What follows belongs to an exercise in optimizing a design on an open flow for small area and a short achievable clock period; a production flow would make more cautious choices. At most, simulation tests tie the RTL to the original design; equivalence was not proved. Some runs may be left out. An edit can pass the tests and still lose a function that they never use. Function not checked in runs 2 to 5 and 8: the RTL went through the layout flow alone.

--- flow/design.v ---
module Fetch(
    input clk,
    input reset,
    input [15:0] imem_data,
    output reg [15:0] instruction
);
    always @(posedge clk or posedge reset) begin
        if (reset) begin
            instruction <= 16'b0;
        end else begin
            instruction <= imem_data;
        end
    end
endmodule
module Decode(
    input [15:0] instruction,
    output reg [3:0] opcode,
    output reg [3:0] src_addr1,
    output reg [3:0] src_addr2,
    output reg [3:0] dest_addr,
    output reg [11:0] operand
);
    always @(*) begin
        opcode = instruction[15:12];
        src_addr1 = instruction[11:8];
        src_addr2 = instruction[7:4];
        dest_addr = instruction[3:0];
        operand = instruction[11:0];
    end
endmodule
module ALU(
    input [15:0] A,
    input [15:0] B,
    input [3:0] opcode,
    output reg [15:0] result,
    output reg N,
    output reg Z
);
    always @(*) begin
        N = 1'b0;
        Z = 1'b0;
        case(opcode)
            4'b0001: result = A + B;           
            4'b0010: result = A - B;           
            4'b0100: result = A * B;           
            4'b0101: result = (B == 16'b0) ? 16'hFFFF : A / B;   
            4'b0110: begin                     
                result = A - B;
                N = result[15];
                Z = (result == 0) ? 1 : 0;
            end
            default: result = 16'b0;
        endcase
    end
endmodule
module Execute(
    input [3:0] opcode,
    input [11:0] operand,
    input [15:0] read_data1,
    input [15:0] read_data2,
    output reg [15:0] result,
    output reg N,
    output reg Z
);
    wire [15:0] alu_result;
    wire alu_N, alu_Z;
    ALU alu(
        .A(read_data1),
        .B(read_data2),
        .opcode(opcode),
        .result(alu_result),
        .N(alu_N),
        .Z(alu_Z)
    );
    always @(*) begin
        N = 1'b0;
        Z = 1'b0;
        case(opcode)
            4'b0000: result = {4'b0, operand};  
            4'b0111: result = {4'b0, operand};  
            default: begin
                result = alu_result;
                N = alu_N;
                Z = alu_Z;
            end
        endcase
    end
endmodule
module RegisterFile(
    input clk,
    input reset,
    input write_enable,
    input [3:0] read_addr1,
    input [3:0] read_addr2,
    input [3:0] write_addr,
    input [15:0] write_data,
    output reg [15:0] read_data1,
    output reg [15:0] read_data2
);
    reg [15:0] registers [0:12];   
    integer i;
    always @(posedge clk or posedge reset) begin
        if (reset) begin
            for (i = 0; i < 13; i = i + 1) begin
                registers[i] <= 16'b0;
            end
        end else if (write_enable && write_addr < 4'd13) begin
            registers[write_addr] <= write_data;
        end
    end
    always @(*) begin
        read_data1 = (read_addr1 < 4'd13) ? registers[read_addr1] : 16'b0;
        read_data2 = (read_addr2 < 4'd13) ? registers[read_addr2] : 16'b0;
    end
endmodule
module CPU(
    input clk,
    input reset,
    output [15:0] imem_addr,
    input [15:0] imem_data,
    output rf_we,
    output [3:0] rf_waddr,
    output [15:0] rf_wdata,
    output flag_n,
    output flag_z
);
    reg [15:0] pc;
    wire [15:0] instruction;
    wire [3:0] opcode;
    wire [3:0] read_addr1, read_addr2, write_addr;
    wire [11:0] operand;
    wire [15:0] read_data1, read_data2;
    wire [15:0] result;
    wire N, Z;
    reg write_enable;
    reg [15:0] instruction_reg;
    reg [3:0] opcode_reg;
    reg [3:0] read_addr1_reg, read_addr2_reg, write_addr_reg;
    reg [11:0] operand_reg;
    reg [15:0] read_data1_reg, read_data2_reg;
    reg [15:0] result_reg;
    reg [3:0] write_addr_wb;
    reg N_reg, Z_reg;
    assign imem_addr = pc;
    assign rf_we = write_enable;
    assign rf_waddr = write_addr_wb;
    assign rf_wdata = result_reg;
    assign flag_n = N_reg;
    assign flag_z = Z_reg;
    Fetch fetch(.clk(clk), .reset(reset), .imem_data(imem_data), .instruction(instruction));
    Decode decode(.instruction(instruction_reg), .opcode(opcode), .src_addr1(read_addr1), .src_addr2(read_addr2), .dest_addr(write_addr), .operand(operand));
    Execute execute(.opcode(opcode_reg), .operand(operand_reg), .read_data1(read_data1_reg), .read_data2(read_data2_reg), .result(result), .N(N), .Z(Z));
    RegisterFile rf(.clk(clk), .reset(reset), .write_enable(write_enable), .read_addr1(read_addr1), .read_addr2(read_addr2), .write_addr(write_addr_wb), .write_data(result_reg), .read_data1(read_data1), .read_data2(read_data2));
    always @(posedge clk or posedge reset) begin
        if (reset) begin
            instruction_reg <= 16'b0;
        end else begin
            instruction_reg <= instruction;
        end
    end
    always @(posedge clk or posedge reset) begin
        if (reset) begin
            opcode_reg <= 4'b0;
            read_addr1_reg <= 4'b0;
            read_addr2_reg <= 4'b0;
            write_addr_reg <= 4'b0;
            operand_reg <= 12'b0;
            read_data1_reg <= 16'b0;
            read_data2_reg <= 16'b0;
        end else begin
            opcode_reg <= opcode;
            read_addr1_reg <= read_addr1;
            read_addr2_reg <= read_addr2;
            write_addr_reg <= write_addr;
            operand_reg <= operand;
            read_data1_reg <= read_data1;
            read_data2_reg <= read_data2;
        end
    end
    always @(posedge clk or posedge reset) begin
        if (reset) begin
            result_reg <= 16'b0;
            write_addr_wb <= 4'b0;
            N_reg <= 0;
            Z_reg <= 0;
        end else begin
            result_reg <= result;
            write_addr_wb <= write_addr_reg;
            if (opcode_reg == 4'b0110) begin   
                N_reg <= N;
                Z_reg <= Z;
            end
        end
    end
    always @(posedge clk or posedge reset) begin
        if (reset) begin
            pc <= 16'b0;
            write_enable <= 0;
        end else begin
            case(opcode_reg)
                4'b0000: begin   
                    write_enable <= 1;
                    pc <= pc + 1;
                end
                4'b0011: begin   
                    write_enable <= 1;
                    pc <= pc + 1;
                end
                4'b0111: begin   
                    pc <= result;
                    write_enable <= 0;
                end
                default: begin   
                    write_enable <= 1;
                    pc <= pc + 1;
                end
            endcase
        end
    end
endmodule
--- flow/run.sh ---
#!/bin/bash
# synth_recipe.tcl (not shown) runs the flow's synth.tcl, then flattens the netlist and writes it again
# the make line also repeats each setting of config.mk as NAME=value (left out here)
make -C /OpenROAD-flow-scripts/flow DESIGN_CONFIG=/design/flow/config.mk WORK_HOME=/design/flow/orfs CLKGATE_MAP_FILE= SYNTH_SCRIPT=/design/flow/synth_recipe.tcl finish
--- flow/config.mk ---
export PLATFORM = sky130hd
export DESIGN_NAME = CPU
export DESIGN_NICKNAME = CPU
export VERILOG_FILES = /design/flow/design.v
export SDC_FILE = /design/flow/constraint.sdc
export NUM_CORES = 4
export LEC_CHECK = 0
export CAP_MARGIN = 20
export CORE_MARGIN = 2
export CORE_UTILIZATION = 40
export SLEW_MARGIN = 20
--- flow/constraint.sdc ---
create_clock -name core_clock -period 27.0 [get_ports {clk}]
set_input_delay 5.4000 -clock core_clock [delete_from_list [all_inputs] [get_ports {clk}]]
set_output_delay 5.4000 -clock core_clock [all_outputs]
set_load 0.01 [all_outputs]
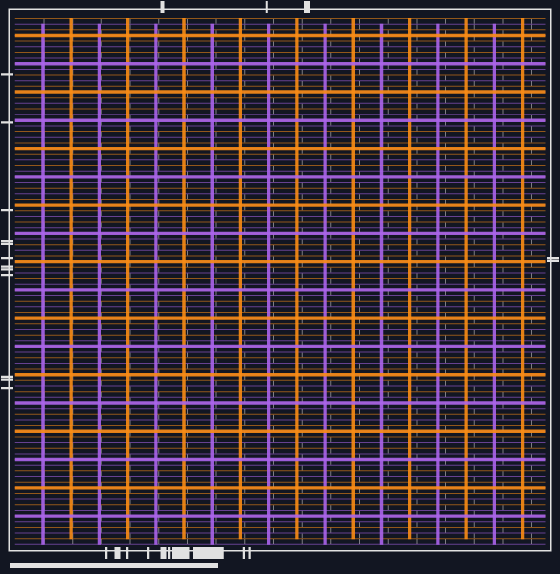
Figure 1: run 1, power grid.
Bar = 100 um. Pins as bars on the die edge. Tap cells in grey.
VDD -> orange
VSS -> purple
met1 rails = 94
rows = 93
signal pins = 57
tap cells = 855
met4 straps = 18
Die X: 260 um
core area: 64600 um2
die height: 260 um

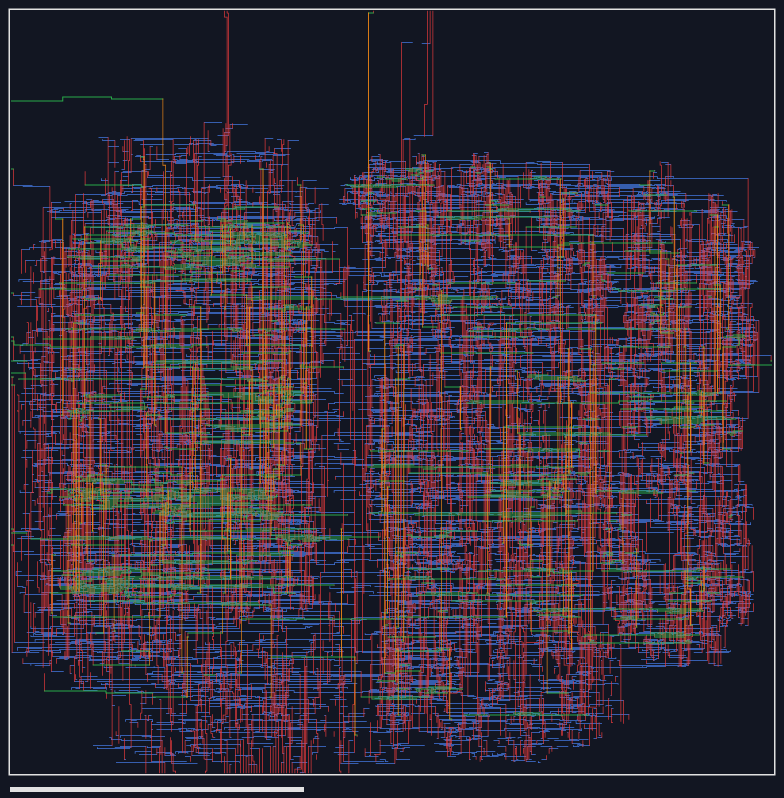
Figure 2: run 1, routed metal, one colour a layer.
Bar = 100 um.
metal 2 -> red  # wire length 42.6 mm
metal 4 -> orange  # wire length 5320 um
metal 1 -> blue  # wire length 37.0 mm
metal 3 -> green  # wire length 7810 um

==> results.cfg, run 1 <==
[cts]
cts_buffer_depth = 3
numCtsBuffers = 31
cts_tree = built
htreeDepth = 1
clock_sink_count = 327
path_clk_slew_ns = 0.07
cts_root_buffer = clkbuf_16

[floorplanning]
start_util_pct = 40.5
rows = 93
dieArea_um2 = 67500
pin_count = 57

[timing]
slew_violations = 0
min_period_ns = 25.74
whs_ns = 0.346
maxSlewHeadroom_pct = 14.3
fin_crit_sh_pct = 95.3
fmax_ghz = 0.0389
fin_ws_ns = 1.26
setup_viol = 0

[critical_path]
crit_top_cell = ha_1
required_ns = 27.46
path_buf_inv = 12
crit_path_start_kind = register
crit_family = compound AO/OA/AOI/OAI gates
cp_max_fo = 16
path_class = reg2reg
critPathSlowestCell = or4_1
crit_arrival_ns = 26.20
worstSetupEndpointType = register
critPathMaxStageDelay_ns = 0.54

[global_routing]
gr-total-overflow = 0
grt_max_degree = 117
grt_pass1_wl_um = 142000
grtUsageTotal_pct = 27.2
grt_pass1_vias = 23400
antenna_found_initial = 3

[final_layout]
top_register = rf.registers
nets = 3107
layout-drive-gt1-share_pct = 19.7
area_growth_pct = 13.8
largest_register_ff_count = 208

[place]
dp_hpwl_um = 64500
pre_cts_slack_ns = -0.561
port_buffers = 56
place_congestion = 0.942

[synthesis]
synth-edff-count = 0
yosysUniqueCellTypes = 87
synth-main-ff-cell = dfrtp_1
synth-seq-area-share_pct = 31.3
synth_seq_cells = 327
ys_warn_count = 7
syn_inst = 2725
syn_avg_cell_area_um2 = 9.60
netlist_area_um2 = 26200
synth_nets = 3044
async_flop_share_pct = 100

[routing]
drt-total-wl_um = 92800
routed_via_density = 6.27
drt-pass1-iter-count = 9
dr.first_iter.drc_count = 2558
wire_per_inst_um = 25.3
drc = 0
antenna_left = 0
via_count = 23000

[outcome]
outcome = complete, no violations

[hold_path]
hp-class = reg2reg
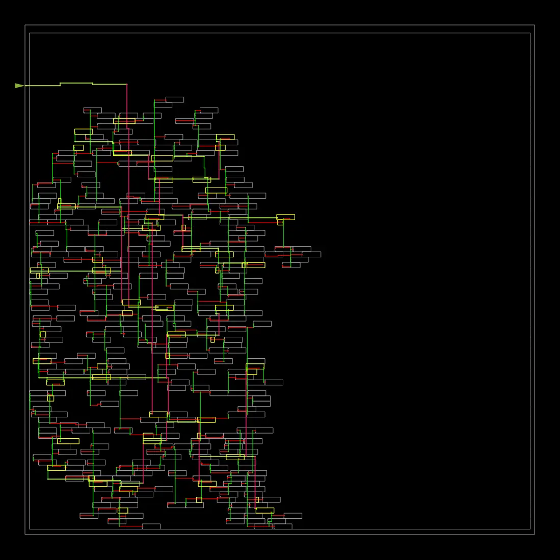
Figure 3: run 1, the clock network.
sequential cell count: 327
clock latency (worst-skew pair): 0.58 ns
Setup Skew: 0.0112 ns

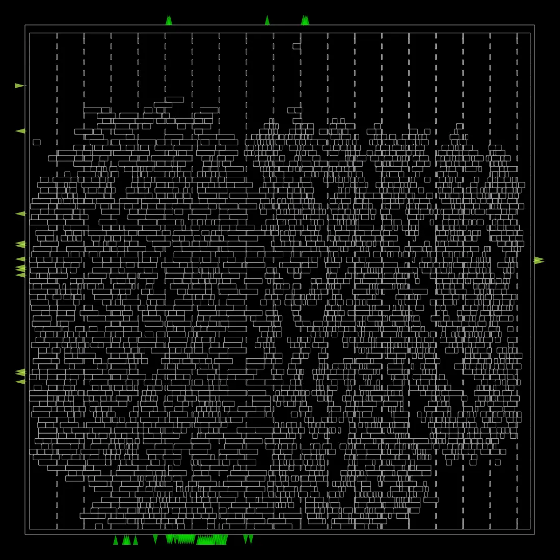
Figure 4: run 1, cell placement.
sequential portion of the cell area: 27.5%
non-filler cells, final: 3669

## run 1: what timing repair did
item	CTS	global route
hold buffers	0	0
buffers inserted	0	13
resized for setup	14	87
cloned	0	1
endpoints found under the setup margin	1	2
pin swaps	1	15
hold endpoints to repair	0	0
## run 1: layer usage
metal	track usage, %	routed length, um	vias up
li1	-	-	10100
met1	34.5	37000	11400
met2	44.6	42600	1186
met3	4.75	7810	353
met4	13.8	5320	0
met5	0	0	-
## run 1: synthesized netlist by cell type (19+ instances only)
library cell / count / share of area, %
mux2_2: 242 / 10
a22oi_1: 70 / 2.0
nor2_1: 188 / 2.7
a22o_1: 35 / 1.2
nor2b_1: 23 / 0.55
nand2_1: 207 / 3.0
and2_1: 40 / 0.96
o211ai_1: 19 / 0.55
o21ai_0: 83 / 1.6
o21a_1: 40 / 1.1
or3_1: 19 / 0.45
nor3_1: 69 / 1.3
ha_1: 219 / 10
xnor2_1: 82 / 2.7
xor2_1: 50 / 1.7
fa_1: 82 / 6.3
nand3_1: 66 / 1.3
a21o_1: 35 / 1.0
inv_1: 171 / 2.5
a21oi_1: 126 / 2.4
a222oi_1: 31 / 1.2
clkbuf_1: 130 / 1.9
a221oi_1: 74 / 2.5
nand2b_1: 25 / 0.60
dfrtp_1: 327 / 31
## run 1: path summary, 6_finish.rpt
check | start | to | slack [ns] | cells after the start
min in group asynchronous | reset | pc[13] | 5.35 | 2
min | fetch.instruction[5] | instruction_reg[5] | 0.35 | 0
min reg2reg | fetch.instruction[5] | instruction_reg[5] | 0.35 | 0
max in group asynchronous | reset | rf.registers[4][11] | 19.27 | 4
max reg2reg | read_data2_reg[11] | result_reg[0] | 1.26 | 118
max | read_data2_reg[11] | result_reg[0] | 1.26 | 118
## run 1: final cells by class
class                           count  area (um2)
Clock inverter                     14         185
Multi-Input combinational cell   2090       17400
Sequential cell                   327        8190
Inverter                          172         653
Fill cell                        6124       34800
Timing Repair Buffer              166        1410
Antenna cell                        2        5.00
Tap cell                          855        1070
Clock buffer                       43         901
## run 1: cell families (layout without fill, tap and decap cells)
logic type	count (synthesis)	count (layout)	synth area share, %
simple gates	734	734	13.6
compound gates	669	669	18.7
flops	327	327	31.3
buf+inv	308	395	4.48
fa+ha+maj	301	301	16.7
mux	254	254	10.9
xor+xnor	132	132	4.42
other cells	0	2	0
## run 1: placed cells by master (no fill, tap or decap), types with 24 or more instances in the layout
cell type,synthesis,routed
a21o_1,35,34
a21oi_1,126,111
a221oi_1,74,74
a222oi_1,31,31
a22o_1,35,35
a22oi_1,70,70
and2_1,40,38
buf_4,0,104
clkbuf_16,0,31
clkdlybuf4s50_1,0,56
dfrtp_1,327,325
fa_1,82,82
ha_1,219,212
inv_1,171,170
mux2_2,242,242
nand2_1,207,205
nand2b_1,25,24
nand3_1,66,65
nor2_1,188,167
nor3_1,69,51
o21a_1,40,38
o21ai_0,83,73
xnor2_1,82,82
xor2_1,50,50
## run 1: worst reg2reg max path: cells and delay by family (launching register included)
family,cells,cell delay (ns)
AOI/OAI and AO/OA,54,10.43
and+or+nand+nor,33,6.60
adders and majority gates,15,4.83
buffers and inverters,12,1.91
muxes,4,1.40
DFF,1,0.45
## run 1: per-stage QoR
step	TNS, ns	instance area, um2	instances
floorplan	0	26200	2725
global placement	0	28200	3593
detailed placement	-0.561	28200	3594
CTS	0	29300	3651
global route	-0.0919	29800	3667
finish	0	29800	3669
Figure 5. Cell classes on the final placement (run 1).
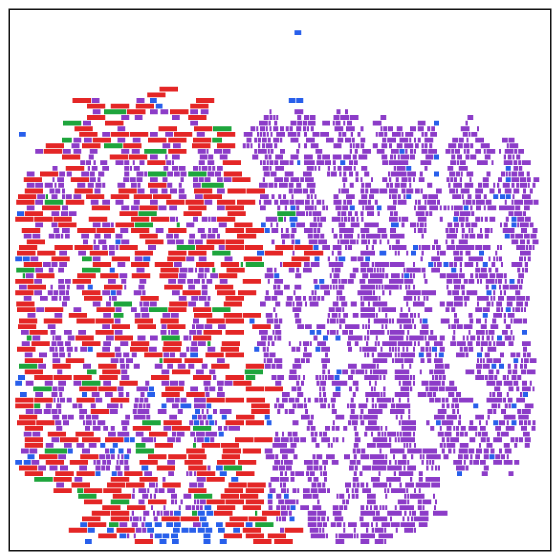

--- run 2 (changed files replaced; the others as in run 1) ---
==> flow/design.v <==
module Fetch(
    input clk,
    input reset,
    input [15:0] imem_data,
    output reg [15:0] instruction
);
    always @(posedge clk or posedge reset) begin
        if (reset) instruction <= 16'b0;
        else       instruction <= imem_data;
    end
endmodule
module Stage #(parameter QW = 4) (
    input clk,
    input reset,
    input [15:0] x_in,
    input [3:0] d_in,
    input is_div_in, is_jmp_in, is_cmp_in,
    input [15:0] ra_in,                         
    input [QW-1:0] q_in,                        
    output reg [15:0] x,
    output reg [3:0] d,
    output reg is_div, is_jmp, is_cmp,
    output reg [15:0] ra,
    output reg [QW-1:0] q
);
    always @(posedge clk or posedge reset) begin
        if (reset) begin
            x <= 16'b0;
            d <= 4'b0;
            is_div <= 1'b0;
            is_jmp <= 1'b0;
            is_cmp <= 1'b0;
        end else begin
            x <= x_in;
            d <= d_in;
            is_div <= is_div_in;
            is_jmp <= is_jmp_in;
            is_cmp <= is_cmp_in;
        end
    end
    always @(posedge clk) begin
        ra <= ra_in;
        q <= q_in;
    end
endmodule
module ALU(
    input [15:0] A,
    input [15:0] B,
    input [3:0] opcode,
    input [11:0] imm,
    output reg [15:0] X
);
    wire sub = opcode[1];                       
    wire [15:0] sum = A + (B ^ {16{sub}}) + {15'b0, sub};
    wire [15:0] prod = A * B;
    always @(*) begin
        case (opcode)
            4'd0, 4'd7: X = {4'b0, imm};
            4'd1, 4'd2, 4'd6: X = sum;
            4'd4: X = prod;
            4'd5: X = B;
            default: X = 16'b0;
        endcase
    end
endmodule
module DivRows #(parameter HI = 15, parameter LO = 8) (
    input [(HI == 15) ? 0 : 14 - HI:0] rin,     
    input [HI:LO] a,
    input [15:0] b,
    output [HI:LO] q,
    output [15-LO:0] rout
);
    genvar k;
    generate
        for (k = HI; k >= LO; k = k - 1) begin : row
            localparam W = 16 - k;
            wire [W-1:0] t;
            wire [W:0] d;
            wire bz;
            wire [W-1:0] r;
            if (W == 1) begin : first
                assign t = a[k];
            end else if (k == HI) begin : first
                assign t = {rin[W-2:0], a[k]};
            end else begin : next
                assign t = {row[k+1].r[W-2:0], a[k]};
            end
            if (W == 16) begin : nohi
                assign bz = 1'b1;
            end else begin : hi
                assign bz = ~|b[15:W];
            end
            assign d = {1'b0, t} - {1'b0, b[W-1:0]};
            assign q[k] = bz & ~d[W];
            assign r = q[k] ? d[W-1:0] : t;
        end
    endgenerate
    assign rout = row[LO].r;
endmodule
module Execute #(parameter L2 = 4) (
    input is_div,
    input [15:0] x,
    input [15:0] ra,
    input [15:L2] qhi,
    output [15:0] result
);
    wire [L2-1:0] qlo;
    DivRows #(.HI(L2-1), .LO(0)) rows(.rin(ra[15:L2]), .a(ra[L2-1:0]), .b(x), .q(qlo), .rout());
    assign result = is_div ? {qhi, qlo} : x;
endmodule
module RegisterFile(
    input clk,
    input reset,
    input write_enable,
    input [3:0] read_addr1,
    input [3:0] read_addr2,
    input [3:0] write_addr,
    input [15:0] write_data,
    output [15:0] read_data1,
    output [15:0] read_data2
);
    reg [15:0] registers [0:12];
    reg [12:0] valid;
    wire [12:0] wsel;
    genvar i;
    generate
        for (i = 0; i < 13; i = i + 1) begin : g_reg
            assign wsel[i] = write_enable && (write_addr == i);
            always @(posedge clk)
                if (wsel[i]) registers[i] <= write_data;
        end
    endgenerate
    always @(posedge clk or posedge reset) begin
        if (reset) valid <= 13'b0;
        else       valid <= valid | wsel;
    end
    RegRead rd1(.sel(read_addr1), .valid(valid),
                .r0(registers[0]), .r1(registers[1]), .r2(registers[2]), .r3(registers[3]),
                .r4(registers[4]), .r5(registers[5]), .r6(registers[6]), .r7(registers[7]),
                .r8(registers[8]), .r9(registers[9]), .r10(registers[10]), .r11(registers[11]),
                .r12(registers[12]), .data(read_data1));
    RegRead rd2(.sel(read_addr2), .valid(valid),
                .r0(registers[0]), .r1(registers[1]), .r2(registers[2]), .r3(registers[3]),
                .r4(registers[4]), .r5(registers[5]), .r6(registers[6]), .r7(registers[7]),
                .r8(registers[8]), .r9(registers[9]), .r10(registers[10]), .r11(registers[11]),
                .r12(registers[12]), .data(read_data2));
endmodule
module RegRead(
    input [3:0] sel,
    input [12:0] valid,
    input [15:0] r0, r1, r2, r3, r4, r5, r6, r7, r8, r9, r10, r11, r12,
    output [15:0] data
);
    wire [12:0] s;
    genvar i;
    generate
        for (i = 0; i < 13; i = i + 1) begin : g_sel
            assign s[i] = valid[i] && (sel == i);
        end
    endgenerate
    assign data = ({16{s[0]}}  & r0)  | ({16{s[1]}}  & r1)  | ({16{s[2]}}  & r2)  |
                  ({16{s[3]}}  & r3)  | ({16{s[4]}}  & r4)  | ({16{s[5]}}  & r5)  |
                  ({16{s[6]}}  & r6)  | ({16{s[7]}}  & r7)  | ({16{s[8]}}  & r8)  |
                  ({16{s[9]}}  & r9)  | ({16{s[10]}} & r10) | ({16{s[11]}} & r11) |
                  ({16{s[12]}} & r12);
endmodule
module CPU(
    input clk,
    input reset,
    output [15:0] imem_addr,
    input [15:0] imem_data,
    output rf_we,
    output [3:0] rf_waddr,
    output [15:0] rf_wdata,
    output flag_n,
    output flag_z
);
    localparam L1 = 9;                  
    localparam L2 = 4;                  
    reg [15:0] pc;
    wire [15:0] ir;
    wire [15:0] A, B, X;
    wire [15:L1] q1;
    wire [15-L1:0] rem1;
    wire [L1-1:L2] q2;
    wire [15-L2:0] rem2;
    wire [15:0] x_d, x_e, ra_d, ra_e, result;
    wire [3:0] d_d, d_e;
    wire is_div_d, is_jmp_d, is_cmp_d, is_div_e, is_jmp_e, is_cmp_e;
    wire [15:L1] q_d;
    wire [15:L2] q_e;
    reg [15:0] result_reg;
    reg [3:0] write_addr_wb;
    reg write_enable;
    reg N_reg, Z_reg;
    assign imem_addr = pc;
    assign rf_we = write_enable;
    assign rf_waddr = write_addr_wb;
    assign rf_wdata = result_reg;
    assign flag_n = N_reg;
    assign flag_z = Z_reg;
    Fetch fetch(.clk(clk), .reset(reset), .imem_data(imem_data), .instruction(ir));
    RegisterFile rf(.clk(clk), .reset(reset), .write_enable(~is_jmp_e),
                    .read_addr1(ir[11:8]), .read_addr2(ir[7:4]),
                    .write_addr(d_e), .write_data(result),
                    .read_data1(A), .read_data2(B));
    ALU alu(.A(A), .B(B), .opcode(ir[15:12]), .imm(ir[11:0]), .X(X));
    DivRows #(.HI(15), .LO(L1)) div1(.rin(1'b0), .a(A[15:L1]), .b(B), .q(q1), .rout(rem1));
    Stage #(.QW(16-L1)) sd(.clk(clk), .reset(reset), .x_in(X), .d_in(ir[3:0]),
        .is_div_in(ir[15:12] == 4'd5), .is_jmp_in(ir[15:12] == 4'd7), .is_cmp_in(ir[15:12] == 4'd6),
        .ra_in({rem1, A[L1-1:0]}), .q_in(q1),
        .x(x_d), .d(d_d), .is_div(is_div_d), .is_jmp(is_jmp_d), .is_cmp(is_cmp_d),
        .ra(ra_d), .q(q_d));
    DivRows #(.HI(L1-1), .LO(L2)) div2(.rin(ra_d[15:L1]), .a(ra_d[L1-1:L2]), .b(x_d), .q(q2), .rout(rem2));
    Stage #(.QW(16-L2)) se(.clk(clk), .reset(reset), .x_in(x_d), .d_in(d_d),
        .is_div_in(is_div_d), .is_jmp_in(is_jmp_d), .is_cmp_in(is_cmp_d),
        .ra_in({rem2, ra_d[L2-1:0]}), .q_in({q_d, q2}),
        .x(x_e), .d(d_e), .is_div(is_div_e), .is_jmp(is_jmp_e), .is_cmp(is_cmp_e),
        .ra(ra_e), .q(q_e));
    Execute #(.L2(L2)) execute(.is_div(is_div_e), .x(x_e), .ra(ra_e), .qhi(q_e), .result(result));
    always @(posedge clk or posedge reset) begin
        if (reset) begin
            result_reg <= 16'b0;
            write_addr_wb <= 4'b0;
            write_enable <= 1'b0;
            N_reg <= 1'b0;
            Z_reg <= 1'b0;
            pc <= 16'b0;
        end else begin
            result_reg <= result;
            write_addr_wb <= d_e;
            write_enable <= ~is_jmp_e;
            if (is_cmp_e) begin
                N_reg <= x_e[15];
                Z_reg <= x_e == 16'b0;
            end
            pc <= is_jmp_e ? x_e : pc + 16'd1;
        end
    end
endmodule
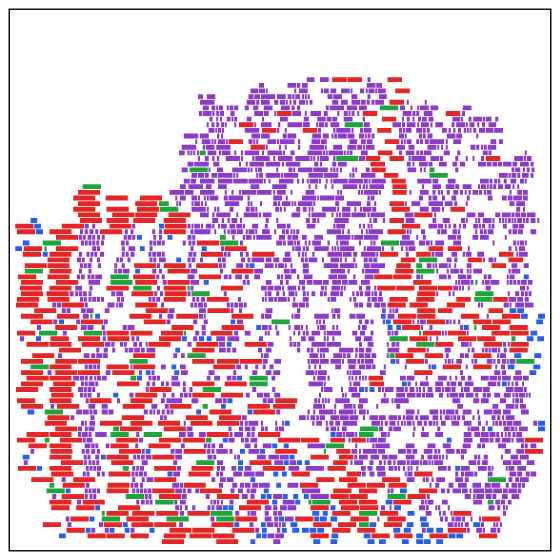
Figure 6: run 2, cell classes on the final placement.
clock drivers and dummy loads -> green  # cells 77
combinational and other logic -> purple  # cells 2189
flops -> red  # cells 373
other buffers and delay cells -> blue  # cells 152

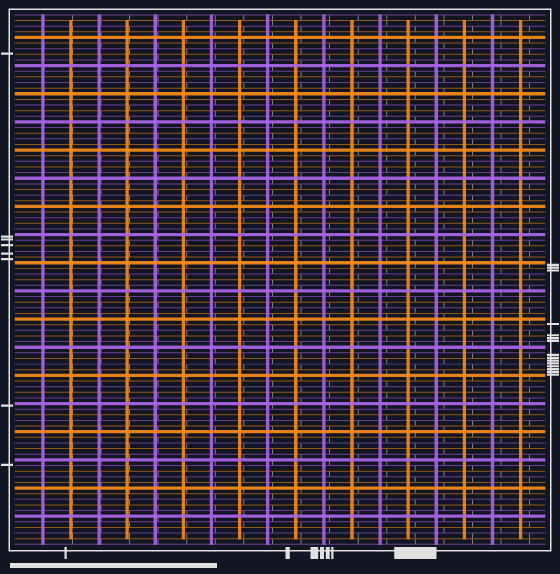
Figure 7: run 2, power grid.
Bar = 100 um. Pins as bars on the die edge. Tap cells in grey.
core area: 65500 um2
Die X: 261 um
die height: 261 um

==> results.cfg, run 2 <==
[outcome]
outcome = complete, no violations

[hold_path]
hold_path_depth = 0
hp-class = reg2reg
holdPathEnd = se.q[7]

[critical_path]
reg2reg_to = se.ra[8]
crit_top_cell = o21ai_0
required_ns = 27.45
path_class = reg2reg
cp_max_fo = 16
worstSetupEndpointType = register
crit_path_start_kind = register
worstReg2RegStart = sd.x[1]
rr_worst_depth = 57
crit_arrival_ns = 14.16
critPathSlowestCell = fa_1

[cts]
cts_buffer_depth = 3
path_clk_slew_ns = 0.06
cts_setup_buffers = 0
cts_resized = 0
clock_latency_ns = 0.59
cts_hold_buf = 0

[final_layout]
nets = 3077
top_register = rf.registers
largest_register_ff_count = 208
area_growth_pct = 13.1
layout-drive-gt1-share_pct = 12.6
diodes = 0
layout_common_cells = 266 x nand3_1, 250 x inv_1, 208 x edfxtp_1
mostFrequentLayoutCell = nand3_1

[place]
place_congestion = 0.916
dp_hpwl_um = 62000
pre_cts_slack_ns = 13.43
port_buffers = 56

[floorplanning]
pin_count = 57
dieArea_um2 = 68000
start_util_pct = 40.3

[routing]
drc = 0
drt-pass1-iter-count = 8
drt-total-wl_um = 90200
wire_per_inst_um = 24.7
dr.first_iter.drc_count = 2680

[synthesis]
synth-seq-area-share_pct = 38.4
synthTopCellsByCount = 266 x nand3_1, 251 x inv_1, 208 x edfxtp_1
syn_inst = 2682
async_flop_share_pct = 30.6
synth_seq_cells = 373
syn_avg_cell_area_um2 = 9.83
synth-edff-count = 208
synth.most_common_cell = nand3_1
synth_top_cell_by_area = edfxtp_1
synth_nets = 3000
netlist_area_um2 = 26400
synth.area.top_cells = edfxtp_1 24%, dfrtp_1 11%, ha_1 9.7%

[timing]
maxSlewHeadroom_pct = 35.8
min_period_ns = 13.71
fin_crit_sh_pct = 50.8
slew_violations = 0

[global_routing]
antenna_found_initial = 1
met1_usage_pct = 34.2
grt_pass1_vias = 21800
grt_pass1_wl_um = 134000
use_met3_pct = 4.72
grt_max_degree = 83
[run 2: cell types whose count changed in the layout (fill, tap and decap cells not counted), moves of 51 or more]
cell	previous run	this run
nand4_1	15	69
mux2_2	242	65
nand2_1	205	140
nand3_1	65	266
dfxtp_1	0	51
a221oi_1	74	6
edfxtp_1	0	208
dfrtp_1	325	114
inv_1	170	250
[run 2: worst max-delay path by stage]
stage | cells after the start | endpoint | startpoint | slack (ns)
floorplan | 56 | se.ra[8] | sd.x[1] | 15.56
finish | 57 | se.ra[8] | sd.x[1] | 13.29
detailed placement | 57 | se.ra[8] | sd.x[1] | 13.43
CTS | 57 | se.ra[8] | sd.x[1] | 13.32
global placement | 57 | se.ra[8] | sd.x[1] | 13.76
global route | 57 | se.ra[10] | sd.x[1] | 11.83
[run 2: critical path: cells and delay by family, from the launching register on]
family	cells	cell delay, ns
buffers and inverters	5	1.26
AND/OR/NAND/NOR	7	1.42
adder cells (fa/ha/maj)	5	1.88
multiplexers	2	0.77
flip-flops	1	0.39
AO/OA/AOI/OAI	38	7.90
[run 2: cells by family (layout without fill, tap and decap cells)]
group | count (synthesis) | after routing | share of synthesized area [%]
xor+xnor | 138 | 138 | 4.64
compound gates | 451 | 451 | 11.5
simple gates | 960 | 960 | 19.3
buf+inv | 377 | 486 | 5.76
fa+ha+maj | 300 | 300 | 16.9
mux | 83 | 83 | 3.52
flops | 373 | 373 | 38.4
[run 2: per-layer routing]
metal | wire [um] | up-vias | part of all wire (%)
li1 | - | 9729 | -
met1 | 35900 | 10600 | 40
met2 | 41100 | 1307 | 46
met3 | 8280 | 285 | 9.2
met4 | 5010 | 0 | 5.6
met5 | 0 | - | 0
[run 2: layout make-up]
| cell class | count | area, um2 | area share, % |
|---|---|---|---|
| Timing Repair Buffer | 152 | 1280 | 4.31 |
| Multi-Input combinational cell | 1932 | 14900 | 50.0 |
| Tap cell | 864 | 1080 | 3.63 |
| Clock inverter | 22 | 268 | 0.898 |
| Inverter | 257 | 981 | 3.29 |
| Clock buffer | 55 | 1160 | 3.90 |
| Sequential cell | 373 | 10100 | 33.9 |
[run 2: metrics by stage]
step | instances | hold WS, ns | cell area, um2
final | 3655 | 0.327 | 29800
after global routing | 3655 | 0.336 | 29800
after CTS | 3654 | 0.327 | 29800
after detailed placement | 3577 | 0.312 | 28400
after global placement | 3577 | 0.310 | 28400
after floorplan | 2682 | 0.310 | 26400
Figure 8. Cell placement (run 2).
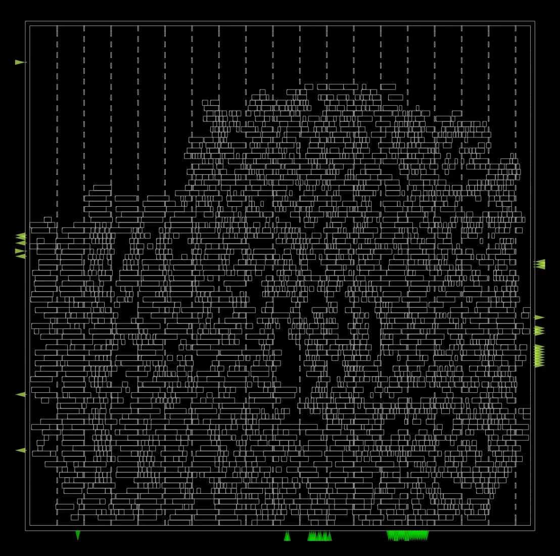

## Run 3: files that changed since run 2, shown whole
==> flow/design.v <==
module Fetch(
    input clk,
    input reset,
    input [15:0] imem_data,
    output reg [15:0] instruction
);
    always @(posedge clk or posedge reset) begin
        if (reset) instruction <= 16'b0;
        else       instruction <= imem_data;
    end
endmodule
module Stage #(parameter QW = 4) (
    input clk,
    input reset,
    input [15:0] x_in,
    input [3:0] d_in,
    input is_div_in, is_jmp_in, is_cmp_in,
    input [15:0] ra_in,                         
    input [QW-1:0] q_in,                        
    input [15:0] b3_in,                         
    output reg [15:0] x,
    output reg [3:0] d,
    output reg is_div, is_jmp, is_cmp,
    output reg [15:0] ra,
    output reg [QW-1:0] q,
    output reg [15:0] b3
);
    always @(posedge clk or posedge reset) begin
        if (reset) begin
            x <= 16'b0;
            d <= 4'b0;
            is_div <= 1'b0;
            is_jmp <= 1'b0;
            is_cmp <= 1'b0;
        end else begin
            x <= x_in;
            d <= d_in;
            is_div <= is_div_in;
            is_jmp <= is_jmp_in;
            is_cmp <= is_cmp_in;
        end
    end
    always @(posedge clk) begin
        ra <= ra_in;
        q <= q_in;
        b3 <= b3_in;
    end
endmodule
module ALU(
    input [15:0] A,
    input [15:0] B,
    input [3:0] opcode,
    input [11:0] imm,
    output reg [15:0] X
);
    wire sub = opcode[1];                       
    wire [15:0] sum = A + (B ^ {16{sub}}) + {15'b0, sub};
    wire [15:0] prod = A * B;
    always @(*) begin
        case (opcode)
            4'd0, 4'd7: X = {4'b0, imm};
            4'd1, 4'd2, 4'd6: X = sum;
            4'd4: X = prod;
            4'd5: X = B;
            default: X = 16'b0;
        endcase
    end
endmodule
module DivStep2 #(parameter L = 15) (
    input [(L >= 15) ? 0 : 14 - L:0] rin,       
    input a,
    input [15:0] b,
    output q,
    output [15-L:0] rout
);
    localparam W = 16 - L;
    wire [W-1:0] t;
    generate if (L >= 15) begin : f
        assign t = a;
    end else begin : n
        assign t = {rin, a};
    end endgenerate
    wire [W:0] d1 = {1'b0, t} - {1'b0, b[W-1:0]};
    wire fit1 = (b <= 16'hFFFF >> L);           
    assign q = fit1 & ~d1[W];
    assign rout = q ? d1[W-1:0] : t;
endmodule
module DivStep4 #(parameter L = 14) (
    input [(L >= 14) ? 0 : 13 - L:0] rin,       
    input [1:0] a,
    input [15:0] b,
    input [15:0] b3,
    output [1:0] q,
    output [15-L:0] rout
);
    localparam W = 16 - L;
    localparam [16:0] TOP = (17'h1 << W) - 17'h1;    
    wire [W-1:0] t;
    generate if (L >= 14) begin : f
        assign t = a;
    end else begin : n
        assign t = {rin, a};
    end endgenerate
    wire [15:0] b2 = {b[14:0], 1'b0};
    wire [W:0] d1 = {1'b0, t} - {1'b0, b[W-1:0]};
    wire [W:0] d2 = {1'b0, t} - {1'b0, b2[W-1:0]};
    wire [W:0] d3 = {1'b0, t} - {1'b0, b3[W-1:0]};
    wire fit1 = ({1'b0, b} <= TOP);
    wire fit2 = ({1'b0, b} <= TOP / 2);
    wire fit3 = ({1'b0, b} <= TOP / 3);
    wire c1 = fit1 & ~d1[W];
    wire c2 = fit2 & ~d2[W];
    wire c3 = fit3 & ~d3[W];
    assign q = {c2, c1 & ~c2 | c3};
    assign rout = c3 ? d3[W-1:0] : c2 ? d2[W-1:0] : c1 ? d1[W-1:0] : t;
endmodule
module Execute(
    input is_div,
    input [15:0] x,
    input [15:0] ra,
    input [15:0] b3,
    input [15:4] qhi,
    output [15:0] result
);
    wire [13:0] s3_0_r;
    wire [1:0] s3_0_q;
    DivStep4 #(.L(2)) s3_0(.rin(ra[15:4]), .a(ra[3:2]), .b(x), .b3(b3), .q(s3_0_q), .rout(s3_0_r));
    wire [15:0] s3_1_r;
    wire [1:0] s3_1_q;
    DivStep4 #(.L(0)) s3_1(.rin(s3_0_r), .a(ra[1:0]), .b(x), .b3(b3), .q(s3_1_q), .rout(s3_1_r));
    assign result = is_div ? {qhi, s3_0_q, s3_1_q} : x;
endmodule
module RegisterFile(
    input clk,
    input reset,
    input write_enable,
    input [3:0] read_addr1,
    input [3:0] read_addr2,
    input [3:0] write_addr,
    input [15:0] write_data,
    output [15:0] read_data1,
    output [15:0] read_data2
);
    reg [15:0] registers [0:12];
    reg [12:0] valid;
    wire [12:0] wsel;
    genvar i;
    generate
        for (i = 0; i < 13; i = i + 1) begin : g_reg
            assign wsel[i] = write_enable && (write_addr == i);
            always @(posedge clk)
                if (wsel[i]) registers[i] <= write_data;
        end
    endgenerate
    always @(posedge clk or posedge reset) begin
        if (reset) valid <= 13'b0;
        else       valid <= valid | wsel;
    end
    RegRead rd1(.sel(read_addr1), .valid(valid),
                .r0(registers[0]), .r1(registers[1]), .r2(registers[2]), .r3(registers[3]),
                .r4(registers[4]), .r5(registers[5]), .r6(registers[6]), .r7(registers[7]),
                .r8(registers[8]), .r9(registers[9]), .r10(registers[10]), .r11(registers[11]),
                .r12(registers[12]), .data(read_data1));
    RegRead rd2(.sel(read_addr2), .valid(valid),
                .r0(registers[0]), .r1(registers[1]), .r2(registers[2]), .r3(registers[3]),
                .r4(registers[4]), .r5(registers[5]), .r6(registers[6]), .r7(registers[7]),
                .r8(registers[8]), .r9(registers[9]), .r10(registers[10]), .r11(registers[11]),
                .r12(registers[12]), .data(read_data2));
endmodule
module RegRead(
    input [3:0] sel,
    input [12:0] valid,
    input [15:0] r0, r1, r2, r3, r4, r5, r6, r7, r8, r9, r10, r11, r12,
    output [15:0] data
);
    wire [12:0] s;
    genvar i;
    generate
        for (i = 0; i < 13; i = i + 1) begin : g_sel
            assign s[i] = valid[i] && (sel == i);
        end
    endgenerate
    assign data = ({16{s[0]}}  & r0)  | ({16{s[1]}}  & r1)  | ({16{s[2]}}  & r2)  |
                  ({16{s[3]}}  & r3)  | ({16{s[4]}}  & r4)  | ({16{s[5]}}  & r5)  |
                  ({16{s[6]}}  & r6)  | ({16{s[7]}}  & r7)  | ({16{s[8]}}  & r8)  |
                  ({16{s[9]}}  & r9)  | ({16{s[10]}} & r10) | ({16{s[11]}} & r11) |
                  ({16{s[12]}} & r12);
endmodule
module CPU(
    input clk,
    input reset,
    output [15:0] imem_addr,
    input [15:0] imem_data,
    output rf_we,
    output [3:0] rf_waddr,
    output [15:0] rf_wdata,
    output flag_n,
    output flag_z
);
    reg [15:0] pc;
    wire [15:0] ir;
    wire [15:0] A, B, X;
    wire [15:0] b3 = B + {B[14:0], 1'b0};      
    wire [15:0] x_d, x_e, ra_d, ra_e, result;
    wire [3:0] d_d, d_e;
    wire is_div_d, is_jmp_d, is_cmp_d, is_div_e, is_jmp_e, is_cmp_e;
    wire [5:0] q_d;
    wire [11:0] q_e;
    wire [15:0] b3_d, b3_e;
    reg [15:0] result_reg;
    reg [3:0] write_addr_wb;
    reg write_enable;
    reg N_reg, Z_reg;
    assign imem_addr = pc;
    assign rf_we = write_enable;
    assign rf_waddr = write_addr_wb;
    assign rf_wdata = result_reg;
    assign flag_n = N_reg;
    assign flag_z = Z_reg;
    Fetch fetch(.clk(clk), .reset(reset), .imem_data(imem_data), .instruction(ir));
    RegisterFile rf(.clk(clk), .reset(reset), .write_enable(~is_jmp_e),
                    .read_addr1(ir[11:8]), .read_addr2(ir[7:4]),
                    .write_addr(d_e), .write_data(result),
                    .read_data1(A), .read_data2(B));
    ALU alu(.A(A), .B(B), .opcode(ir[15:12]), .imm(ir[11:0]), .X(X));
    wire [1:0] s1_0_r;
    wire [1:0] s1_0_q;
    DivStep4 #(.L(14)) s1_0(.rin(1'b0), .a(A[15:14]), .b(B), .b3(b3), .q(s1_0_q), .rout(s1_0_r));
    wire [3:0] s1_1_r;
    wire [1:0] s1_1_q;
    DivStep4 #(.L(12)) s1_1(.rin(s1_0_r), .a(A[13:12]), .b(B), .b3(b3), .q(s1_1_q), .rout(s1_1_r));
    wire [5:0] s1_2_r;
    wire [1:0] s1_2_q;
    DivStep4 #(.L(10)) s1_2(.rin(s1_1_r), .a(A[11:10]), .b(B), .b3(b3), .q(s1_2_q), .rout(s1_2_r));
    Stage #(.QW(6)) sd(.clk(clk), .reset(reset), .x_in(X), .d_in(ir[3:0]),
        .is_div_in(ir[15:12] == 4'd5), .is_jmp_in(ir[15:12] == 4'd7), .is_cmp_in(ir[15:12] == 4'd6),
        .ra_in({s1_2_r, A[9:0]}), .q_in({s1_0_q, s1_1_q, s1_2_q}), .b3_in(b3),
        .x(x_d), .d(d_d), .is_div(is_div_d), .is_jmp(is_jmp_d), .is_cmp(is_cmp_d),
        .ra(ra_d), .q(q_d), .b3(b3_d));
    wire [7:0] s2_0_r;
    wire [1:0] s2_0_q;
    DivStep4 #(.L(8)) s2_0(.rin(ra_d[15:10]), .a(ra_d[9:8]), .b(x_d), .b3(b3_d), .q(s2_0_q), .rout(s2_0_r));
    wire [9:0] s2_1_r;
    wire [1:0] s2_1_q;
    DivStep4 #(.L(6)) s2_1(.rin(s2_0_r), .a(ra_d[7:6]), .b(x_d), .b3(b3_d), .q(s2_1_q), .rout(s2_1_r));
    wire [11:0] s2_2_r;
    wire [1:0] s2_2_q;
    DivStep4 #(.L(4)) s2_2(.rin(s2_1_r), .a(ra_d[5:4]), .b(x_d), .b3(b3_d), .q(s2_2_q), .rout(s2_2_r));
    Stage #(.QW(12)) se(.clk(clk), .reset(reset), .x_in(x_d), .d_in(d_d),
        .is_div_in(is_div_d), .is_jmp_in(is_jmp_d), .is_cmp_in(is_cmp_d),
        .ra_in({s2_2_r, ra_d[3:0]}), .q_in({q_d, s2_0_q, s2_1_q, s2_2_q}), .b3_in(b3_d),
        .x(x_e), .d(d_e), .is_div(is_div_e), .is_jmp(is_jmp_e), .is_cmp(is_cmp_e),
        .ra(ra_e), .q(q_e), .b3(b3_e));
    Execute execute(.is_div(is_div_e), .x(x_e), .ra(ra_e), .b3(b3_e), .qhi(q_e), .result(result));
    always @(posedge clk or posedge reset) begin
        if (reset) begin
            result_reg <= 16'b0;
            write_addr_wb <= 4'b0;
            write_enable <= 1'b0;
            N_reg <= 1'b0;
            Z_reg <= 1'b0;
            pc <= 16'b0;
        end else begin
            result_reg <= result;
            write_addr_wb <= d_e;
            write_enable <= ~is_jmp_e;
            if (is_cmp_e) begin
                N_reg <= x_e[15];
                Z_reg <= x_e == 16'b0;
            end
            pc <= is_jmp_e ? x_e : pc + 16'd1;
        end
    end
endmodule
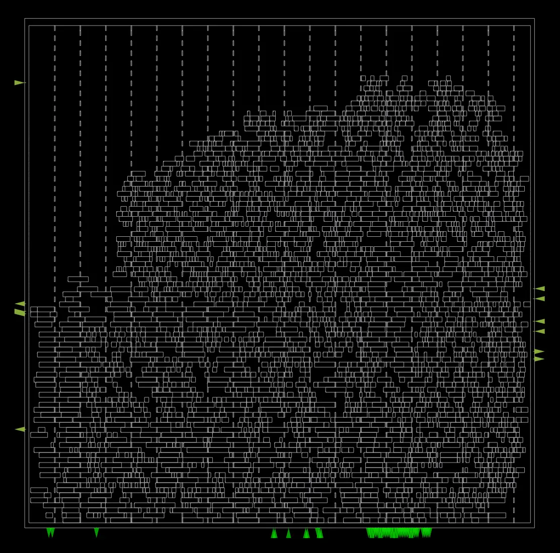
Figure 9: run 3, cell placement.
non-filler cells, final: 4134
core area: 73100 um2
Fill cells: 6984
row cnt: 99
sequential cell count: 404

==> results.cfg, run 3 <==
[outcome]
outcome = complete, no violations

[timing]
maxSlewHeadroom_pct = 29.0
fin_crit_sh_pct = 34.3
slew_violations = 0
setup_tns_ns = 0
fmax_ghz = 0.108
fin_worst_skew_ns = 0.0239
min_period_ns = 9.27
rsz0062_at_grt = no
fin_ws_ns = 17.73
setup_viol = 0

[critical_path]
critPathSlowestCell = nand4bb_1
worstReg2RegStart = fetch.instruction[6]
crit_start = fetch.instruction[6]
cp_max_fo = 16
critPathMaxStageDelay_ns = 0.81
crit_family = simple AND/OR/NAND/NOR gates
required_ns = 27.45
worstSetupEndpointType = register
crit_path_start_kind = register

[final_layout]
layout_common_cells = 308 x inv_1, 301 x ha_1, 275 x nand2_1
regArea_um2 = 10700
mostFrequentLayoutCell = inv_1
area_growth_pct = 11.3
diodes = 0
nets = 3562
largest_register_ff_count = 208
top_register = rf.registers

[synthesis]
ys_warn_count = 8
synthTopCellsByCount = 309 x inv_1, 301 x ha_1, 275 x nand2_1
synth_top_cell_by_area = edfxtp_1
syn_inst = 3085
synth-seq-area-share_pct = 36.3
synth.area.top_cells = edfxtp_1 21%, ha_1 13%, dfrtp_1 9.6%
syn_avg_cell_area_um2 = 9.58
synth-edff-count = 208
async_flop_share_pct = 28.2
synth-main-ff-cell = edfxtp_1
synth_seq_cells = 404
netlist_area_um2 = 29600
yosysUniqueCellTypes = 87
synth_nets = 3506

[routing]
routed_via_density = 5.94
drc = 0
wire_per_inst_um = 24.0
dr.first_iter.drc_count = 2685
drt-pass1-iter-count = 8
antenna_left = 0

[cts]
cts_resized = 0
numCtsBuffers = 43
cts_root_buffer = clkbuf_16
cts_tree = built
path_clk_slew_ns = 0.06
clock_sink_count = 404
cts_hold_buf = 0
cts_setup_buffers = 0

[floorplanning]
pin_count = 57
start_util_pct = 40.5
dieArea_um2 = 76100

[place]
port_buffers = 56
pre_cts_slack_ns = 17.95
place_congestion = 0.969

[hold_path]
min-delay-start = sd.ra[0]
hp-class = reg2reg

[global_routing]
grt_max_degree = 74
antenna_found_initial = 2
grt_pass1_wl_um = 147000
grtUsageTotal_pct = 25.9
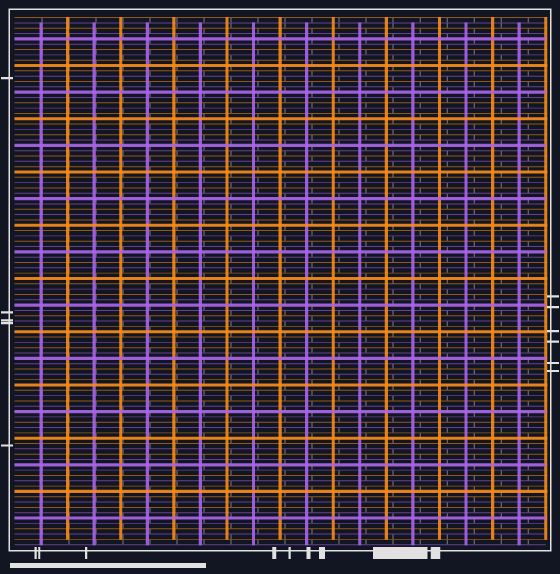
Figure 10: run 3, power grid.
Bar = 100 um. Pins as bars on the die edge. Tap cells in grey.
Die X: 276 um
die height: 276 um

run 3: cell type report:
type / instances / share of cell area, %
clock inverter: 26 / 0.768
multi-input combinational: 2261 / 52.5
timing repair buffer: 121 / 3.18
clock buffer: 53 / 3.73
inverter: 310 / 3.55
tap: 959 / 3.64
sequential: 404 / 32.6
run 3: worst reg2reg max path: cells and delay by family (launching register included):
kind	cells	cell delay (ns)
AOI/OAI and AO/OA	10	2.55
adders and majority gates	3	0.91
buffers and inverters	3	0.66
DFF	1	0.73
muxes	5	1.43
and+or+nand+nor	8	2.88
run 3: logic make-up (layout without fill, tap and decap cells):
kind of cell             count (synthesis)  count (layout)  synth area share [%]
adder cells (fa/ha/maj)                403             403                  19.6
flip-flops                             404             404                  36.3
multiplexers                            26              26                 0.927
AO/OA/AOI/OAI                          721             721                  16.4
AND/OR/NAND/NOR                        927             927                  15.7
XOR/XNOR                               184             184                  5.50
buffers and inverters                  420             510                  5.49
run 3: final timing paths:
kind / slack (ns) / cells past startpoint / end
setup / recovery: 17.73 / 29 / sd.ra[10]
hold / removal: 0.32 / 0 / se.ra[0]
setup reg to reg: 17.73 / 29 / sd.ra[10]
hold reg to reg: 0.32 / 0 / se.ra[0]
max in group asynchronous: 20.37 / 3 / fetch.instruction[13]
min in group asynchronous: 5.22 / 2 / result_reg[10]
run 3: through the flow:
step	util, %	hold slack, ns	area (um2)	instances
final	45.0	0.321	32900	4134
after global routing	45.0	0.333	32900	4134
after floorplan	-	0.310	29600	3085
after global placement	43.0	0.311	31400	4055
after detailed placement	43.0	0.312	31400	4055
after CTS	45.0	0.324	32900	4134
run 3: layer usage:
metal,wire length (um),GRT usage [%],up-vias
met3,9460,5.06,224
met1,40800,34.5,11900
met2,45200,41.5,1256
li1,-,-,11200
met5,13,0,-
met4,3860,9.82,2
Figure 11. Routed metal, one colour a layer (run 3).
Bar = 100 um.
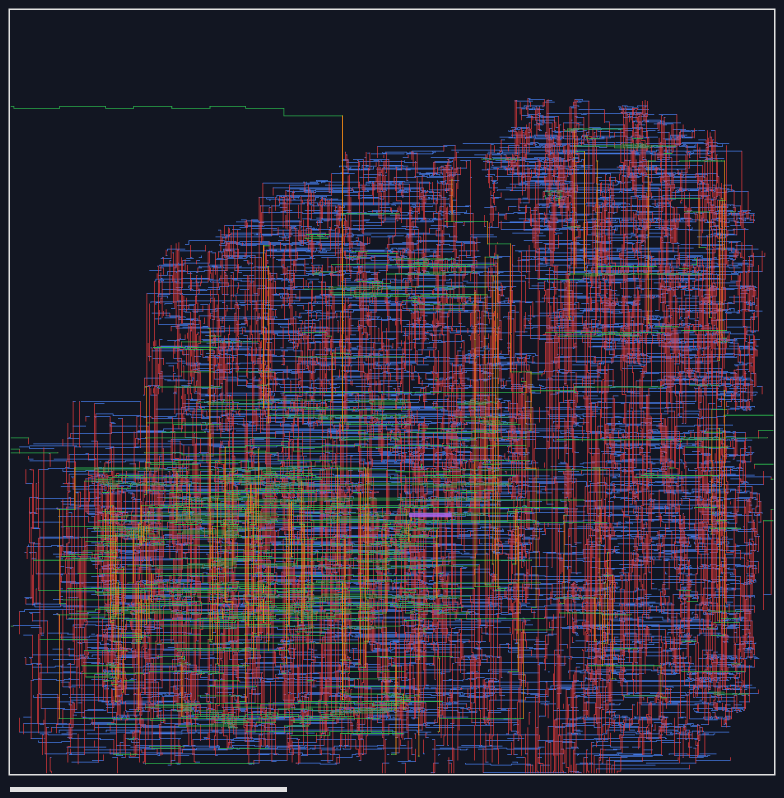

==> run 4, diff against run 3 <==
--- a/flow/design.v
+++ b/flow/design.v
@@ -119,23 +119,26 @@
     input [15:0] x,
     input [15:0] ra,
     input [15:0] b3,
-    input [15:4] qhi,
+    input [15:5] qhi,
     output [15:0] result
 );
-    wire [13:0] s3_0_r;
-    wire [1:0] s3_0_q;
-    DivStep4 #(.L(2)) s3_0(.rin(ra[15:4]), .a(ra[3:2]), .b(x), .b3(b3), .q(s3_0_q), .rout(s3_0_r));
-    wire [15:0] s3_1_r;
+    wire [11:0] s3_0_r;
+    wire s3_0_q;
+    DivStep2 #(.L(4)) s3_0(.rin(ra[15:5]), .a(ra[4]), .b(x), .q(s3_0_q), .rout(s3_0_r));
+    wire [13:0] s3_1_r;
     wire [1:0] s3_1_q;
-    DivStep4 #(.L(0)) s3_1(.rin(s3_0_r), .a(ra[1:0]), .b(x), .b3(b3), .q(s3_1_q), .rout(s3_1_r));
-    assign result = is_div ? {qhi, s3_0_q, s3_1_q} : x;
+    DivStep4 #(.L(2)) s3_1(.rin(s3_0_r), .a(ra[3:2]), .b(x), .b3(b3), .q(s3_1_q), .rout(s3_1_r));
+    wire [15:0] s3_2_r;
+    wire [1:0] s3_2_q;
+    DivStep4 #(.L(0)) s3_2(.rin(s3_1_r), .a(ra[1:0]), .b(x), .b3(b3), .q(s3_2_q), .rout(s3_2_r));
+    assign result = is_div ? {qhi, s3_0_q, s3_1_q, s3_2_q} : x;
 endmodule
 module RegisterFile(
     input clk,
     input reset,
     input write_enable,
-    input [3:0] read_addr1,
-    input [3:0] read_addr2,
+    input [3:0] next_read_addr1,
+    input [3:0] next_read_addr2,
     input [3:0] write_addr,
     input [15:0] write_data,
     output [15:0] read_data1,
@@ -143,7 +146,9 @@
 );
     reg [15:0] registers [0:12];
     reg [12:0] valid;
+    reg [12:0] sel1, sel2;
     wire [12:0] wsel;
+    wire [12:0] valid_next = valid | wsel;
     genvar i;
     generate
         for (i = 0; i < 13; i = i + 1) begin : g_reg
@@ -153,33 +158,39 @@
         end
     endgenerate
     always @(posedge clk or posedge reset) begin
-        if (reset) valid <= 13'b0;
-        else       valid <= valid | wsel;
-    end
-    RegRead rd1(.sel(read_addr1), .valid(valid),
+        if (reset) begin
+            valid <= 13'b0;
+            sel1 <= 13'b0;
+            sel2 <= 13'b0;
+        end else begin
+            valid <= valid_next;
+            sel1 <= Decode13(next_read_addr1) & valid_next;
+            sel2 <= Decode13(next_read_addr2) & valid_next;
+        end
+    end
+    function [12:0] Decode13(input [3:0] a);
+        integer k;
+        begin
+            for (k = 0; k < 13; k = k + 1)
+                Decode13[k] = (a == k);
+        end
+    endfunction
+    RegRead rd1(.s(sel1),
                 .r0(registers[0]), .r1(registers[1]), .r2(registers[2]), .r3(registers[3]),
                 .r4(registers[4]), .r5(registers[5]), .r6(registers[6]), .r7(registers[7]),
                 .r8(registers[8]), .r9(registers[9]), .r10(registers[10]), .r11(registers[11]),
                 .r12(registers[12]), .data(read_data1));
-    RegRead rd2(.sel(read_addr2), .valid(valid),
+    RegRead rd2(.s(sel2),
                 .r0(registers[0]), .r1(registers[1]), .r2(registers[2]), .r3(registers[3]),
                 .r4(registers[4]), .r5(registers[5]), .r6(registers[6]), .r7(registers[7]),
                 .r8(registers[8]), .r9(registers[9]), .r10(registers[10]), .r11(registers[11]),
                 .r12(registers[12]), .data(read_data2));
 endmodule
 module RegRead(
-    input [3:0] sel,
-    input [12:0] valid,
+    input [12:0] s,
     input [15:0] r0, r1, r2, r3, r4, r5, r6, r7, r8, r9, r10, r11, r12,
     output [15:0] data
 );
-    wire [12:0] s;
-    genvar i;
-    generate
-        for (i = 0; i < 13; i = i + 1) begin : g_sel
-            assign s[i] = valid[i] && (sel == i);
-        end
-    endgenerate
     assign data = ({16{s[0]}}  & r0)  | ({16{s[1]}}  & r1)  | ({16{s[2]}}  & r2)  |
                   ({16{s[3]}}  & r3)  | ({16{s[4]}}  & r4)  | ({16{s[5]}}  & r5)  |
                   ({16{s[6]}}  & r6)  | ({16{s[7]}}  & r7)  | ({16{s[8]}}  & r8)  |
@@ -205,7 +216,7 @@
     wire [3:0] d_d, d_e;
     wire is_div_d, is_jmp_d, is_cmp_d, is_div_e, is_jmp_e, is_cmp_e;
     wire [5:0] q_d;
-    wire [11:0] q_e;
+    wire [10:0] q_e;
     wire [15:0] b3_d, b3_e;
     reg [15:0] result_reg;
     reg [3:0] write_addr_wb;
@@ -219,7 +230,7 @@
     assign flag_z = Z_reg;
     Fetch fetch(.clk(clk), .reset(reset), .imem_data(imem_data), .instruction(ir));
     RegisterFile rf(.clk(clk), .reset(reset), .write_enable(~is_jmp_e),
-                    .read_addr1(ir[11:8]), .read_addr2(ir[7:4]),
+                    .next_read_addr1(imem_data[11:8]), .next_read_addr2(imem_data[7:4]),
                     .write_addr(d_e), .write_data(result),
                     .read_data1(A), .read_data2(B));
     ALU alu(.A(A), .B(B), .opcode(ir[15:12]), .imm(ir[11:0]), .X(X));
@@ -243,12 +254,12 @@
     wire [9:0] s2_1_r;
     wire [1:0] s2_1_q;
     DivStep4 #(.L(6)) s2_1(.rin(s2_0_r), .a(ra_d[7:6]), .b(x_d), .b3(b3_d), .q(s2_1_q), .rout(s2_1_r));
-    wire [11:0] s2_2_r;
-    wire [1:0] s2_2_q;
-    DivStep4 #(.L(4)) s2_2(.rin(s2_1_r), .a(ra_d[5:4]), .b(x_d), .b3(b3_d), .q(s2_2_q), .rout(s2_2_r));
-    Stage #(.QW(12)) se(.clk(clk), .reset(reset), .x_in(x_d), .d_in(d_d),
+    wire [10:0] s2_2_r;
+    wire s2_2_q;
+    DivStep2 #(.L(5)) s2_2(.rin(s2_1_r), .a(ra_d[5]), .b(x_d), .q(s2_2_q), .rout(s2_2_r));
+    Stage #(.QW(11)) se(.clk(clk), .reset(reset), .x_in(x_d), .d_in(d_d),
         .is_div_in(is_div_d), .is_jmp_in(is_jmp_d), .is_cmp_in(is_cmp_d),
-        .ra_in({s2_2_r, ra_d[3:0]}), .q_in({q_d, s2_0_q, s2_1_q, s2_2_q}), .b3_in(b3_d),
+        .ra_in({s2_2_r, ra_d[4:0]}), .q_in({q_d, s2_0_q, s2_1_q, s2_2_q}), .b3_in(b3_d),
         .x(x_e), .d(d_e), .is_div(is_div_e), .is_jmp(is_jmp_e), .is_cmp(is_cmp_e),
         .ra(ra_e), .q(q_e), .b3(b3_e));
     Execute execute(.is_div(is_div_e), .x(x_e), .ra(ra_e), .b3(b3_e), .qhi(q_e), .result(result));
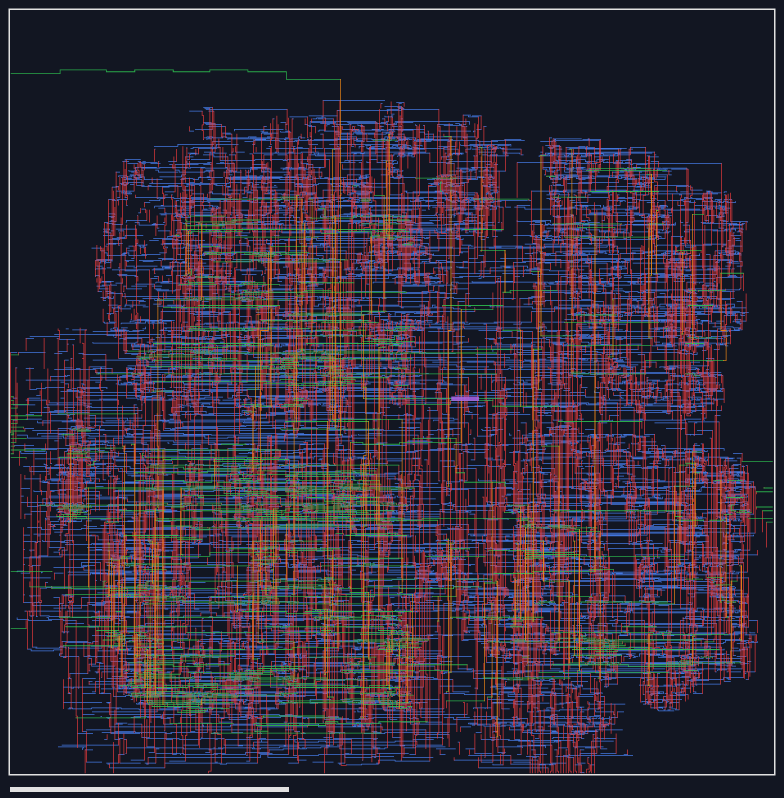
Figure 12: run 4, routed metal, one colour a layer.
Bar = 100 um.
metal 4 -> orange  # wire length 4710 um
metal 3 -> green  # wire length 9220 um
metal 1 -> blue  # wire length 41.1 mm
metal 5 -> purple  # wire length 8.30 um
metal 2 -> red  # wire length 42.9 mm

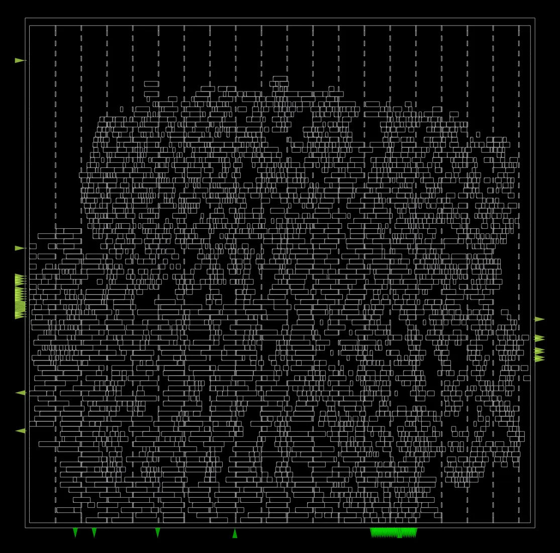
Figure 13: run 4, cell placement.
non-filler cells, final: 3938
Post-Route Utilization: 45.3%
Tapcells: 950

==> results.cfg, run 4 <==
[synthesis]
syn_inst = 2882
synth_top_cell_by_area = edfxtp_1
synth_nets = 3290
muxShareOfSynthArea_pct = 1.02
synth.area.top_cells = edfxtp_1 22%, ha_1 12%, dfrtp_1 12%
synth-xor-area-share_pct = 5.60
synth-main-ff-cell = edfxtp_1
yosysUniqueCellTypes = 92
synth-seq-area-share_pct = 39.2

[critical_path]
worstSetupEndpointType = register
r2r_slack_ns = 17.96
worstReg2RegStart = se.x[1]
cp_max_fo = 24
crit_arrival_ns = 9.27
critPathSlowestCell = o311ai_2

[timing]
min_period_ns = 9.04
setup_viol = 0
rsz0062_at_grt = no
fmax_ghz = 0.111
slew_violations = 0
fin_crit_sh_pct = 33.5
maxSlewHeadroom_pct = 21.7

[global_routing]
grt_pass1_wl_um = 147000
gr-total-overflow = 0
grt_pass1_vias = 23900
grtUsageTotal_pct = 26.1

[hold_path]
hp-class = reg2reg
min-delay-start = sd.b3[11]
hold_path_depth = 0

[cts]
clock_latency_ns = 0.59
cts_tree = built
clock_sink_count = 429
cts_hold_buf = 0
path_clk_slew_ns = 0.06
cts_buffer_depth = 3
numCtsBuffers = 45

[floorplanning]
pin_count = 57
core_area_um2 = 71600
die_y_um = 273

[routing]
wire_per_inst_um = 24.9
drt-total-wl_um = 97900
routed_via_density = 5.99
antenna_left = 0

[final_layout]
diodes = 0
area_growth_pct = 11.8
layout_common_cells = 289 x ha_1, 288 x inv_1, 208 x edfxtp_1
largest_register_ff_count = 208
top_register = rf.registers
nets = 3360

[place]
dp_hpwl_um = 71100

[outcome]
outcome = complete, no violations
[run 4: layout make-up]
| cell class | instances | share of cell area (%) |
|---|---|---|
| clock buffers | 60 | 4.03 |
| multi-input cells | 2069 | 50.2 |
| inverters | 297 | 3.47 |
| clock inverters | 23 | 0.594 |
| well taps | 950 | 3.66 |
| flip-flops and latches | 429 | 35.1 |
| repair buffers | 110 | 2.99 |
[run 4: worst max path at each step]
| stage | endpoint | start |
|---|---|---|
| floorplan | N_reg | reset |
| global route | se.ra[15] | sd.x[1] |
| finish | rf.registers[4][0] | se.x[1] |
| global placement | rf.registers[2][0] | se.x[1] |
| detailed placement | rf.registers[11][0] | se.x[1] |
| CTS | rf.registers[12][0] | se.x[1] |
[run 4: metrics by stage]
stage          hold slack (ns)  setup WS [ns]
2_1_floorplan            0.310          17.85
3_3_place_gp             0.314          18.29
3_5_place_dp             0.314          18.13
4_1_cts                  0.330          18.08
5_1_grt                  0.335          17.36
6_report                 0.329          17.96
[run 4: routing by layer]
layer / part of all wire [%] / vias to the layer above / wire length (um) / GRT usage (%)
li1: - / 10600 / - / -
met1: 42 / 11400 / 41100 / 35.6
met2: 44 / 1278 / 42900 / 40.3
met3: 9.4 / 285 / 9220 / 4.91
met4: 4.8 / 2 / 4710 / 11.4
met5: 0.0082 / - / 8 / 0
[run 4: critical path, delay by kind of cell, from the launching register on]
family,cells,cell delay (ns)
flops,1,0.60
mux,2,0.65
compound gates,16,4.25
buf+inv,2,0.56
fa+ha+maj,3,1.30
simple gates,7,1.31
[run 4: logic make-up (layout without fill, tap and decap cells)]
kind of cell | after synthesis | count (layout)
muxes | 28 | 28
buffers and inverters | 384 | 490
AOI/OAI and AO/OA | 750 | 750
DFF | 429 | 429
and+or+nand+nor | 717 | 717
xor gates and xnor gates | 184 | 184
adders and majority gates | 390 | 390
Figure 14. Clock wires, drivers and flops (run 4).
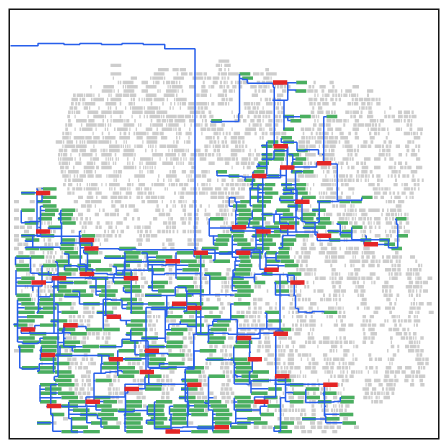

==> run 5, diff against run 4 <==
--- a/flow/config.mk
+++ b/flow/config.mk
@@ -7,5 +7,6 @@
 export LEC_CHECK = 0
 export CAP_MARGIN = 20
 export CORE_MARGIN = 2
-export CORE_UTILIZATION = 40
+export CORE_UTILIZATION = 60
+export CTS_BUF_LIST = sky130_fd_sc_hd__clkbuf_4 sky130_fd_sc_hd__clkbuf_8
 export SLEW_MARGIN = 20
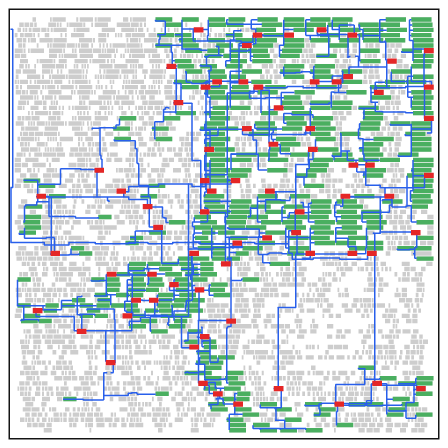
Figure 15: run 5, clock wires, drivers and flops.
clock wires -> blue  # length 5490 um
flip-flops -> green  # count 429
clock drivers -> red  # count 72
flops lie = widely spread

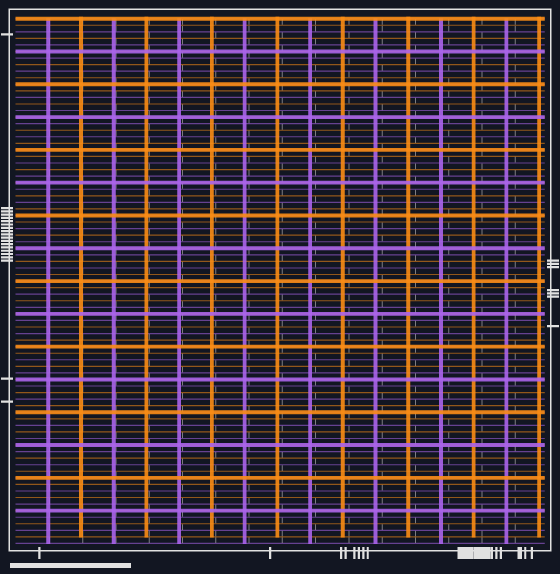
Figure 16: run 5, power grid.
Bar = 50 um. Pins as bars on the die edge. Tap cells in grey.
VSS -> purple
VDD -> orange
met5 straps = 16
rows = 80
tap cells = 615
signal pins = 57
met4 straps = 16
core area: 47700 um2
die height: 224 um
Die X: 224 um

==> results.cfg, run 5 <==
[outcome]
outcome = complete, no violations

[critical_path]
critPathSlowestCell = a41oi_1
worstSetupEndpointType = register
crit_family = compound AO/OA/AOI/OAI gates
critPathMaxStageDelay_ns = 0.81
path_class = reg2reg
crit_arrival_ns = 9.19
required_ns = 27.48
cp_max_fo = 14
path_buf_inv = 2
crit_path_start_kind = register

[routing]
drt-total-wl_um = 97100
wire_per_inst_um = 26.5
drc = 0
routed_via_density = 6.65
drt-pass1-iter-count = 7
antenna_left = 0
via_count = 24400

[global_routing]
grtUsageTotal_pct = 38.8
use_met3_pct = 10.8
grt_max_degree = 85
met1_usage_pct = 53.2
met2_usage_pct = 56.6
gr-total-overflow = 0
grt_pass1_wl_um = 145000
antenna_found_initial = 5
grt_pass1_vias = 24200
busiest_layer = met2

[final_layout]
nets = 3396
fin_area_um2 = 32100
top_register = rf.registers
largest_register_ff_count = 208
mostFrequentLayoutCell = ha_1
layout-drive-gt1-share_pct = 8.63
layout_common_cells = 289 x ha_1, 288 x inv_1, 208 x edfxtp_1

[cts]
cts_tree = built
cts_root_buffer = clkbuf_8
numCtsBuffers = 72
htreeDepth = 3
path_clk_slew_ns = 0.06
clock_sink_count = 429
clock_latency_ns = 0.70
cts_resized = 0
cts_buffer_depth = 3
cts_hold_buf = 0
cts_setup_buffers = 0

[timing]
setup_viol = 0
rsz0062_at_grt = no
min_period_ns = 8.71
setup_tns_ns = 0
slew_violations = 0
fmax_ghz = 0.115
maxSlewHeadroom_pct = 18.0
fin_worst_skew_ns = 0.0586

[synthesis]
syn_avg_cell_area_um2 = 10.1
synth-main-ff-cell = edfxtp_1
synthTopCellsByCount = 289 x ha_1, 289 x inv_1, 208 x edfxtp_1
synth.area.top_cells = edfxtp_1 22%, ha_1 12%, dfrtp_1 12%
yosysUniqueCellTypes = 92
syn_inst = 2882
synth_top_cell_by_area = edfxtp_1
netlist_area_um2 = 29000
synth-seq-area-share_pct = 39.2
async_flop_share_pct = 32.6
ys_warn_count = 8
synth_top_cell_area_share_pct = 21.5
synth-edff-count = 208
synth_seq_cells = 429

[place]
dp_hpwl_um = 70200
place_congestion = 0.992
port_buffers = 56
placed_area_um2 = 30600

[floorplanning]
pin_count = 57
start_util_pct = 60.8
rows = 80

[hold_path]
hp-class = reg2reg
## run 5: cell counts after synthesis
Identical to the previous run, type by type.
## run 5: worst register-to-register path: cells and delay by family (launching register included)
family,cells,cell delay [ns]
fa+ha+maj,3,1.18
mux,2,0.89
simple gates,2,0.22
compound gates,21,5.03
buf+inv,2,0.77
flops,1,0.46
## run 5: logic make-up after synthesis
| kind of cell | Yosys count | share of synthesized area (%) |
|---|---|---|
| DFF | 429 | 39.2 |
| and+or+nand+nor | 717 | 11.8 |
| buffers and inverters | 384 | 5.01 |
| xor gates and xnor gates | 184 | 5.60 |
| AOI/OAI and AO/OA | 750 | 17.9 |
| muxes | 28 | 1.02 |
| adders and majority gates | 390 | 19.4 |
## run 5: cell type report
class | count | area [um2]
repair buffers | 119 | 1030
well taps | 615 | 769
flip-flops and latches | 429 | 11400
fillers | 3734 | 15600
clock buffers | 107 | 1300
inverters | 297 | 1120
diodes | 3 | 7.51
multi-input cells | 2069 | 16300
clock inverters | 25 | 243
## run 5: per-stage QoR
stage               utilization, %  instances  hold WS (ns)  setup slack (ns)
floorplan                        -       2882         0.310             17.85
global placement              64.0       3529         0.315             18.26
detailed placement            64.0       3529         0.318             18.43
CTS                           67.2       3661         0.312             18.39
global route                  67.3       3662         0.323             17.48
finish                        67.3       3664         0.310             18.29
## run 5: per-layer routing
metal | vias to the layer above | share of wire, %
met2 | 1670 | 42
met1 | 11700 | 40
li1 | 10600 | -
met3 | 391 | 13
met4 | 2 | 5.8
met5 | - | 0.011
## run 5: path summary, 6_finish.rpt
| path | startpoint | endpoint | slack [ns] | cells past startpoint |
|---|---|---|---|---|
| max | sd.x[1] | se.ra[15] | 18.29 | 30 |
| min | sd.b3[14] | se.b3[14] | 0.31 | 0 |
| max reg2reg | sd.x[1] | se.ra[15] | 18.29 | 30 |
| min reg2reg | sd.b3[14] | se.b3[14] | 0.31 | 0 |
| max in group asynchronous | reset | se.is_jmp | 20.38 | 3 |
| min in group asynchronous | reset | pc[9] | 5.26 | 2 |
Figure 17. Cell placement (run 5).
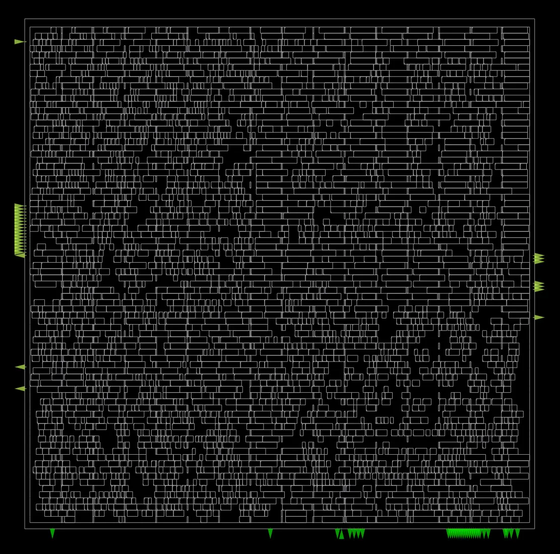

--- run 6: outline of the changes from run 5 ---
flow/design.v: 285 -> 649 lines; modules unchanged: 5
  ALU: edited, 20 -> 21 lines
  MulLo16: new, 351 lines
  RegisterFile: edited, 53 -> 62 lines
  RegRead: edited, 11 -> 13 lines
  CPU: edited, 86 -> 87 lines
==> module CPU as of run 6 <==
module CPU(
    input clk,
    input reset,
    output [15:0] imem_addr,
    input [15:0] imem_data,
    output rf_we,
    output [3:0] rf_waddr,
    output [15:0] rf_wdata,
    output flag_n,
    output flag_z
);
    reg [15:0] pc;
    wire [15:0] ir;
    wire [15:0] A, B, X;
    wire [15:0] b3 = B + {B[14:0], 1'b0};      
    wire [15:0] x_d, x_e, ra_d, ra_e, result;
    wire [3:0] d_d, d_e;
    wire is_div_d, is_jmp_d, is_cmp_d, is_div_e, is_jmp_e, is_cmp_e;
    wire [5:0] q_d;
    wire [10:0] q_e;
    wire [15:0] b3_d, b3_e;
    reg [15:0] result_reg;
    reg [3:0] write_addr_wb;
    reg write_enable;
    reg N_reg, Z_reg;
    assign imem_addr = pc;
    assign rf_we = write_enable;
    assign rf_waddr = write_addr_wb;
    assign rf_wdata = result_reg;
    assign flag_n = N_reg;
    assign flag_z = Z_reg;
    Fetch fetch(.clk(clk), .reset(reset), .imem_data(imem_data), .instruction(ir));
    RegisterFile rf(.clk(clk), .reset(reset), .write_enable(write_enable),
                    .write_addr(write_addr_wb), .write_data(result_reg),
                    .exec_we(~is_jmp_e), .exec_addr(d_e),
                    .next_read_addr1(imem_data[11:8]), .next_read_addr2(imem_data[7:4]),
                    .read_data1(A), .read_data2(B));
    ALU alu(.A(A), .B(B), .opcode(ir[15:12]), .imm(ir[11:0]), .X(X));
    wire [1:0] s1_0_r;
    wire [1:0] s1_0_q;
    DivStep4 #(.L(14)) s1_0(.rin(1'b0), .a(A[15:14]), .b(B), .b3(b3), .q(s1_0_q), .rout(s1_0_r));
    wire [3:0] s1_1_r;
    wire [1:0] s1_1_q;
    DivStep4 #(.L(12)) s1_1(.rin(s1_0_r), .a(A[13:12]), .b(B), .b3(b3), .q(s1_1_q), .rout(s1_1_r));
    wire [5:0] s1_2_r;
    wire [1:0] s1_2_q;
    DivStep4 #(.L(10)) s1_2(.rin(s1_1_r), .a(A[11:10]), .b(B), .b3(b3), .q(s1_2_q), .rout(s1_2_r));
    Stage #(.QW(6)) sd(.clk(clk), .reset(reset), .x_in(X), .d_in(ir[3:0]),
        .is_div_in(ir[15:12] == 4'd5), .is_jmp_in(ir[15:12] == 4'd7), .is_cmp_in(ir[15:12] == 4'd6),
        .ra_in({s1_2_r, A[9:0]}), .q_in({s1_0_q, s1_1_q, s1_2_q}), .b3_in(b3),
        .x(x_d), .d(d_d), .is_div(is_div_d), .is_jmp(is_jmp_d), .is_cmp(is_cmp_d),
        .ra(ra_d), .q(q_d), .b3(b3_d));
    wire [7:0] s2_0_r;
    wire [1:0] s2_0_q;
    DivStep4 #(.L(8)) s2_0(.rin(ra_d[15:10]), .a(ra_d[9:8]), .b(x_d), .b3(b3_d), .q(s2_0_q), .rout(s2_0_r));
    wire [9:0] s2_1_r;
    wire [1:0] s2_1_q;
    DivStep4 #(.L(6)) s2_1(.rin(s2_0_r), .a(ra_d[7:6]), .b(x_d), .b3(b3_d), .q(s2_1_q), .rout(s2_1_r));
    wire [10:0] s2_2_r;
    wire s2_2_q;
    DivStep2 #(.L(5)) s2_2(.rin(s2_1_r), .a(ra_d[5]), .b(x_d), .q(s2_2_q), .rout(s2_2_r));
    Stage #(.QW(11)) se(.clk(clk), .reset(reset), .x_in(x_d), .d_in(d_d),
        .is_div_in(is_div_d), .is_jmp_in(is_jmp_d), .is_cmp_in(is_cmp_d),
        .ra_in({s2_2_r, ra_d[4:0]}), .q_in({q_d, s2_0_q, s2_1_q, s2_2_q}), .b3_in(b3_d),
        .x(x_e), .d(d_e), .is_div(is_div_e), .is_jmp(is_jmp_e), .is_cmp(is_cmp_e),
        .ra(ra_e), .q(q_e), .b3(b3_e));
    Execute execute(.is_div(is_div_e), .x(x_e), .ra(ra_e), .b3(b3_e), .qhi(q_e), .result(result));
    always @(posedge clk or posedge reset) begin
        if (reset) begin
            result_reg <= 16'b0;
            write_addr_wb <= 4'b0;
            write_enable <= 1'b0;
            N_reg <= 1'b0;
            Z_reg <= 1'b0;
            pc <= 16'b0;
        end else begin
            result_reg <= result;
            write_addr_wb <= d_e;
            write_enable <= ~is_jmp_e;
            if (is_cmp_e) begin
                N_reg <= x_e[15];
                Z_reg <= x_e == 16'b0;
            end
            pc <= is_jmp_e ? x_e : pc + 16'd1;
        end
    end
endmodule
==> module RegisterFile as of run 6 <==
module RegisterFile(
    input clk,
    input reset,
    input write_enable,                 
    input [3:0] write_addr,
    input [15:0] write_data,
    input exec_we,                      
    input [3:0] exec_addr,
    input [3:0] next_read_addr1,
    input [3:0] next_read_addr2,
    output [15:0] read_data1,
    output [15:0] read_data2
);
    reg [15:0] registers [0:12];
    reg [12:0] valid;
    reg [12:0] sel1, sel2;
    reg fwd1, fwd2;
    wire [12:0] wsel;
    wire [12:0] valid_next = valid | wsel;
    wire fwd1_next = exec_we && (exec_addr == next_read_addr1) && (next_read_addr1 < 4'd13);
    wire fwd2_next = exec_we && (exec_addr == next_read_addr2) && (next_read_addr2 < 4'd13);
    genvar i;
    generate
        for (i = 0; i < 13; i = i + 1) begin : g_reg
            assign wsel[i] = write_enable && (write_addr == i);
            always @(posedge clk)
                if (wsel[i]) registers[i] <= write_data;
        end
    endgenerate
    always @(posedge clk or posedge reset) begin
        if (reset) begin
            valid <= 13'b0;
            sel1 <= 13'b0;
            sel2 <= 13'b0;
            fwd1 <= 1'b0;
            fwd2 <= 1'b0;
        end else begin
            valid <= valid_next;
            sel1 <= Decode13(next_read_addr1) & valid_next & {13{~fwd1_next}};
            sel2 <= Decode13(next_read_addr2) & valid_next & {13{~fwd2_next}};
            fwd1 <= fwd1_next;
            fwd2 <= fwd2_next;
        end
    end
    function [12:0] Decode13(input [3:0] a);
        integer k;
        begin
            for (k = 0; k < 13; k = k + 1)
                Decode13[k] = (a == k);
        end
    endfunction
    RegRead rd1(.s(sel1), .f(fwd1), .fdata(write_data),
                .r0(registers[0]), .r1(registers[1]), .r2(registers[2]), .r3(registers[3]),
                .r4(registers[4]), .r5(registers[5]), .r6(registers[6]), .r7(registers[7]),
                .r8(registers[8]), .r9(registers[9]), .r10(registers[10]), .r11(registers[11]),
                .r12(registers[12]), .data(read_data1));
    RegRead rd2(.s(sel2), .f(fwd2), .fdata(write_data),
                .r0(registers[0]), .r1(registers[1]), .r2(registers[2]), .r3(registers[3]),
                .r4(registers[4]), .r5(registers[5]), .r6(registers[6]), .r7(registers[7]),
                .r8(registers[8]), .r9(registers[9]), .r10(registers[10]), .r11(registers[11]),
                .r12(registers[12]), .data(read_data2));
endmodule
==> module ALU as of run 6 <==
module ALU(
    input [15:0] A,
    input [15:0] B,
    input [3:0] opcode,
    input [11:0] imm,
    output reg [15:0] X
);
    wire sub = opcode[1];                       
    wire [15:0] sum = A + (B ^ {16{sub}}) + {15'b0, sub};
    wire [15:0] prod;
    MulLo16 mul(.a(A), .b(B), .p(prod));
    always @(*) begin
        case (opcode)
            4'd0, 4'd7: X = {4'b0, imm};
            4'd1, 4'd2, 4'd6: X = sum;
            4'd4: X = prod;
            4'd5: X = B;
            default: X = 16'b0;
        endcase
    end
endmodule
==> module RegRead as of run 6 <==
module RegRead(
    input [12:0] s,
    input f,
    input [15:0] fdata,
    input [15:0] r0, r1, r2, r3, r4, r5, r6, r7, r8, r9, r10, r11, r12,
    output [15:0] data
);
    assign data = ({16{s[0]}}  & r0)  | ({16{s[1]}}  & r1)  | ({16{s[2]}}  & r2)  |
                  ({16{s[3]}}  & r3)  | ({16{s[4]}}  & r4)  | ({16{s[5]}}  & r5)  |
                  ({16{s[6]}}  & r6)  | ({16{s[7]}}  & r7)  | ({16{s[8]}}  & r8)  |
                  ({16{s[9]}}  & r9)  | ({16{s[10]}} & r10) | ({16{s[11]}} & r11) |
                  ({16{s[12]}} & r12) | ({16{f}} & fdata);
endmodule
--- a/flow/config.mk
+++ b/flow/config.mk
@@ -8,5 +8,4 @@
 export CAP_MARGIN = 20
 export CORE_MARGIN = 2
-export CORE_UTILIZATION = 60
-export CTS_BUF_LIST = sky130_fd_sc_hd__clkbuf_4 sky130_fd_sc_hd__clkbuf_8
+export CORE_UTILIZATION = 40
 export SLEW_MARGIN = 20
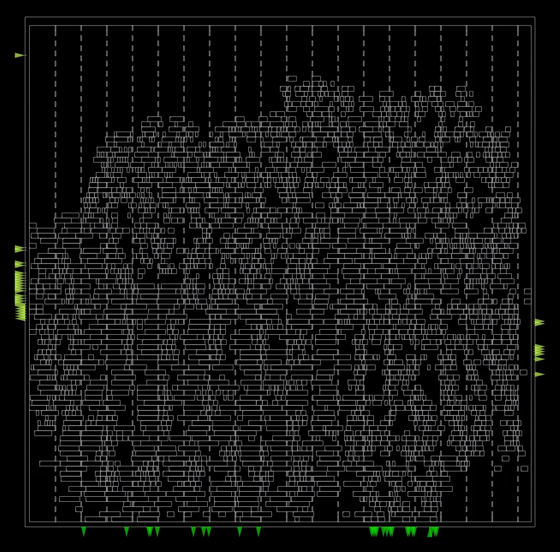
Figure 18: run 6, cell placement.
sequential cell count: 431
core area: 71900 um2

==> results.cfg, run 6 <==
[timing]
fin_ws_ns = 17.94
maxSlewHeadroom_pct = 19.7
fin_worst_skew_ns = 0.0393
rsz0062_at_grt = no
slew_violations = 0
min_period_ns = 9.06
setup_viol = 0
setup_tns_ns = 0

[global_routing]
grt_max_degree = 73
antenna_found_initial = 2
grt_pass1_vias = 24000

[synthesis]
syn_avg_cell_area_um2 = 10.0
synth-seq-area-share_pct = 39.2
synth_seq_cells = 431
yosysUniqueCellTypes = 82
synth_nets = 3297
synth.area.top_cells = edfxtp_1 21%, dfrtp_1 12%, ha_1 11%
ys_warn_count = 8
async_flop_share_pct = 32.9
synth-main-ff-cell = edfxtp_1
syn_inst = 2912

[final_layout]
layout-drive-gt1-share_pct = 7.10
top_register = rf.registers
mostFrequentLayoutCell = ha_1
largest_register_ff_count = 208
nets = 3349
area_growth_pct = 11.5

[outcome]
outcome = complete, no violations

[critical_path]
crit_end = se.ra[7]
critPathMaxStageDelay_ns = 0.79
crit_path_start_kind = register
crit_arrival_ns = 9.53
worstReg2RegStart = sd.x[1]
crit_start = sd.x[1]
cp_max_fo = 10
path_class = reg2reg
rr_worst_depth = 30
r2r_slack_ns = 17.94
required_ns = 27.47
path_buf_inv = 3
crit_family = compound AO/OA/AOI/OAI gates

[cts]
cts_resized = 0
numCtsBuffers = 44
cts_buffer_depth = 3
cts_hold_buf = 0
htreeDepth = 2
path_clk_slew_ns = 0.06

[place]
dp_hpwl_um = 70500
placed_area_um2 = 31000
place_congestion = 0.943
port_buffers = 56

[routing]
dr_wl_met3_um = 10300
via_count = 23800
routed_via_density = 6.04
drc = 0
met1_length_um = 40100
drt-pass1-iter-count = 8
antenna_left = 0

[floorplanning]
dieArea_um2 = 75000
start_util_pct = 40.5
pin_count = 57
die_w_um = 274

[hold_path]
min-delay-start = sd.q[0]
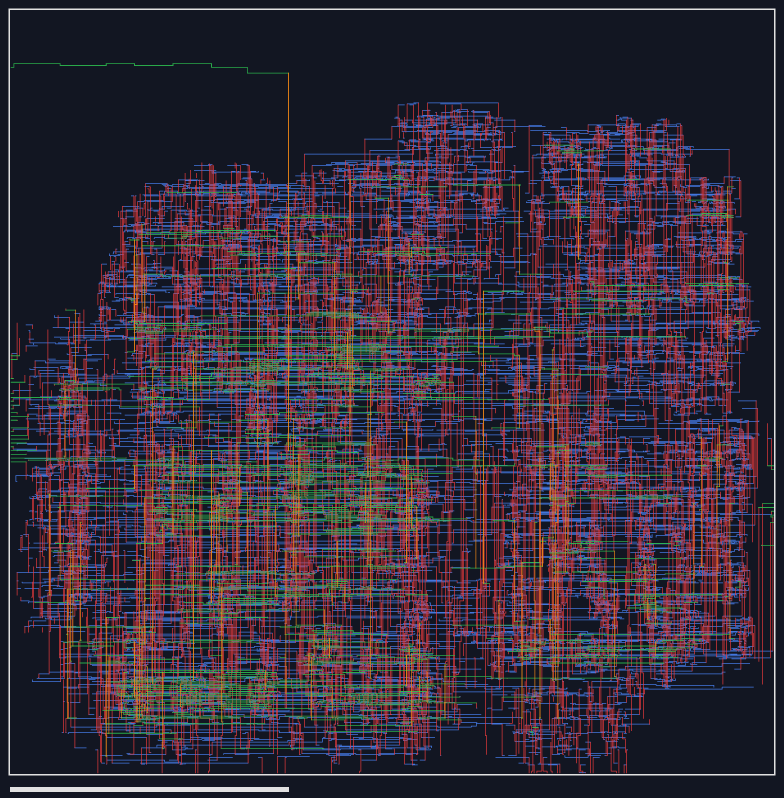
Figure 19: run 6, routed metal, one colour a layer.
Bar = 100 um.
metal 1 -> blue  # wire length 40.1 mm
metal 3 -> green  # wire length 10300 um
metal 2 -> red  # wire length 45.4 mm
metal 4 -> orange  # wire length 3850 um
gr usage total: 26.5%
average wire per standard cell: 25.2 um
WL final: 99700 um

[run 6: changes by cell type in the layout (fill, tap and decap cells not counted), moves of 18 or more]
cell / change
nand2_1: +33
clkbuf_8: -75
nand3_1: -28
ha_1: -22
clkbuf_16: +48
clkbuf_4: -26
a22oi_1: +56
a222oi_1: -32
inv_1: -33
mux2_2: +18
[run 6: kinds of logic after synthesis]
family                   Yosys count  synth area share (%)
AO/OA/AOI/OAI                    765                  18.2
XOR/XNOR                         188                  5.70
multiplexers                      48                  1.78
adder cells (fa/ha/maj)          367                  18.3
AND/OR/NAND/NOR                  747                  12.0
flip-flops                       431                  39.2
buffers and inverters            366                  4.72
[run 6: how the worst min path moves through the flow]
stage	endpoint	slack, ns	depth (start not counted)
after floorplan	se.b3[10]	0.31	0
after global placement	se.q[9]	0.32	0
after global routing	se.q[5]	0.33	0
after CTS	se.q[8]	0.33	0
final	se.q[5]	0.33	0
after detailed placement	se.q[8]	0.32	0
[run 6: routing by layer]
layer	GRT usage (%)	vias to the layer above
met5	0	-
met3	5.80	273
met4	10.2	0
met2	42.0	1372
met1	35.3	11600
li1	-	10600
[run 6: through the flow]
step | cells | hold WS, ns | utilization [%]
2_1_floorplan | 2912 | 0.310 | -
3_3_place_gp | 3868 | 0.317 | 43.1
3_5_place_dp | 3868 | 0.315 | 43.1
4_1_cts | 3950 | 0.329 | 45.2
5_1_grt | 3950 | 0.331 | 45.2
6_report | 3951 | 0.327 | 45.2
[run 6: worst reg2reg max path, delay by kind of cell, from the launching register on]
kind	cells	cell delay [ns]
adder cells (fa/ha/maj)	3	1.07
flip-flops	1	0.49
buffers and inverters	3	0.62
AND/OR/NAND/NOR	4	0.92
AO/OA/AOI/OAI	19	5.48
multiplexers	1	0.36
[run 6: final cells by class]
cell class                      instances  area [um2]
Clock inverter                         19         211
Antenna cell                            1        2.50
Multi-Input combinational cell       2115       16400
Tap cell                              950        1190
Timing Repair Buffer                  110         966
Sequential cell                       431       11400
Fill cell                            6766       39400
Clock buffer                           63        1310
Inverter                              262         988
Figure 20. Clock wires, drivers and flops (run 6).
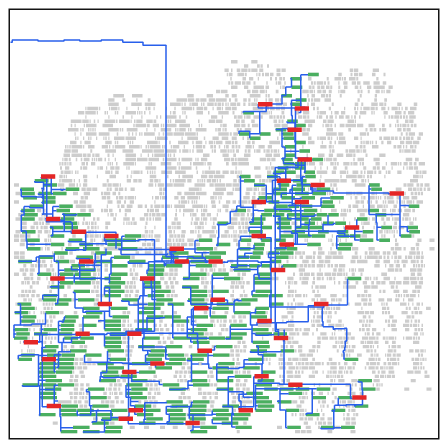

==> run 7, diff against run 6 <==
==> flow/flow/run.sh (new file) <==
#!/bin/bash
# Layout flow: the standard flow (standard synthesis included, unchanged),
# with the timing repair asked for more setup slack than the constraint needs,
# so that it sizes and buffers the critical paths towards a shorter period.
# The clock period and constraints are the standard flow's own (constraint.sdc).
set -euo pipefail
MARGIN=$(cat flow/setup_margin.txt)
bash standard.sh SETUP_SLACK_MARGIN=$MARGIN finish > standard_flow.log 2>&1
==> flow/flow/setup_margin.txt (new file) <==
19.5
==> flow/standard.sh (new file) <==
#!/bin/bash
# synth_recipe.tcl (not shown) runs the flow's synth.tcl, then flattens the netlist and writes it again
# the make line also repeats each setting of config.mk as NAME=value (left out here)
make -C /OpenROAD-flow-scripts/flow DESIGN_CONFIG=/design/flow/config.mk WORK_HOME=/design/flow/orfs CLKGATE_MAP_FILE= SYNTH_SCRIPT=/design/flow/synth_recipe.tcl "${@:-finish}"
--- a/flow/config.mk
+++ b/flow/config.mk
@@ -7,5 +7,5 @@
 export LEC_CHECK = 0
 export CAP_MARGIN = 20
 export CORE_MARGIN = 2
-export CORE_UTILIZATION = 40
+export CORE_UTILIZATION = 55
 export SLEW_MARGIN = 20
removed: flow/run.sh
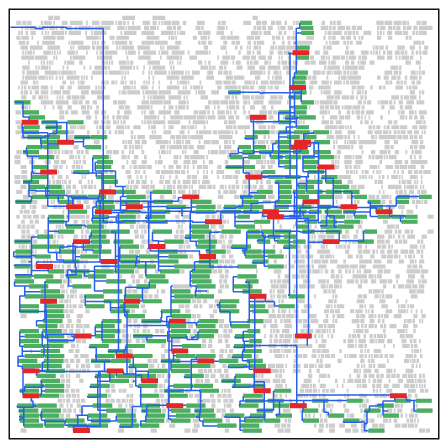
Figure 21: run 7, clock wires, drivers and flops.
clock wires -> blue  # length 5050 um
flip-flops -> green  # count 431
clock drivers -> red  # count 46
flops lie = widely spread
routed clock nets = 47

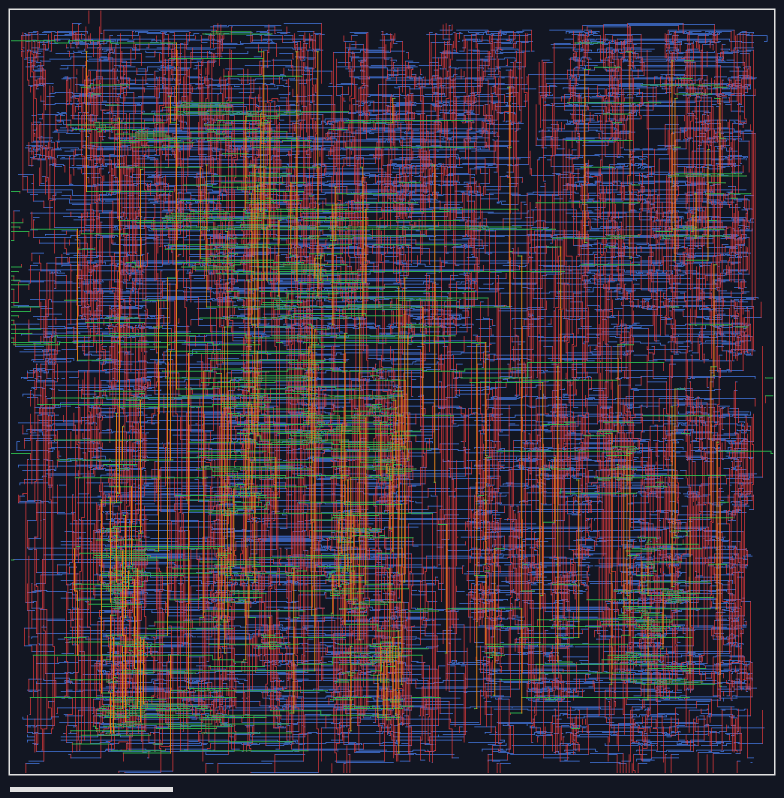
Figure 22: run 7, routed metal, one colour a layer.
Bar = 50 um.
metal 4 -> orange  # wire length 5810 um
metal 3 -> green  # wire length 8910 um
metal 1 -> blue  # wire length 38.9 mm
metal 2 -> red  # wire length 45.1 mm

==> results.cfg, run 7 <==
[outcome]
outcome = complete, no violations

[place]
port_buffers = 56
place_congestion = 0.964
dp_cells = 3604

[critical_path]
critPathMaxStageDelay_ns = 0.80
crit_family = flip-flops
path_class = reg2out
crit_path_start_kind = register
path_buf_inv = 1

[cts]
cts_tree = built
clock_sink_count = 431
clock_latency_ns = 0.59
cts_root_buffer = clkbuf_16

[global_routing]
antenna_found_initial = 3
grt_pass1_wl_um = 146000
grt_pass1_vias = 23600
grtUsageTotal_pct = 36.2

[final_layout]
fill_cells = 4290
layout_common_cells = 266 x ha_1, 248 x inv_1, 219 x nand2_1
fin_area_um2 = 32800
nets = 3387
area_growth_pct = 12.6
final_cells = 3732

[synthesis]
synth_seq_cells = 431
synth-edff-count = 208
async_flop_share_pct = 32.9
synth.most_common_cell = ha_1
ys_warn_count = 8
synth_nets = 3297
yosysUniqueCellTypes = 82

[routing]
drc = 0
wire_per_inst_um = 26.5
antenna_left = 0
routed_via_density = 6.48

[floorplanning]
die_y_um = 234
pin_count = 57
core_area_um2 = 52400

[timing]
fmax_ghz = 0.134
whs_ns = 0.326
fin_crit_sh_pct = 27.6
fin_worst_skew_ns = 0.0224
run 7: cell counts after synthesis:
Identical to the previous run, type by type.
run 7: stage by stage:
step                      setup slack, ns  util [%]
after floorplan                     19.54         -
after global placement              18.10      58.4
after detailed placement            17.96      58.4
after CTS                           19.51      61.8
after global routing                19.40      62.5
final                               19.54      62.6
run 7: area by class of cell:
| class | instances | area (um2) | share of cell area (%) |
|---|---|---|---|
| multi-input cells | 2115 | 16600 | 50.7 |
| flip-flops and latches | 431 | 11500 | 35.0 |
| clock buffers | 64 | 1330 | 4.06 |
| repair buffers | 146 | 1250 | 3.80 |
| inverters | 262 | 1020 | 3.11 |
| well taps | 688 | 861 | 2.62 |
| clock inverters | 21 | 228 | 0.694 |
| diodes | 5 | 12.5 | 0.0381 |
run 7: cell families after synthesis:
| group | synth area share (%) |
|---|---|
| AOI/OAI and AO/OA | 18.2 |
| and+or+nand+nor | 12.0 |
| DFF | 39.2 |
| adders and majority gates | 18.3 |
| buffers and inverters | 4.72 |
| xor gates and xnor gates | 5.70 |
| muxes | 1.78 |
run 7: per-layer routing:
layer  part of all wire, %  track usage, %
met1                    39            47.2
met4                   5.9            18.5
met3                   9.0            6.27
met2                    46            58.1
met5                     0               0
run 7: final timing paths:
kind	cells after the start	slack, ns	endpoint	startpoint
setup / recovery	1	19.54	rf_wdata[0]	result_reg[0]
hold / removal	0	0.33	se.q[5]	sd.q[0]
setup reg to reg	29	19.81	result_reg[0]	se.x[1]
hold reg to reg	0	0.33	se.q[5]	sd.q[0]
max in group asynchronous	4	20.07	rf.sel2[9]	reset
min in group asynchronous	2	5.18	pc[9]	reset
run 7: repair_timing:
| action | CTS | global route |
|---|---|---|
| resized for setup | 47 | 56 |
| hold buffers | 0 | 0 |
| pin swaps | 5 | 8 |
| endpoints found under the setup margin | 22 | 93 |
| gates cloned | 0 | 1 |
| setup buffers | 14 | 23 |
Figure 23. The clock network (run 7).
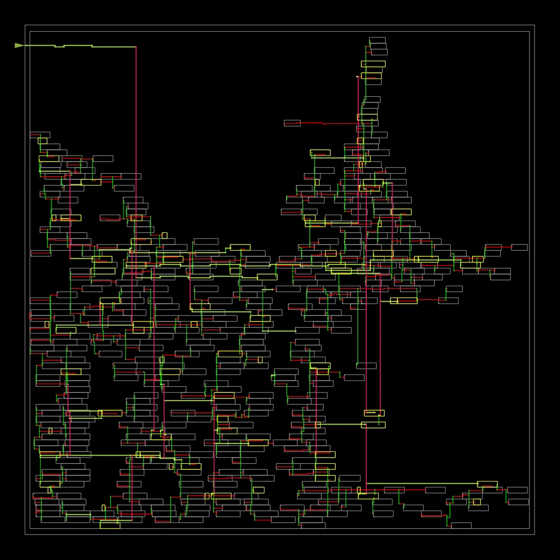

==> run 8, diff against run 7 <==
--- a/flow/design.v
+++ b/flow/design.v
@@ -62,7 +62,7 @@
             4'd0, 4'd7: X = {4'b0, imm};
             4'd1, 4'd2, 4'd6: X = sum;
             4'd4: X = prod;
-            4'd5: X = B;
+            4'd5: X = ~B;
             default: X = 16'b0;
         endcase
     end
@@ -70,50 +70,54 @@
 module DivStep2 #(parameter L = 15) (
     input [(L >= 15) ? 0 : 14 - L:0] rin,       
     input a,
-    input [15:0] b,
+    input [15:0] nb,
     output q,
     output [15-L:0] rout
 );
     localparam W = 16 - L;
+    localparam [15:0] TOP = 16'hFFFF >> L;      
     wire [W-1:0] t;
     generate if (L >= 15) begin : f
         assign t = a;
     end else begin : n
         assign t = {rin, a};
     end endgenerate
-    wire [W:0] d1 = {1'b0, t} - {1'b0, b[W-1:0]};
-    wire fit1 = (b <= 16'hFFFF >> L);           
-    assign q = fit1 & ~d1[W];
-    assign rout = q ? d1[W-1:0] : t;
+    wire [W:0] s1 = {1'b0, t} + {1'b0, nb[W-1:0]} + 1'b1;
+    wire fit1 = (nb >= ~TOP);                   
+    assign q = fit1 & s1[W];
+    assign rout = q ? s1[W-1:0] : t;
 endmodule
 module DivStep4 #(parameter L = 14) (
     input [(L >= 14) ? 0 : 13 - L:0] rin,       
     input [1:0] a,
-    input [15:0] b,
-    input [15:0] b3,
+    input [15:0] nb,
+    input [15:0] nb3,
     output [1:0] q,
     output [15-L:0] rout
 );
     localparam W = 16 - L;
     localparam [16:0] TOP = (17'h1 << W) - 17'h1;    
+    localparam [15:0] TOP1 = TOP;
+    localparam [15:0] TOP2 = TOP / 2;
+    localparam [15:0] TOP3 = TOP / 3;
     wire [W-1:0] t;
     generate if (L >= 14) begin : f
         assign t = a;
     end else begin : n
         assign t = {rin, a};
     end endgenerate
-    wire [15:0] b2 = {b[14:0], 1'b0};
-    wire [W:0] d1 = {1'b0, t} - {1'b0, b[W-1:0]};
-    wire [W:0] d2 = {1'b0, t} - {1'b0, b2[W-1:0]};
-    wire [W:0] d3 = {1'b0, t} - {1'b0, b3[W-1:0]};
-    wire fit1 = ({1'b0, b} <= TOP);
-    wire fit2 = ({1'b0, b} <= TOP / 2);
-    wire fit3 = ({1'b0, b} <= TOP / 3);
-    wire c1 = fit1 & ~d1[W];
-    wire c2 = fit2 & ~d2[W];
-    wire c3 = fit3 & ~d3[W];
+    wire [15:0] nb2 = {nb[14:0], 1'b1};         
+    wire [W:0] s1 = {1'b0, t} + {1'b0, nb[W-1:0]} + 1'b1;
+    wire [W:0] s2 = {1'b0, t} + {1'b0, nb2[W-1:0]} + 1'b1;
+    wire [W:0] s3 = {1'b0, t} + {1'b0, nb3[W-1:0]} + 1'b1;
+    wire fit1 = (nb >= ~TOP1);
+    wire fit2 = (nb >= ~TOP2);
+    wire fit3 = (nb >= ~TOP3);
+    wire c1 = fit1 & s1[W];
+    wire c2 = fit2 & s2[W];
+    wire c3 = fit3 & s3[W];
     assign q = {c2, c1 & ~c2 | c3};
-    assign rout = c3 ? d3[W-1:0] : c2 ? d2[W-1:0] : c1 ? d1[W-1:0] : t;
+    assign rout = c3 ? s3[W-1:0] : c2 ? s2[W-1:0] : c1 ? s1[W-1:0] : t;
 endmodule
 module MulLo16(input [15:0] a, input [15:0] b, output [15:0] p);
     wire pp0_0 = a[0] & b[0];
@@ -468,21 +472,21 @@
 endmodule
 module Execute(
     input is_div,
-    input [15:0] x,
+    input [15:0] x,                     
     input [15:0] ra,
-    input [15:0] b3,
+    input [15:0] b3,                    
     input [15:5] qhi,
     output [15:0] result
 );
     wire [11:0] s3_0_r;
     wire s3_0_q;
-    DivStep2 #(.L(4)) s3_0(.rin(ra[15:5]), .a(ra[4]), .b(x), .q(s3_0_q), .rout(s3_0_r));
+    DivStep2 #(.L(4)) s3_0(.rin(ra[15:5]), .a(ra[4]), .nb(x), .q(s3_0_q), .rout(s3_0_r));
     wire [13:0] s3_1_r;
     wire [1:0] s3_1_q;
-    DivStep4 #(.L(2)) s3_1(.rin(s3_0_r), .a(ra[3:2]), .b(x), .b3(b3), .q(s3_1_q), .rout(s3_1_r));
+    DivStep4 #(.L(2)) s3_1(.rin(s3_0_r), .a(ra[3:2]), .nb(x), .nb3(b3), .q(s3_1_q), .rout(s3_1_r));
     wire [15:0] s3_2_r;
     wire [1:0] s3_2_q;
-    DivStep4 #(.L(0)) s3_2(.rin(s3_1_r), .a(ra[1:0]), .b(x), .b3(b3), .q(s3_2_q), .rout(s3_2_r));
+    DivStep4 #(.L(0)) s3_2(.rin(s3_1_r), .a(ra[1:0]), .nb(x), .nb3(b3), .q(s3_2_q), .rout(s3_2_r));
     assign result = is_div ? {qhi, s3_0_q, s3_1_q, s3_2_q} : x;
 endmodule
 module RegisterFile(
@@ -574,14 +578,16 @@
     reg [15:0] pc;
     wire [15:0] ir;
     wire [15:0] A, B, X;
-    wire [15:0] b3 = B + {B[14:0], 1'b0};      
+    wire [15:0] nB = ~B;
+    wire [15:0] nb3 = ~(B + {B[14:0], 1'b0});  
     wire [15:0] x_d, x_e, ra_d, ra_e, result;
     wire [3:0] d_d, d_e;
     wire is_div_d, is_jmp_d, is_cmp_d, is_div_e, is_jmp_e, is_cmp_e;
     wire [5:0] q_d;
     wire [10:0] q_e;
     wire [15:0] b3_d, b3_e;
-    reg [15:0] result_reg;
+    reg [15:0] result_reg;              
+    reg [15:0] result_wb;               
     reg [3:0] write_addr_wb;
     reg write_enable;
     reg N_reg, Z_reg;
@@ -593,34 +599,34 @@
     assign flag_z = Z_reg;
     Fetch fetch(.clk(clk), .reset(reset), .imem_data(imem_data), .instruction(ir));
     RegisterFile rf(.clk(clk), .reset(reset), .write_enable(write_enable),
-                    .write_addr(write_addr_wb), .write_data(result_reg),
+                    .write_addr(write_addr_wb), .write_data(result_wb),
                     .exec_we(~is_jmp_e), .exec_addr(d_e),
                     .next_read_addr1(imem_data[11:8]), .next_read_addr2(imem_data[7:4]),
                     .read_data1(A), .read_data2(B));
     ALU alu(.A(A), .B(B), .opcode(ir[15:12]), .imm(ir[11:0]), .X(X));
     wire [1:0] s1_0_r;
     wire [1:0] s1_0_q;
-    DivStep4 #(.L(14)) s1_0(.rin(1'b0), .a(A[15:14]), .b(B), .b3(b3), .q(s1_0_q), .rout(s1_0_r));
+    DivStep4 #(.L(14)) s1_0(.rin(1'b0), .a(A[15:14]), .nb(nB), .nb3(nb3), .q(s1_0_q), .rout(s1_0_r));
     wire [3:0] s1_1_r;
     wire [1:0] s1_1_q;
-    DivStep4 #(.L(12)) s1_1(.rin(s1_0_r), .a(A[13:12]), .b(B), .b3(b3), .q(s1_1_q), .rout(s1_1_r));
+    DivStep4 #(.L(12)) s1_1(.rin(s1_0_r), .a(A[13:12]), .nb(nB), .nb3(nb3), .q(s1_1_q), .rout(s1_1_r));
     wire [5:0] s1_2_r;
     wire [1:0] s1_2_q;
-    DivStep4 #(.L(10)) s1_2(.rin(s1_1_r), .a(A[11:10]), .b(B), .b3(b3), .q(s1_2_q), .rout(s1_2_r));
+    DivStep4 #(.L(10)) s1_2(.rin(s1_1_r), .a(A[11:10]), .nb(nB), .nb3(nb3), .q(s1_2_q), .rout(s1_2_r));
     Stage #(.QW(6)) sd(.clk(clk), .reset(reset), .x_in(X), .d_in(ir[3:0]),
         .is_div_in(ir[15:12] == 4'd5), .is_jmp_in(ir[15:12] == 4'd7), .is_cmp_in(ir[15:12] == 4'd6),
-        .ra_in({s1_2_r, A[9:0]}), .q_in({s1_0_q, s1_1_q, s1_2_q}), .b3_in(b3),
+        .ra_in({s1_2_r, A[9:0]}), .q_in({s1_0_q, s1_1_q, s1_2_q}), .b3_in(nb3),
         .x(x_d), .d(d_d), .is_div(is_div_d), .is_jmp(is_jmp_d), .is_cmp(is_cmp_d),
         .ra(ra_d), .q(q_d), .b3(b3_d));
     wire [7:0] s2_0_r;
     wire [1:0] s2_0_q;
-    DivStep4 #(.L(8)) s2_0(.rin(ra_d[15:10]), .a(ra_d[9:8]), .b(x_d), .b3(b3_d), .q(s2_0_q), .rout(s2_0_r));
+    DivStep4 #(.L(8)) s2_0(.rin(ra_d[15:10]), .a(ra_d[9:8]), .nb(x_d), .nb3(b3_d), .q(s2_0_q), .rout(s2_0_r));
     wire [9:0] s2_1_r;
     wire [1:0] s2_1_q;
-    DivStep4 #(.L(6)) s2_1(.rin(s2_0_r), .a(ra_d[7:6]), .b(x_d), .b3(b3_d), .q(s2_1_q), .rout(s2_1_r));
+    DivStep4 #(.L(6)) s2_1(.rin(s2_0_r), .a(ra_d[7:6]), .nb(x_d), .nb3(b3_d), .q(s2_1_q), .rout(s2_1_r));
     wire [10:0] s2_2_r;
     wire s2_2_q;
-    DivStep2 #(.L(5)) s2_2(.rin(s2_1_r), .a(ra_d[5]), .b(x_d), .q(s2_2_q), .rout(s2_2_r));
+    DivStep2 #(.L(5)) s2_2(.rin(s2_1_r), .a(ra_d[5]), .nb(x_d), .q(s2_2_q), .rout(s2_2_r));
     Stage #(.QW(11)) se(.clk(clk), .reset(reset), .x_in(x_d), .d_in(d_d),
         .is_div_in(is_div_d), .is_jmp_in(is_jmp_d), .is_cmp_in(is_cmp_d),
         .ra_in({s2_2_r, ra_d[4:0]}), .q_in({q_d, s2_0_q, s2_1_q, s2_2_q}), .b3_in(b3_d),
@@ -646,4 +652,6 @@
             pc <= is_jmp_e ? x_e : pc + 16'd1;
         end
     end
+    always @(posedge clk)
+        result_wb <= result;
 endmodule
==> flow/flow/setup_margin.txt (replaced) <==
19.8
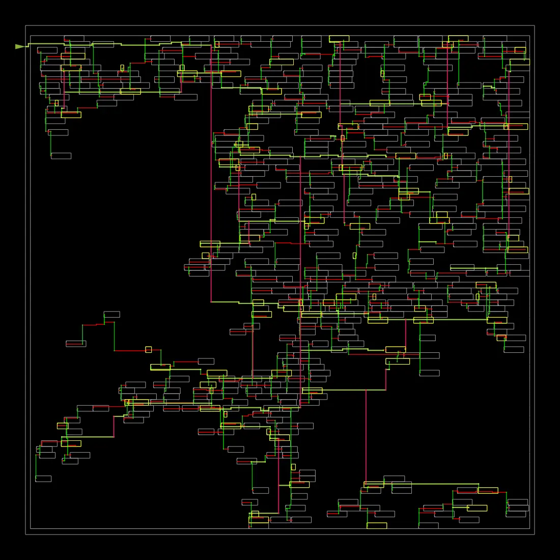
Figure 24: run 8, the clock network.
Setup Skew: 0.0283 ns
CLK BUF: 76
sequential cell count: 447
CTS Buf Count: 50

==> results.cfg, run 8 <==
[synthesis]
synth.area.top_cells = edfxtp_1 21%, dfrtp_1 12%, ha_1 12%
synth-main-ff-cell = edfxtp_1
synth-edff-count = 208
syn_avg_cell_area_um2 = 10.4
synth-seq-area-share_pct = 39.7
synth-adder-area-share_pct = 18.3
synth-xor-area-share_pct = 5.55
async_flop_share_pct = 31.8
syn_inst = 2853
synth_top_cell_area_share_pct = 21.1
synthTopCellsByCount = 273 x ha_1, 219 x inv_1, 213 x nand2_1
synth_top_family_by_area = adder cells
yosys.area_share.simple_pct = 12.2
netlist_area_um2 = 29600

[routing]
routed_via_density = 6.48
met1_length_um = 42300
top_layer_used = met4
dr_wl_met3_um = 10800
dr.first_iter.drc_count = 2845
antenna_left = 0
drc = 0
wl_met2_um = 43000
drt-pass1-iter-count = 6
wire_per_inst_um = 27.2
via_count = 24100
drt-total-wl_um = 101000

[final_layout]
layout_common_cells = 272 x ha_1, 213 x nand2_1, 212 x inv_1
layout-drive-gt1-share_pct = 13.4
top_register = rf.registers
largest_register_ff_count = 208
fin_util_pct = 63.6

[place]
port_buffers = 56
dp_cells = 3550
dp_hpwl_um = 69300
place_congestion = 0.980

[timing]
slew_violations = 0
maxSlewHeadroom_pct = 25.2
fin_crit_sh_pct = 26.4
setup_viol = 0
min_period_ns = 7.14
setup_tns_ns = 0
whs_ns = 0.326

[critical_path]
worstReg2RegStart = rf.fwd2
crit_family = buffers and inverters
critPathMaxStageDelay_ns = 0.60
reg2reg_to = sd.ra[12]
rr_worst_depth = 29
crit_start = write_addr_wb[1]
path_buf_inv = 1
critPathSlowestCell = clkdlybuf4s50_1
path_class = reg2out
crit_arrival_ns = 1.74

[outcome]
outcome = complete, no violations

[cts]
clock_latency_ns = 0.62
path_clk_slew_ns = 0.06
htreeDepth = 2
clock_sink_count = 447
cts_hold_buf = 0
cts_root_buffer = clkbuf_16

[global_routing]
antenna_found_initial = 2
grt_pass1_wl_um = 150000
grtUsageTotal_pct = 36.0
gr-total-overflow = 0
grt_pass1_vias = 23900

[hold_path]
hp-class = reg2reg
min-delay-start = sd.ra[0]
holdPathEnd = se.ra[0]
hold_path_depth = 0

[floorplanning]
pin_count = 57
die_y_um = 236
dieArea_um2 = 55600
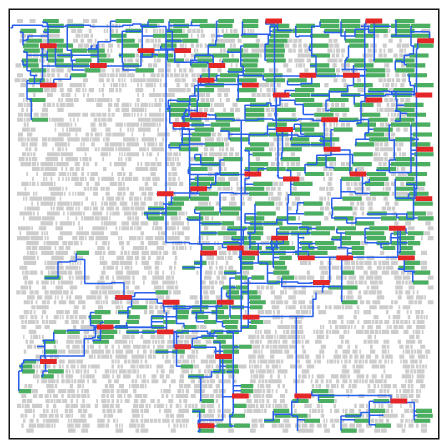
Figure 25: run 8, clock wires, drivers and flops.
clock wires -> blue  # length 5460 um
clock drivers -> red  # count 50
flip-flops -> green  # count 447
routed clock nets = 51
flops lie = widely spread

-- run 8: worst max-delay path by stage --
stage / end / slack (ns) / depth (start not counted)
floorplan: N_reg / 19.82 / 1
global placement: sd.ra[10] / 18.60 / 26
detailed placement: sd.ra[10] / 18.52 / 27
CTS: rf.sel2[0] / 19.75 / 4
global route: result_reg[1] / 19.78 / 36
finish: rf_waddr[1] / 19.86 / 1
-- run 8: cells by family (layout without fill, tap and decap cells) --
logic type,count (synthesis),count (layout)
other,0,1
xor gates and xnor gates,184,184
and+or+nand+nor,734,734
muxes,50,50
adders and majority gates,373,373
DFF,447,447
AOI/OAI and AO/OA,737,738
buffers and inverters,328,497
-- run 8: timing repair --
item | in CTS | in global routing
endpoints found under the setup margin | 26 | 25
pin swaps | 14 | 21
cloned | 0 | 1
hold endpoints to repair | 0 | 0
buffers inserted | 28 | 37
resized for setup | 62 | 76
-- run 8: cell type report --
cell class                 count  area (um2)  area share (%)
clock buffer                  76        1500            4.47
inverter                     226         882            2.62
timing repair buffer         177        1590            4.74
antenna                        1        2.50         0.00745
clock inverter                18         200           0.596
multi-input combinational   2079       16800            50.0
tap                          688         861            2.56
sequential                   447       11800            35.0
-- run 8: routing by layer --
layer  up-vias  GRT usage (%)
met4         0           15.7
met1     11800           51.4
met5         -              0
met2      1399           53.2
li1      10600              -
met3       318           7.34
-- run 8: metrics by stage --
step	setup slack (ns)	cell area, um2
after floorplan	19.82	29600
after global placement	18.60	30800
after detailed placement	18.52	30800
after CTS	19.75	33000
after global routing	19.78	33600
final	19.86	33600
Figure 26. Cell classes on the final placement (run 8).
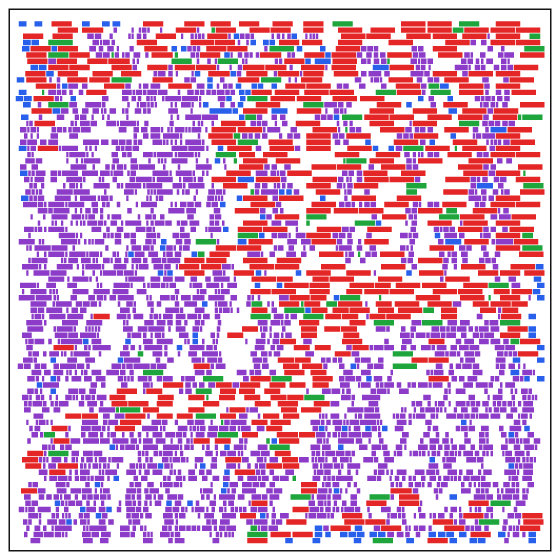

==> run 9, diff against run 8 <==
--- a/flow/design.v
+++ b/flow/design.v
@@ -519,19 +519,14 @@
         end
     endgenerate
     always @(posedge clk or posedge reset) begin
-        if (reset) begin
-            valid <= 13'b0;
-            sel1 <= 13'b0;
-            sel2 <= 13'b0;
-            fwd1 <= 1'b0;
-            fwd2 <= 1'b0;
-        end else begin
-            valid <= valid_next;
-            sel1 <= Decode13(next_read_addr1) & valid_next & {13{~fwd1_next}};
-            sel2 <= Decode13(next_read_addr2) & valid_next & {13{~fwd2_next}};
-            fwd1 <= fwd1_next;
-            fwd2 <= fwd2_next;
-        end
+        if (reset) valid <= 13'b0;
+        else       valid <= valid_next;
+    end
+    always @(posedge clk) begin
+        sel1 <= Decode13(next_read_addr1) & valid_next & {13{~fwd1_next}};
+        sel2 <= Decode13(next_read_addr2) & valid_next & {13{~fwd2_next}};
+        fwd1 <= fwd1_next;
+        fwd2 <= fwd2_next;
     end
     function [12:0] Decode13(input [3:0] a);
         integer k;
==> flow/flow/run.sh (replaced) <==
#!/bin/bash
# Layout flow: the standard flow (standard synthesis included, unchanged),
# with two changes to how the layout is made:
#  - the timing repair is asked for more setup slack than the constraint
#    needs (flow/setup_margin.txt, ns), so that it sizes and buffers the
#    critical paths towards a shorter period;
#  - clock tree synthesis gets the arguments in flow/cts_args.txt.
# The clock period and constraints are the standard flow's own (constraint.sdc).
set -euo pipefail
MARGIN=$(cat flow/setup_margin.txt)
CTS=$(cat flow/cts_args.txt)
bash standard.sh SETUP_SLACK_MARGIN="$MARGIN" CTS_ARGS="$CTS" finish > standard_flow.log 2>&1
==> flow/flow/cts_args.txt (new file) <==
-sink_clustering_enable -repair_clock_nets -dont_use_dummy_load -sink_clustering_size 24 -sink_clustering_max_diameter 90
--- a/flow/config.mk
+++ b/flow/config.mk
@@ -7,5 +7,5 @@
 export LEC_CHECK = 0
 export CAP_MARGIN = 20
 export CORE_MARGIN = 2
-export CORE_UTILIZATION = 55
+export CORE_UTILIZATION = 70
 export SLEW_MARGIN = 20
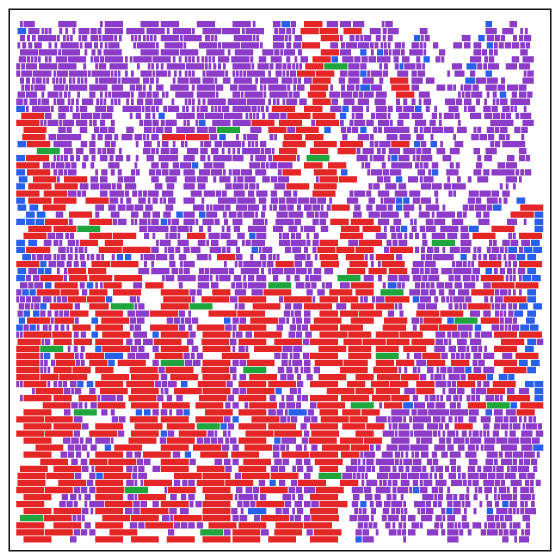
Figure 27: run 9, cell classes on the final placement.
sequential portion of the cell area: 36.6%
Post-Route Utilization: 77.5%
row cnt: 74
design area: 31700 um2
core area: 40900 um2

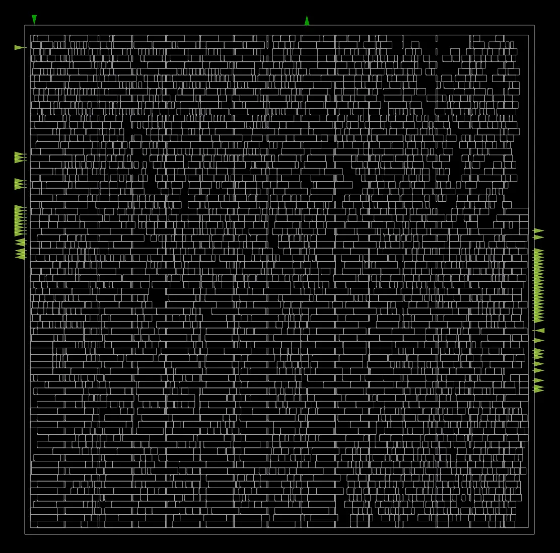
Figure 28: run 9, cell placement.
Fill cells: 2702
non-filler cells, final: 3432
Tapcells: 532

==> results.cfg, run 9 <==
[routing]
drt-pass1-iter-count = 8
antenna_left = 0
top_layer_used = met5
wire_per_inst_um = 27.8
drt-total-wl_um = 95600
met1_length_um = 32600

[timing]
whs_ns = 0.333
fin_worst_skew_ns = 0.0737
slew_violations = 0

[final_layout]
regArea_um2 = 11600
largest_class = multi-input gates
nets = 3293
nNonClkInverters = 217
largest_register_ff_count = 208
mostFrequentLayoutCell = ha_1

[critical_path]
reg2reg_to = sd.x[15]
path_buf_inv = 1
crit_family = buffers and inverters
crit_path_start_kind = register
required_ns = 21.60
critPathMaxStageDelay_ns = 0.60
worstReg2RegStart = rf.fwd1
path_class = reg2out
rr_worst_depth = 19

[cts]
clock_latency_ns = 0.60
clock_sink_count = 447
numCtsBuffers = 24
cts_root_buffer = clkbuf_16

[global_routing]
use_met3_pct = 11.0
met2_usage_pct = 67.4
grt_max_degree = 79
met1_usage_pct = 54.7

[synthesis]
netlist_area_um2 = 29200
synth-edff-count = 208
synthTopCellsByCount = 273 x ha_1, 213 x inv_1, 209 x nand2_1
synth_top_cell_by_area = edfxtp_1
synth_top_cell_area_share_pct = 21.4
synth_seq_cells = 447
ys_warn_count = 8

[place]
place_congestion = 1.00
pre_cts_slack_ns = 18.24
dp_cells = 3358

[hold_path]
min-delay-start = sd.b3[11]
hold_path_depth = 0

[floorplanning]
die_w_um = 208

[outcome]
outcome = complete, no violations
## run 9: cell types whose count changed in the layout (fill, tap and decap cells not counted), moves of 9 or more
| cell | before | now |
|---|---|---|
| dfrtp_2 | 14 | 5 |
| clkbuf_16 | 52 | 24 |
| dfxtp_1 | 97 | 120 |
| o21bai_1 | 8 | 18 |
| or3_1 | 20 | 9 |
| clkbuf_8 | 11 | 0 |
| nor3_2 | 6 | 15 |
| inv_1 | 212 | 201 |
| clkbuf_1 | 13 | 0 |
| dfrtp_1 | 124 | 109 |
| nand3_1 | 67 | 55 |
| o21ai_0 | 109 | 95 |
| mux2_2 | 31 | 43 |
| buf_4 | 109 | 89 |
## run 9: kinds of logic after synthesis
family | after synthesis | synth area share, %
fa+ha+maj | 373 | 18.6
xor+xnor | 187 | 5.67
buf+inv | 316 | 4.67
mux | 71 | 2.63
flops | 447 | 39.8
compound gates | 716 | 17.0
simple gates | 710 | 11.7
## run 9: timing repair
item                                    CTS  global route
buffers inserted                         19            30
gates cloned                              1             0
pin swaps                                11            23
endpoints found under the setup margin   26            24
gates resized for setup                  61            78
## run 9: how the worst max path moves through the flow
stage / start / end / slack (ns) / cells after the start
floorplan: se.x[0] / result_reg[0] / 20.08 / 37
global placement: rf.sel2[10] / sd.ra[10] / 18.29 / 27
detailed placement: rf.sel2[10] / sd.ra[10] / 18.24 / 27
CTS: se.x[0] / result_reg[0] / 19.81 / 36
global route: se.x[0] / result_reg[1] / 19.70 / 36
finish: write_addr_wb[1] / rf_waddr[1] / 19.88 / 1

## Gallery

The clock network.
Plate I
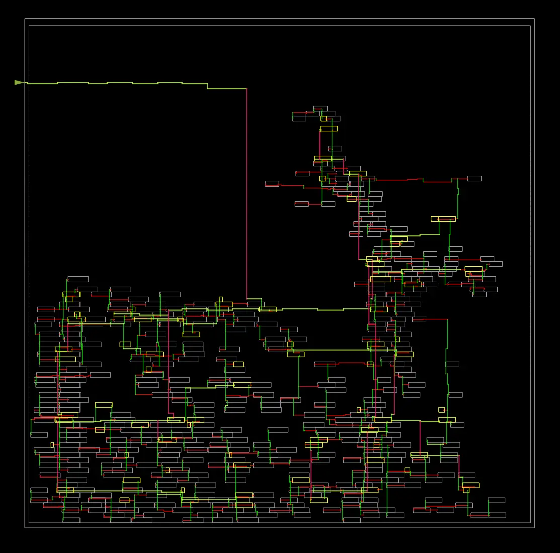
Plate II
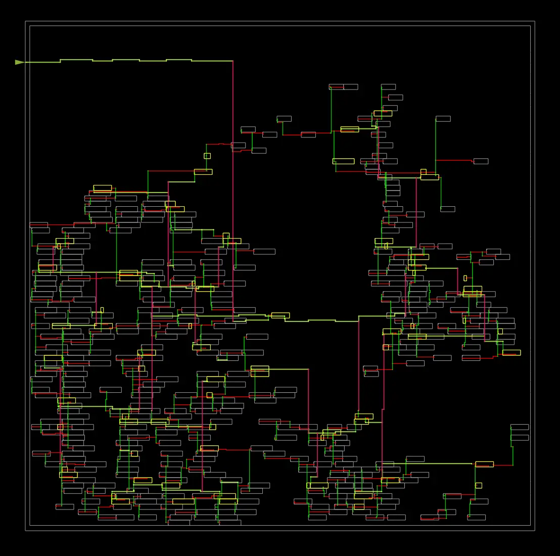
Plate III
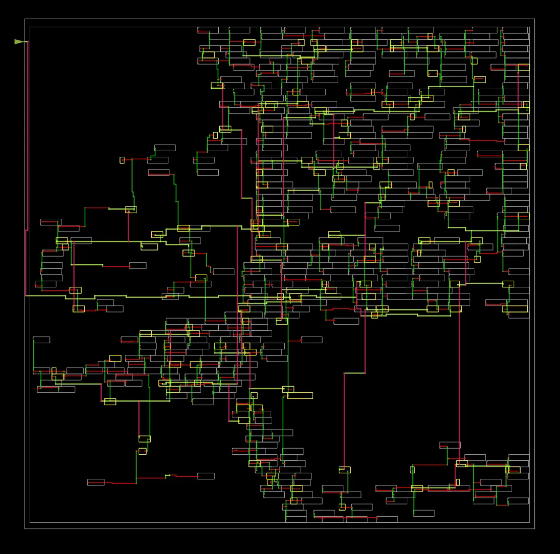
Plate IV
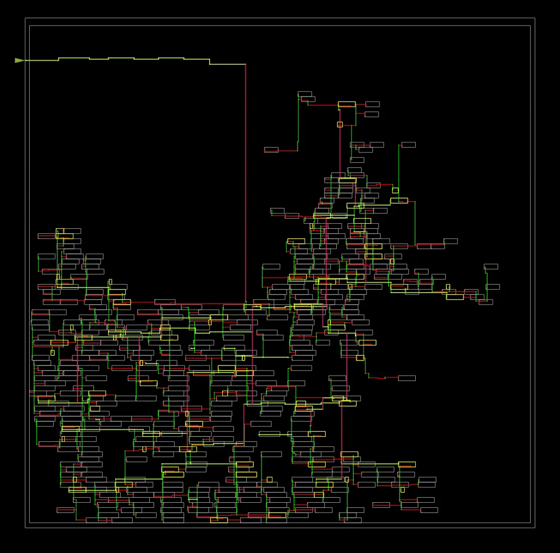
Plate V
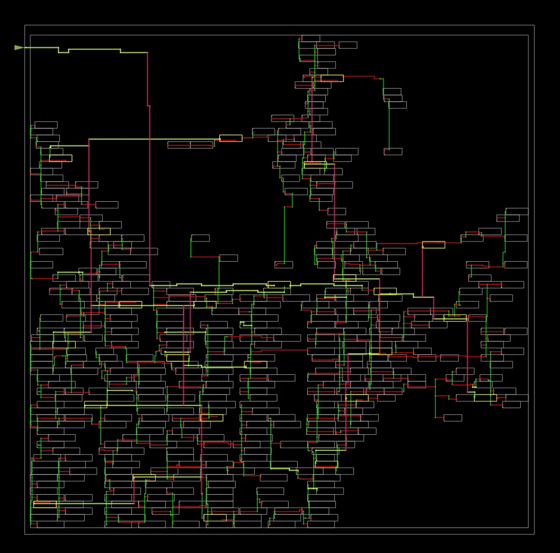
| from | picture |
|---|---|
| run 4 | Plate IV |
| run 9 | Plate V |
| run 3 | Plate I |
| run 2 | Plate II |
| run 5 | Plate III |
Of these, most clock buffers: Plate III
Of these, fewest clock buffers: Plate V


==> notes/layouts.md <==
Pictures saved along the way, in no particular order.

Power grid.
shot_01.png
Bar = 100 um. Pins as bars on the die edge. Tap cells in grey.
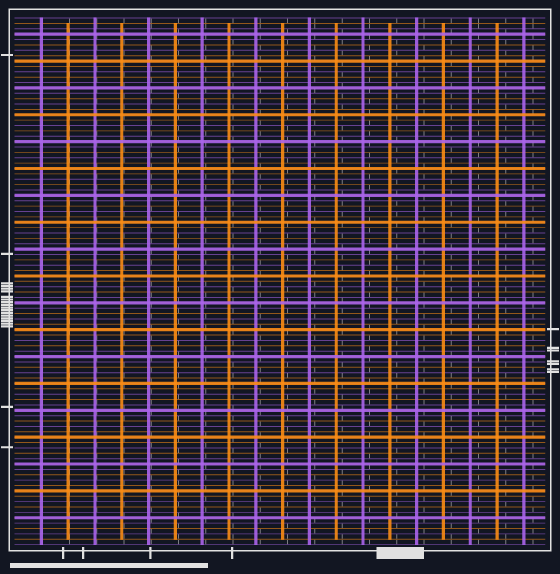
shot_02.png
Bar = 50 um. Pins as bars on the die edge. Tap cells in grey.
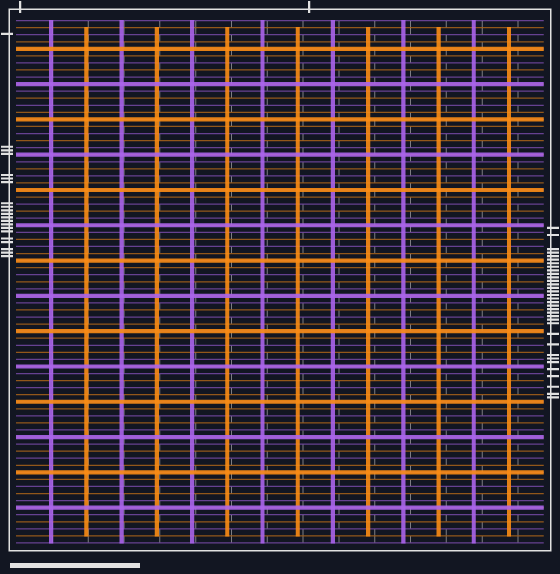
shot_03.png
Bar = 100 um. Pins as bars on the die edge. Tap cells in grey.
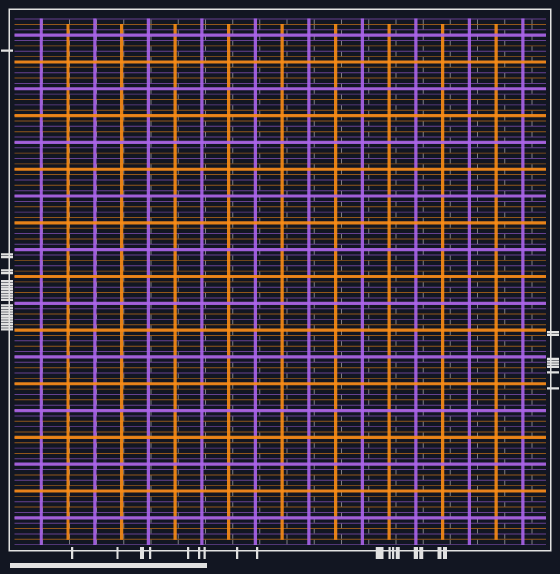
| picture | from |
|---|---|
| shot_03.png | run 6 |
| shot_01.png | run 4 |
| shot_02.png | run 9 |
Of these, smallest die: shot_02.png

Key to shot_02.png:
VDD -> orange
VSS -> purple
tap cells = 532
signal pins = 57
met1 rails = 75
rows = 74

re-timing with driven ports:
Ports are ideal in the flow. The routed layouts listed here were re-timed in OpenROAD. Step 1, drivers: a clkbuf_16 drives clk and a buf_2 each remaining input, both assumed. Step 2 times the ports against the registers' clock, not the clock port: input delays grow and output delays shrink by t, the midpoint of the rising clock arrivals with the driver on. Slacks: no drivers / after step 1 / after step 2; pairs: no drivers / after step 1.
| run | t (ns) | setup WS [ns] | worst setup path at the end | worst register clock-pin slew, ns |
|---|---|---|---|---|
| run 1 | 0.623 | 1.263 / 1.263 / 1.263 | register to register | 0.07 / 0.07 |
| run 2 | 0.635 | 13.290 / 13.290 / 13.290 | register to register | 0.07 / 0.07 |
| run 3 | 0.627 | 17.727 / 17.727 / 17.727 | register to register | 0.07 / 0.07 |
| run 4 | 0.637 | 17.963 / 17.963 / 17.963 | register to register | 0.07 / 0.07 |
| run 5 | 0.726 | 18.295 / 18.295 / 18.295 | register to register | 0.08 / 0.08 |
| run 6 | 0.661 | 17.939 / 17.939 / 17.939 | register to register | 0.07 / 0.07 |
| run 7 | 0.645 | 19.536 / 19.473 / 19.360 | input to register | 0.06 / 0.06 |
| run 8 | 0.665 | 19.865 / 19.798 / 19.472 | input to register | 0.06 / 0.06 |
| run 9 | 0.625 | 19.884 / 19.822 / 19.431 | input to register | 0.10 / 0.10 |
After both steps setup and hold are still met in every run listed. The setup slack of run 9, which loses most, moves by -0.062 ns with the drivers and by -0.453 ns with both steps.
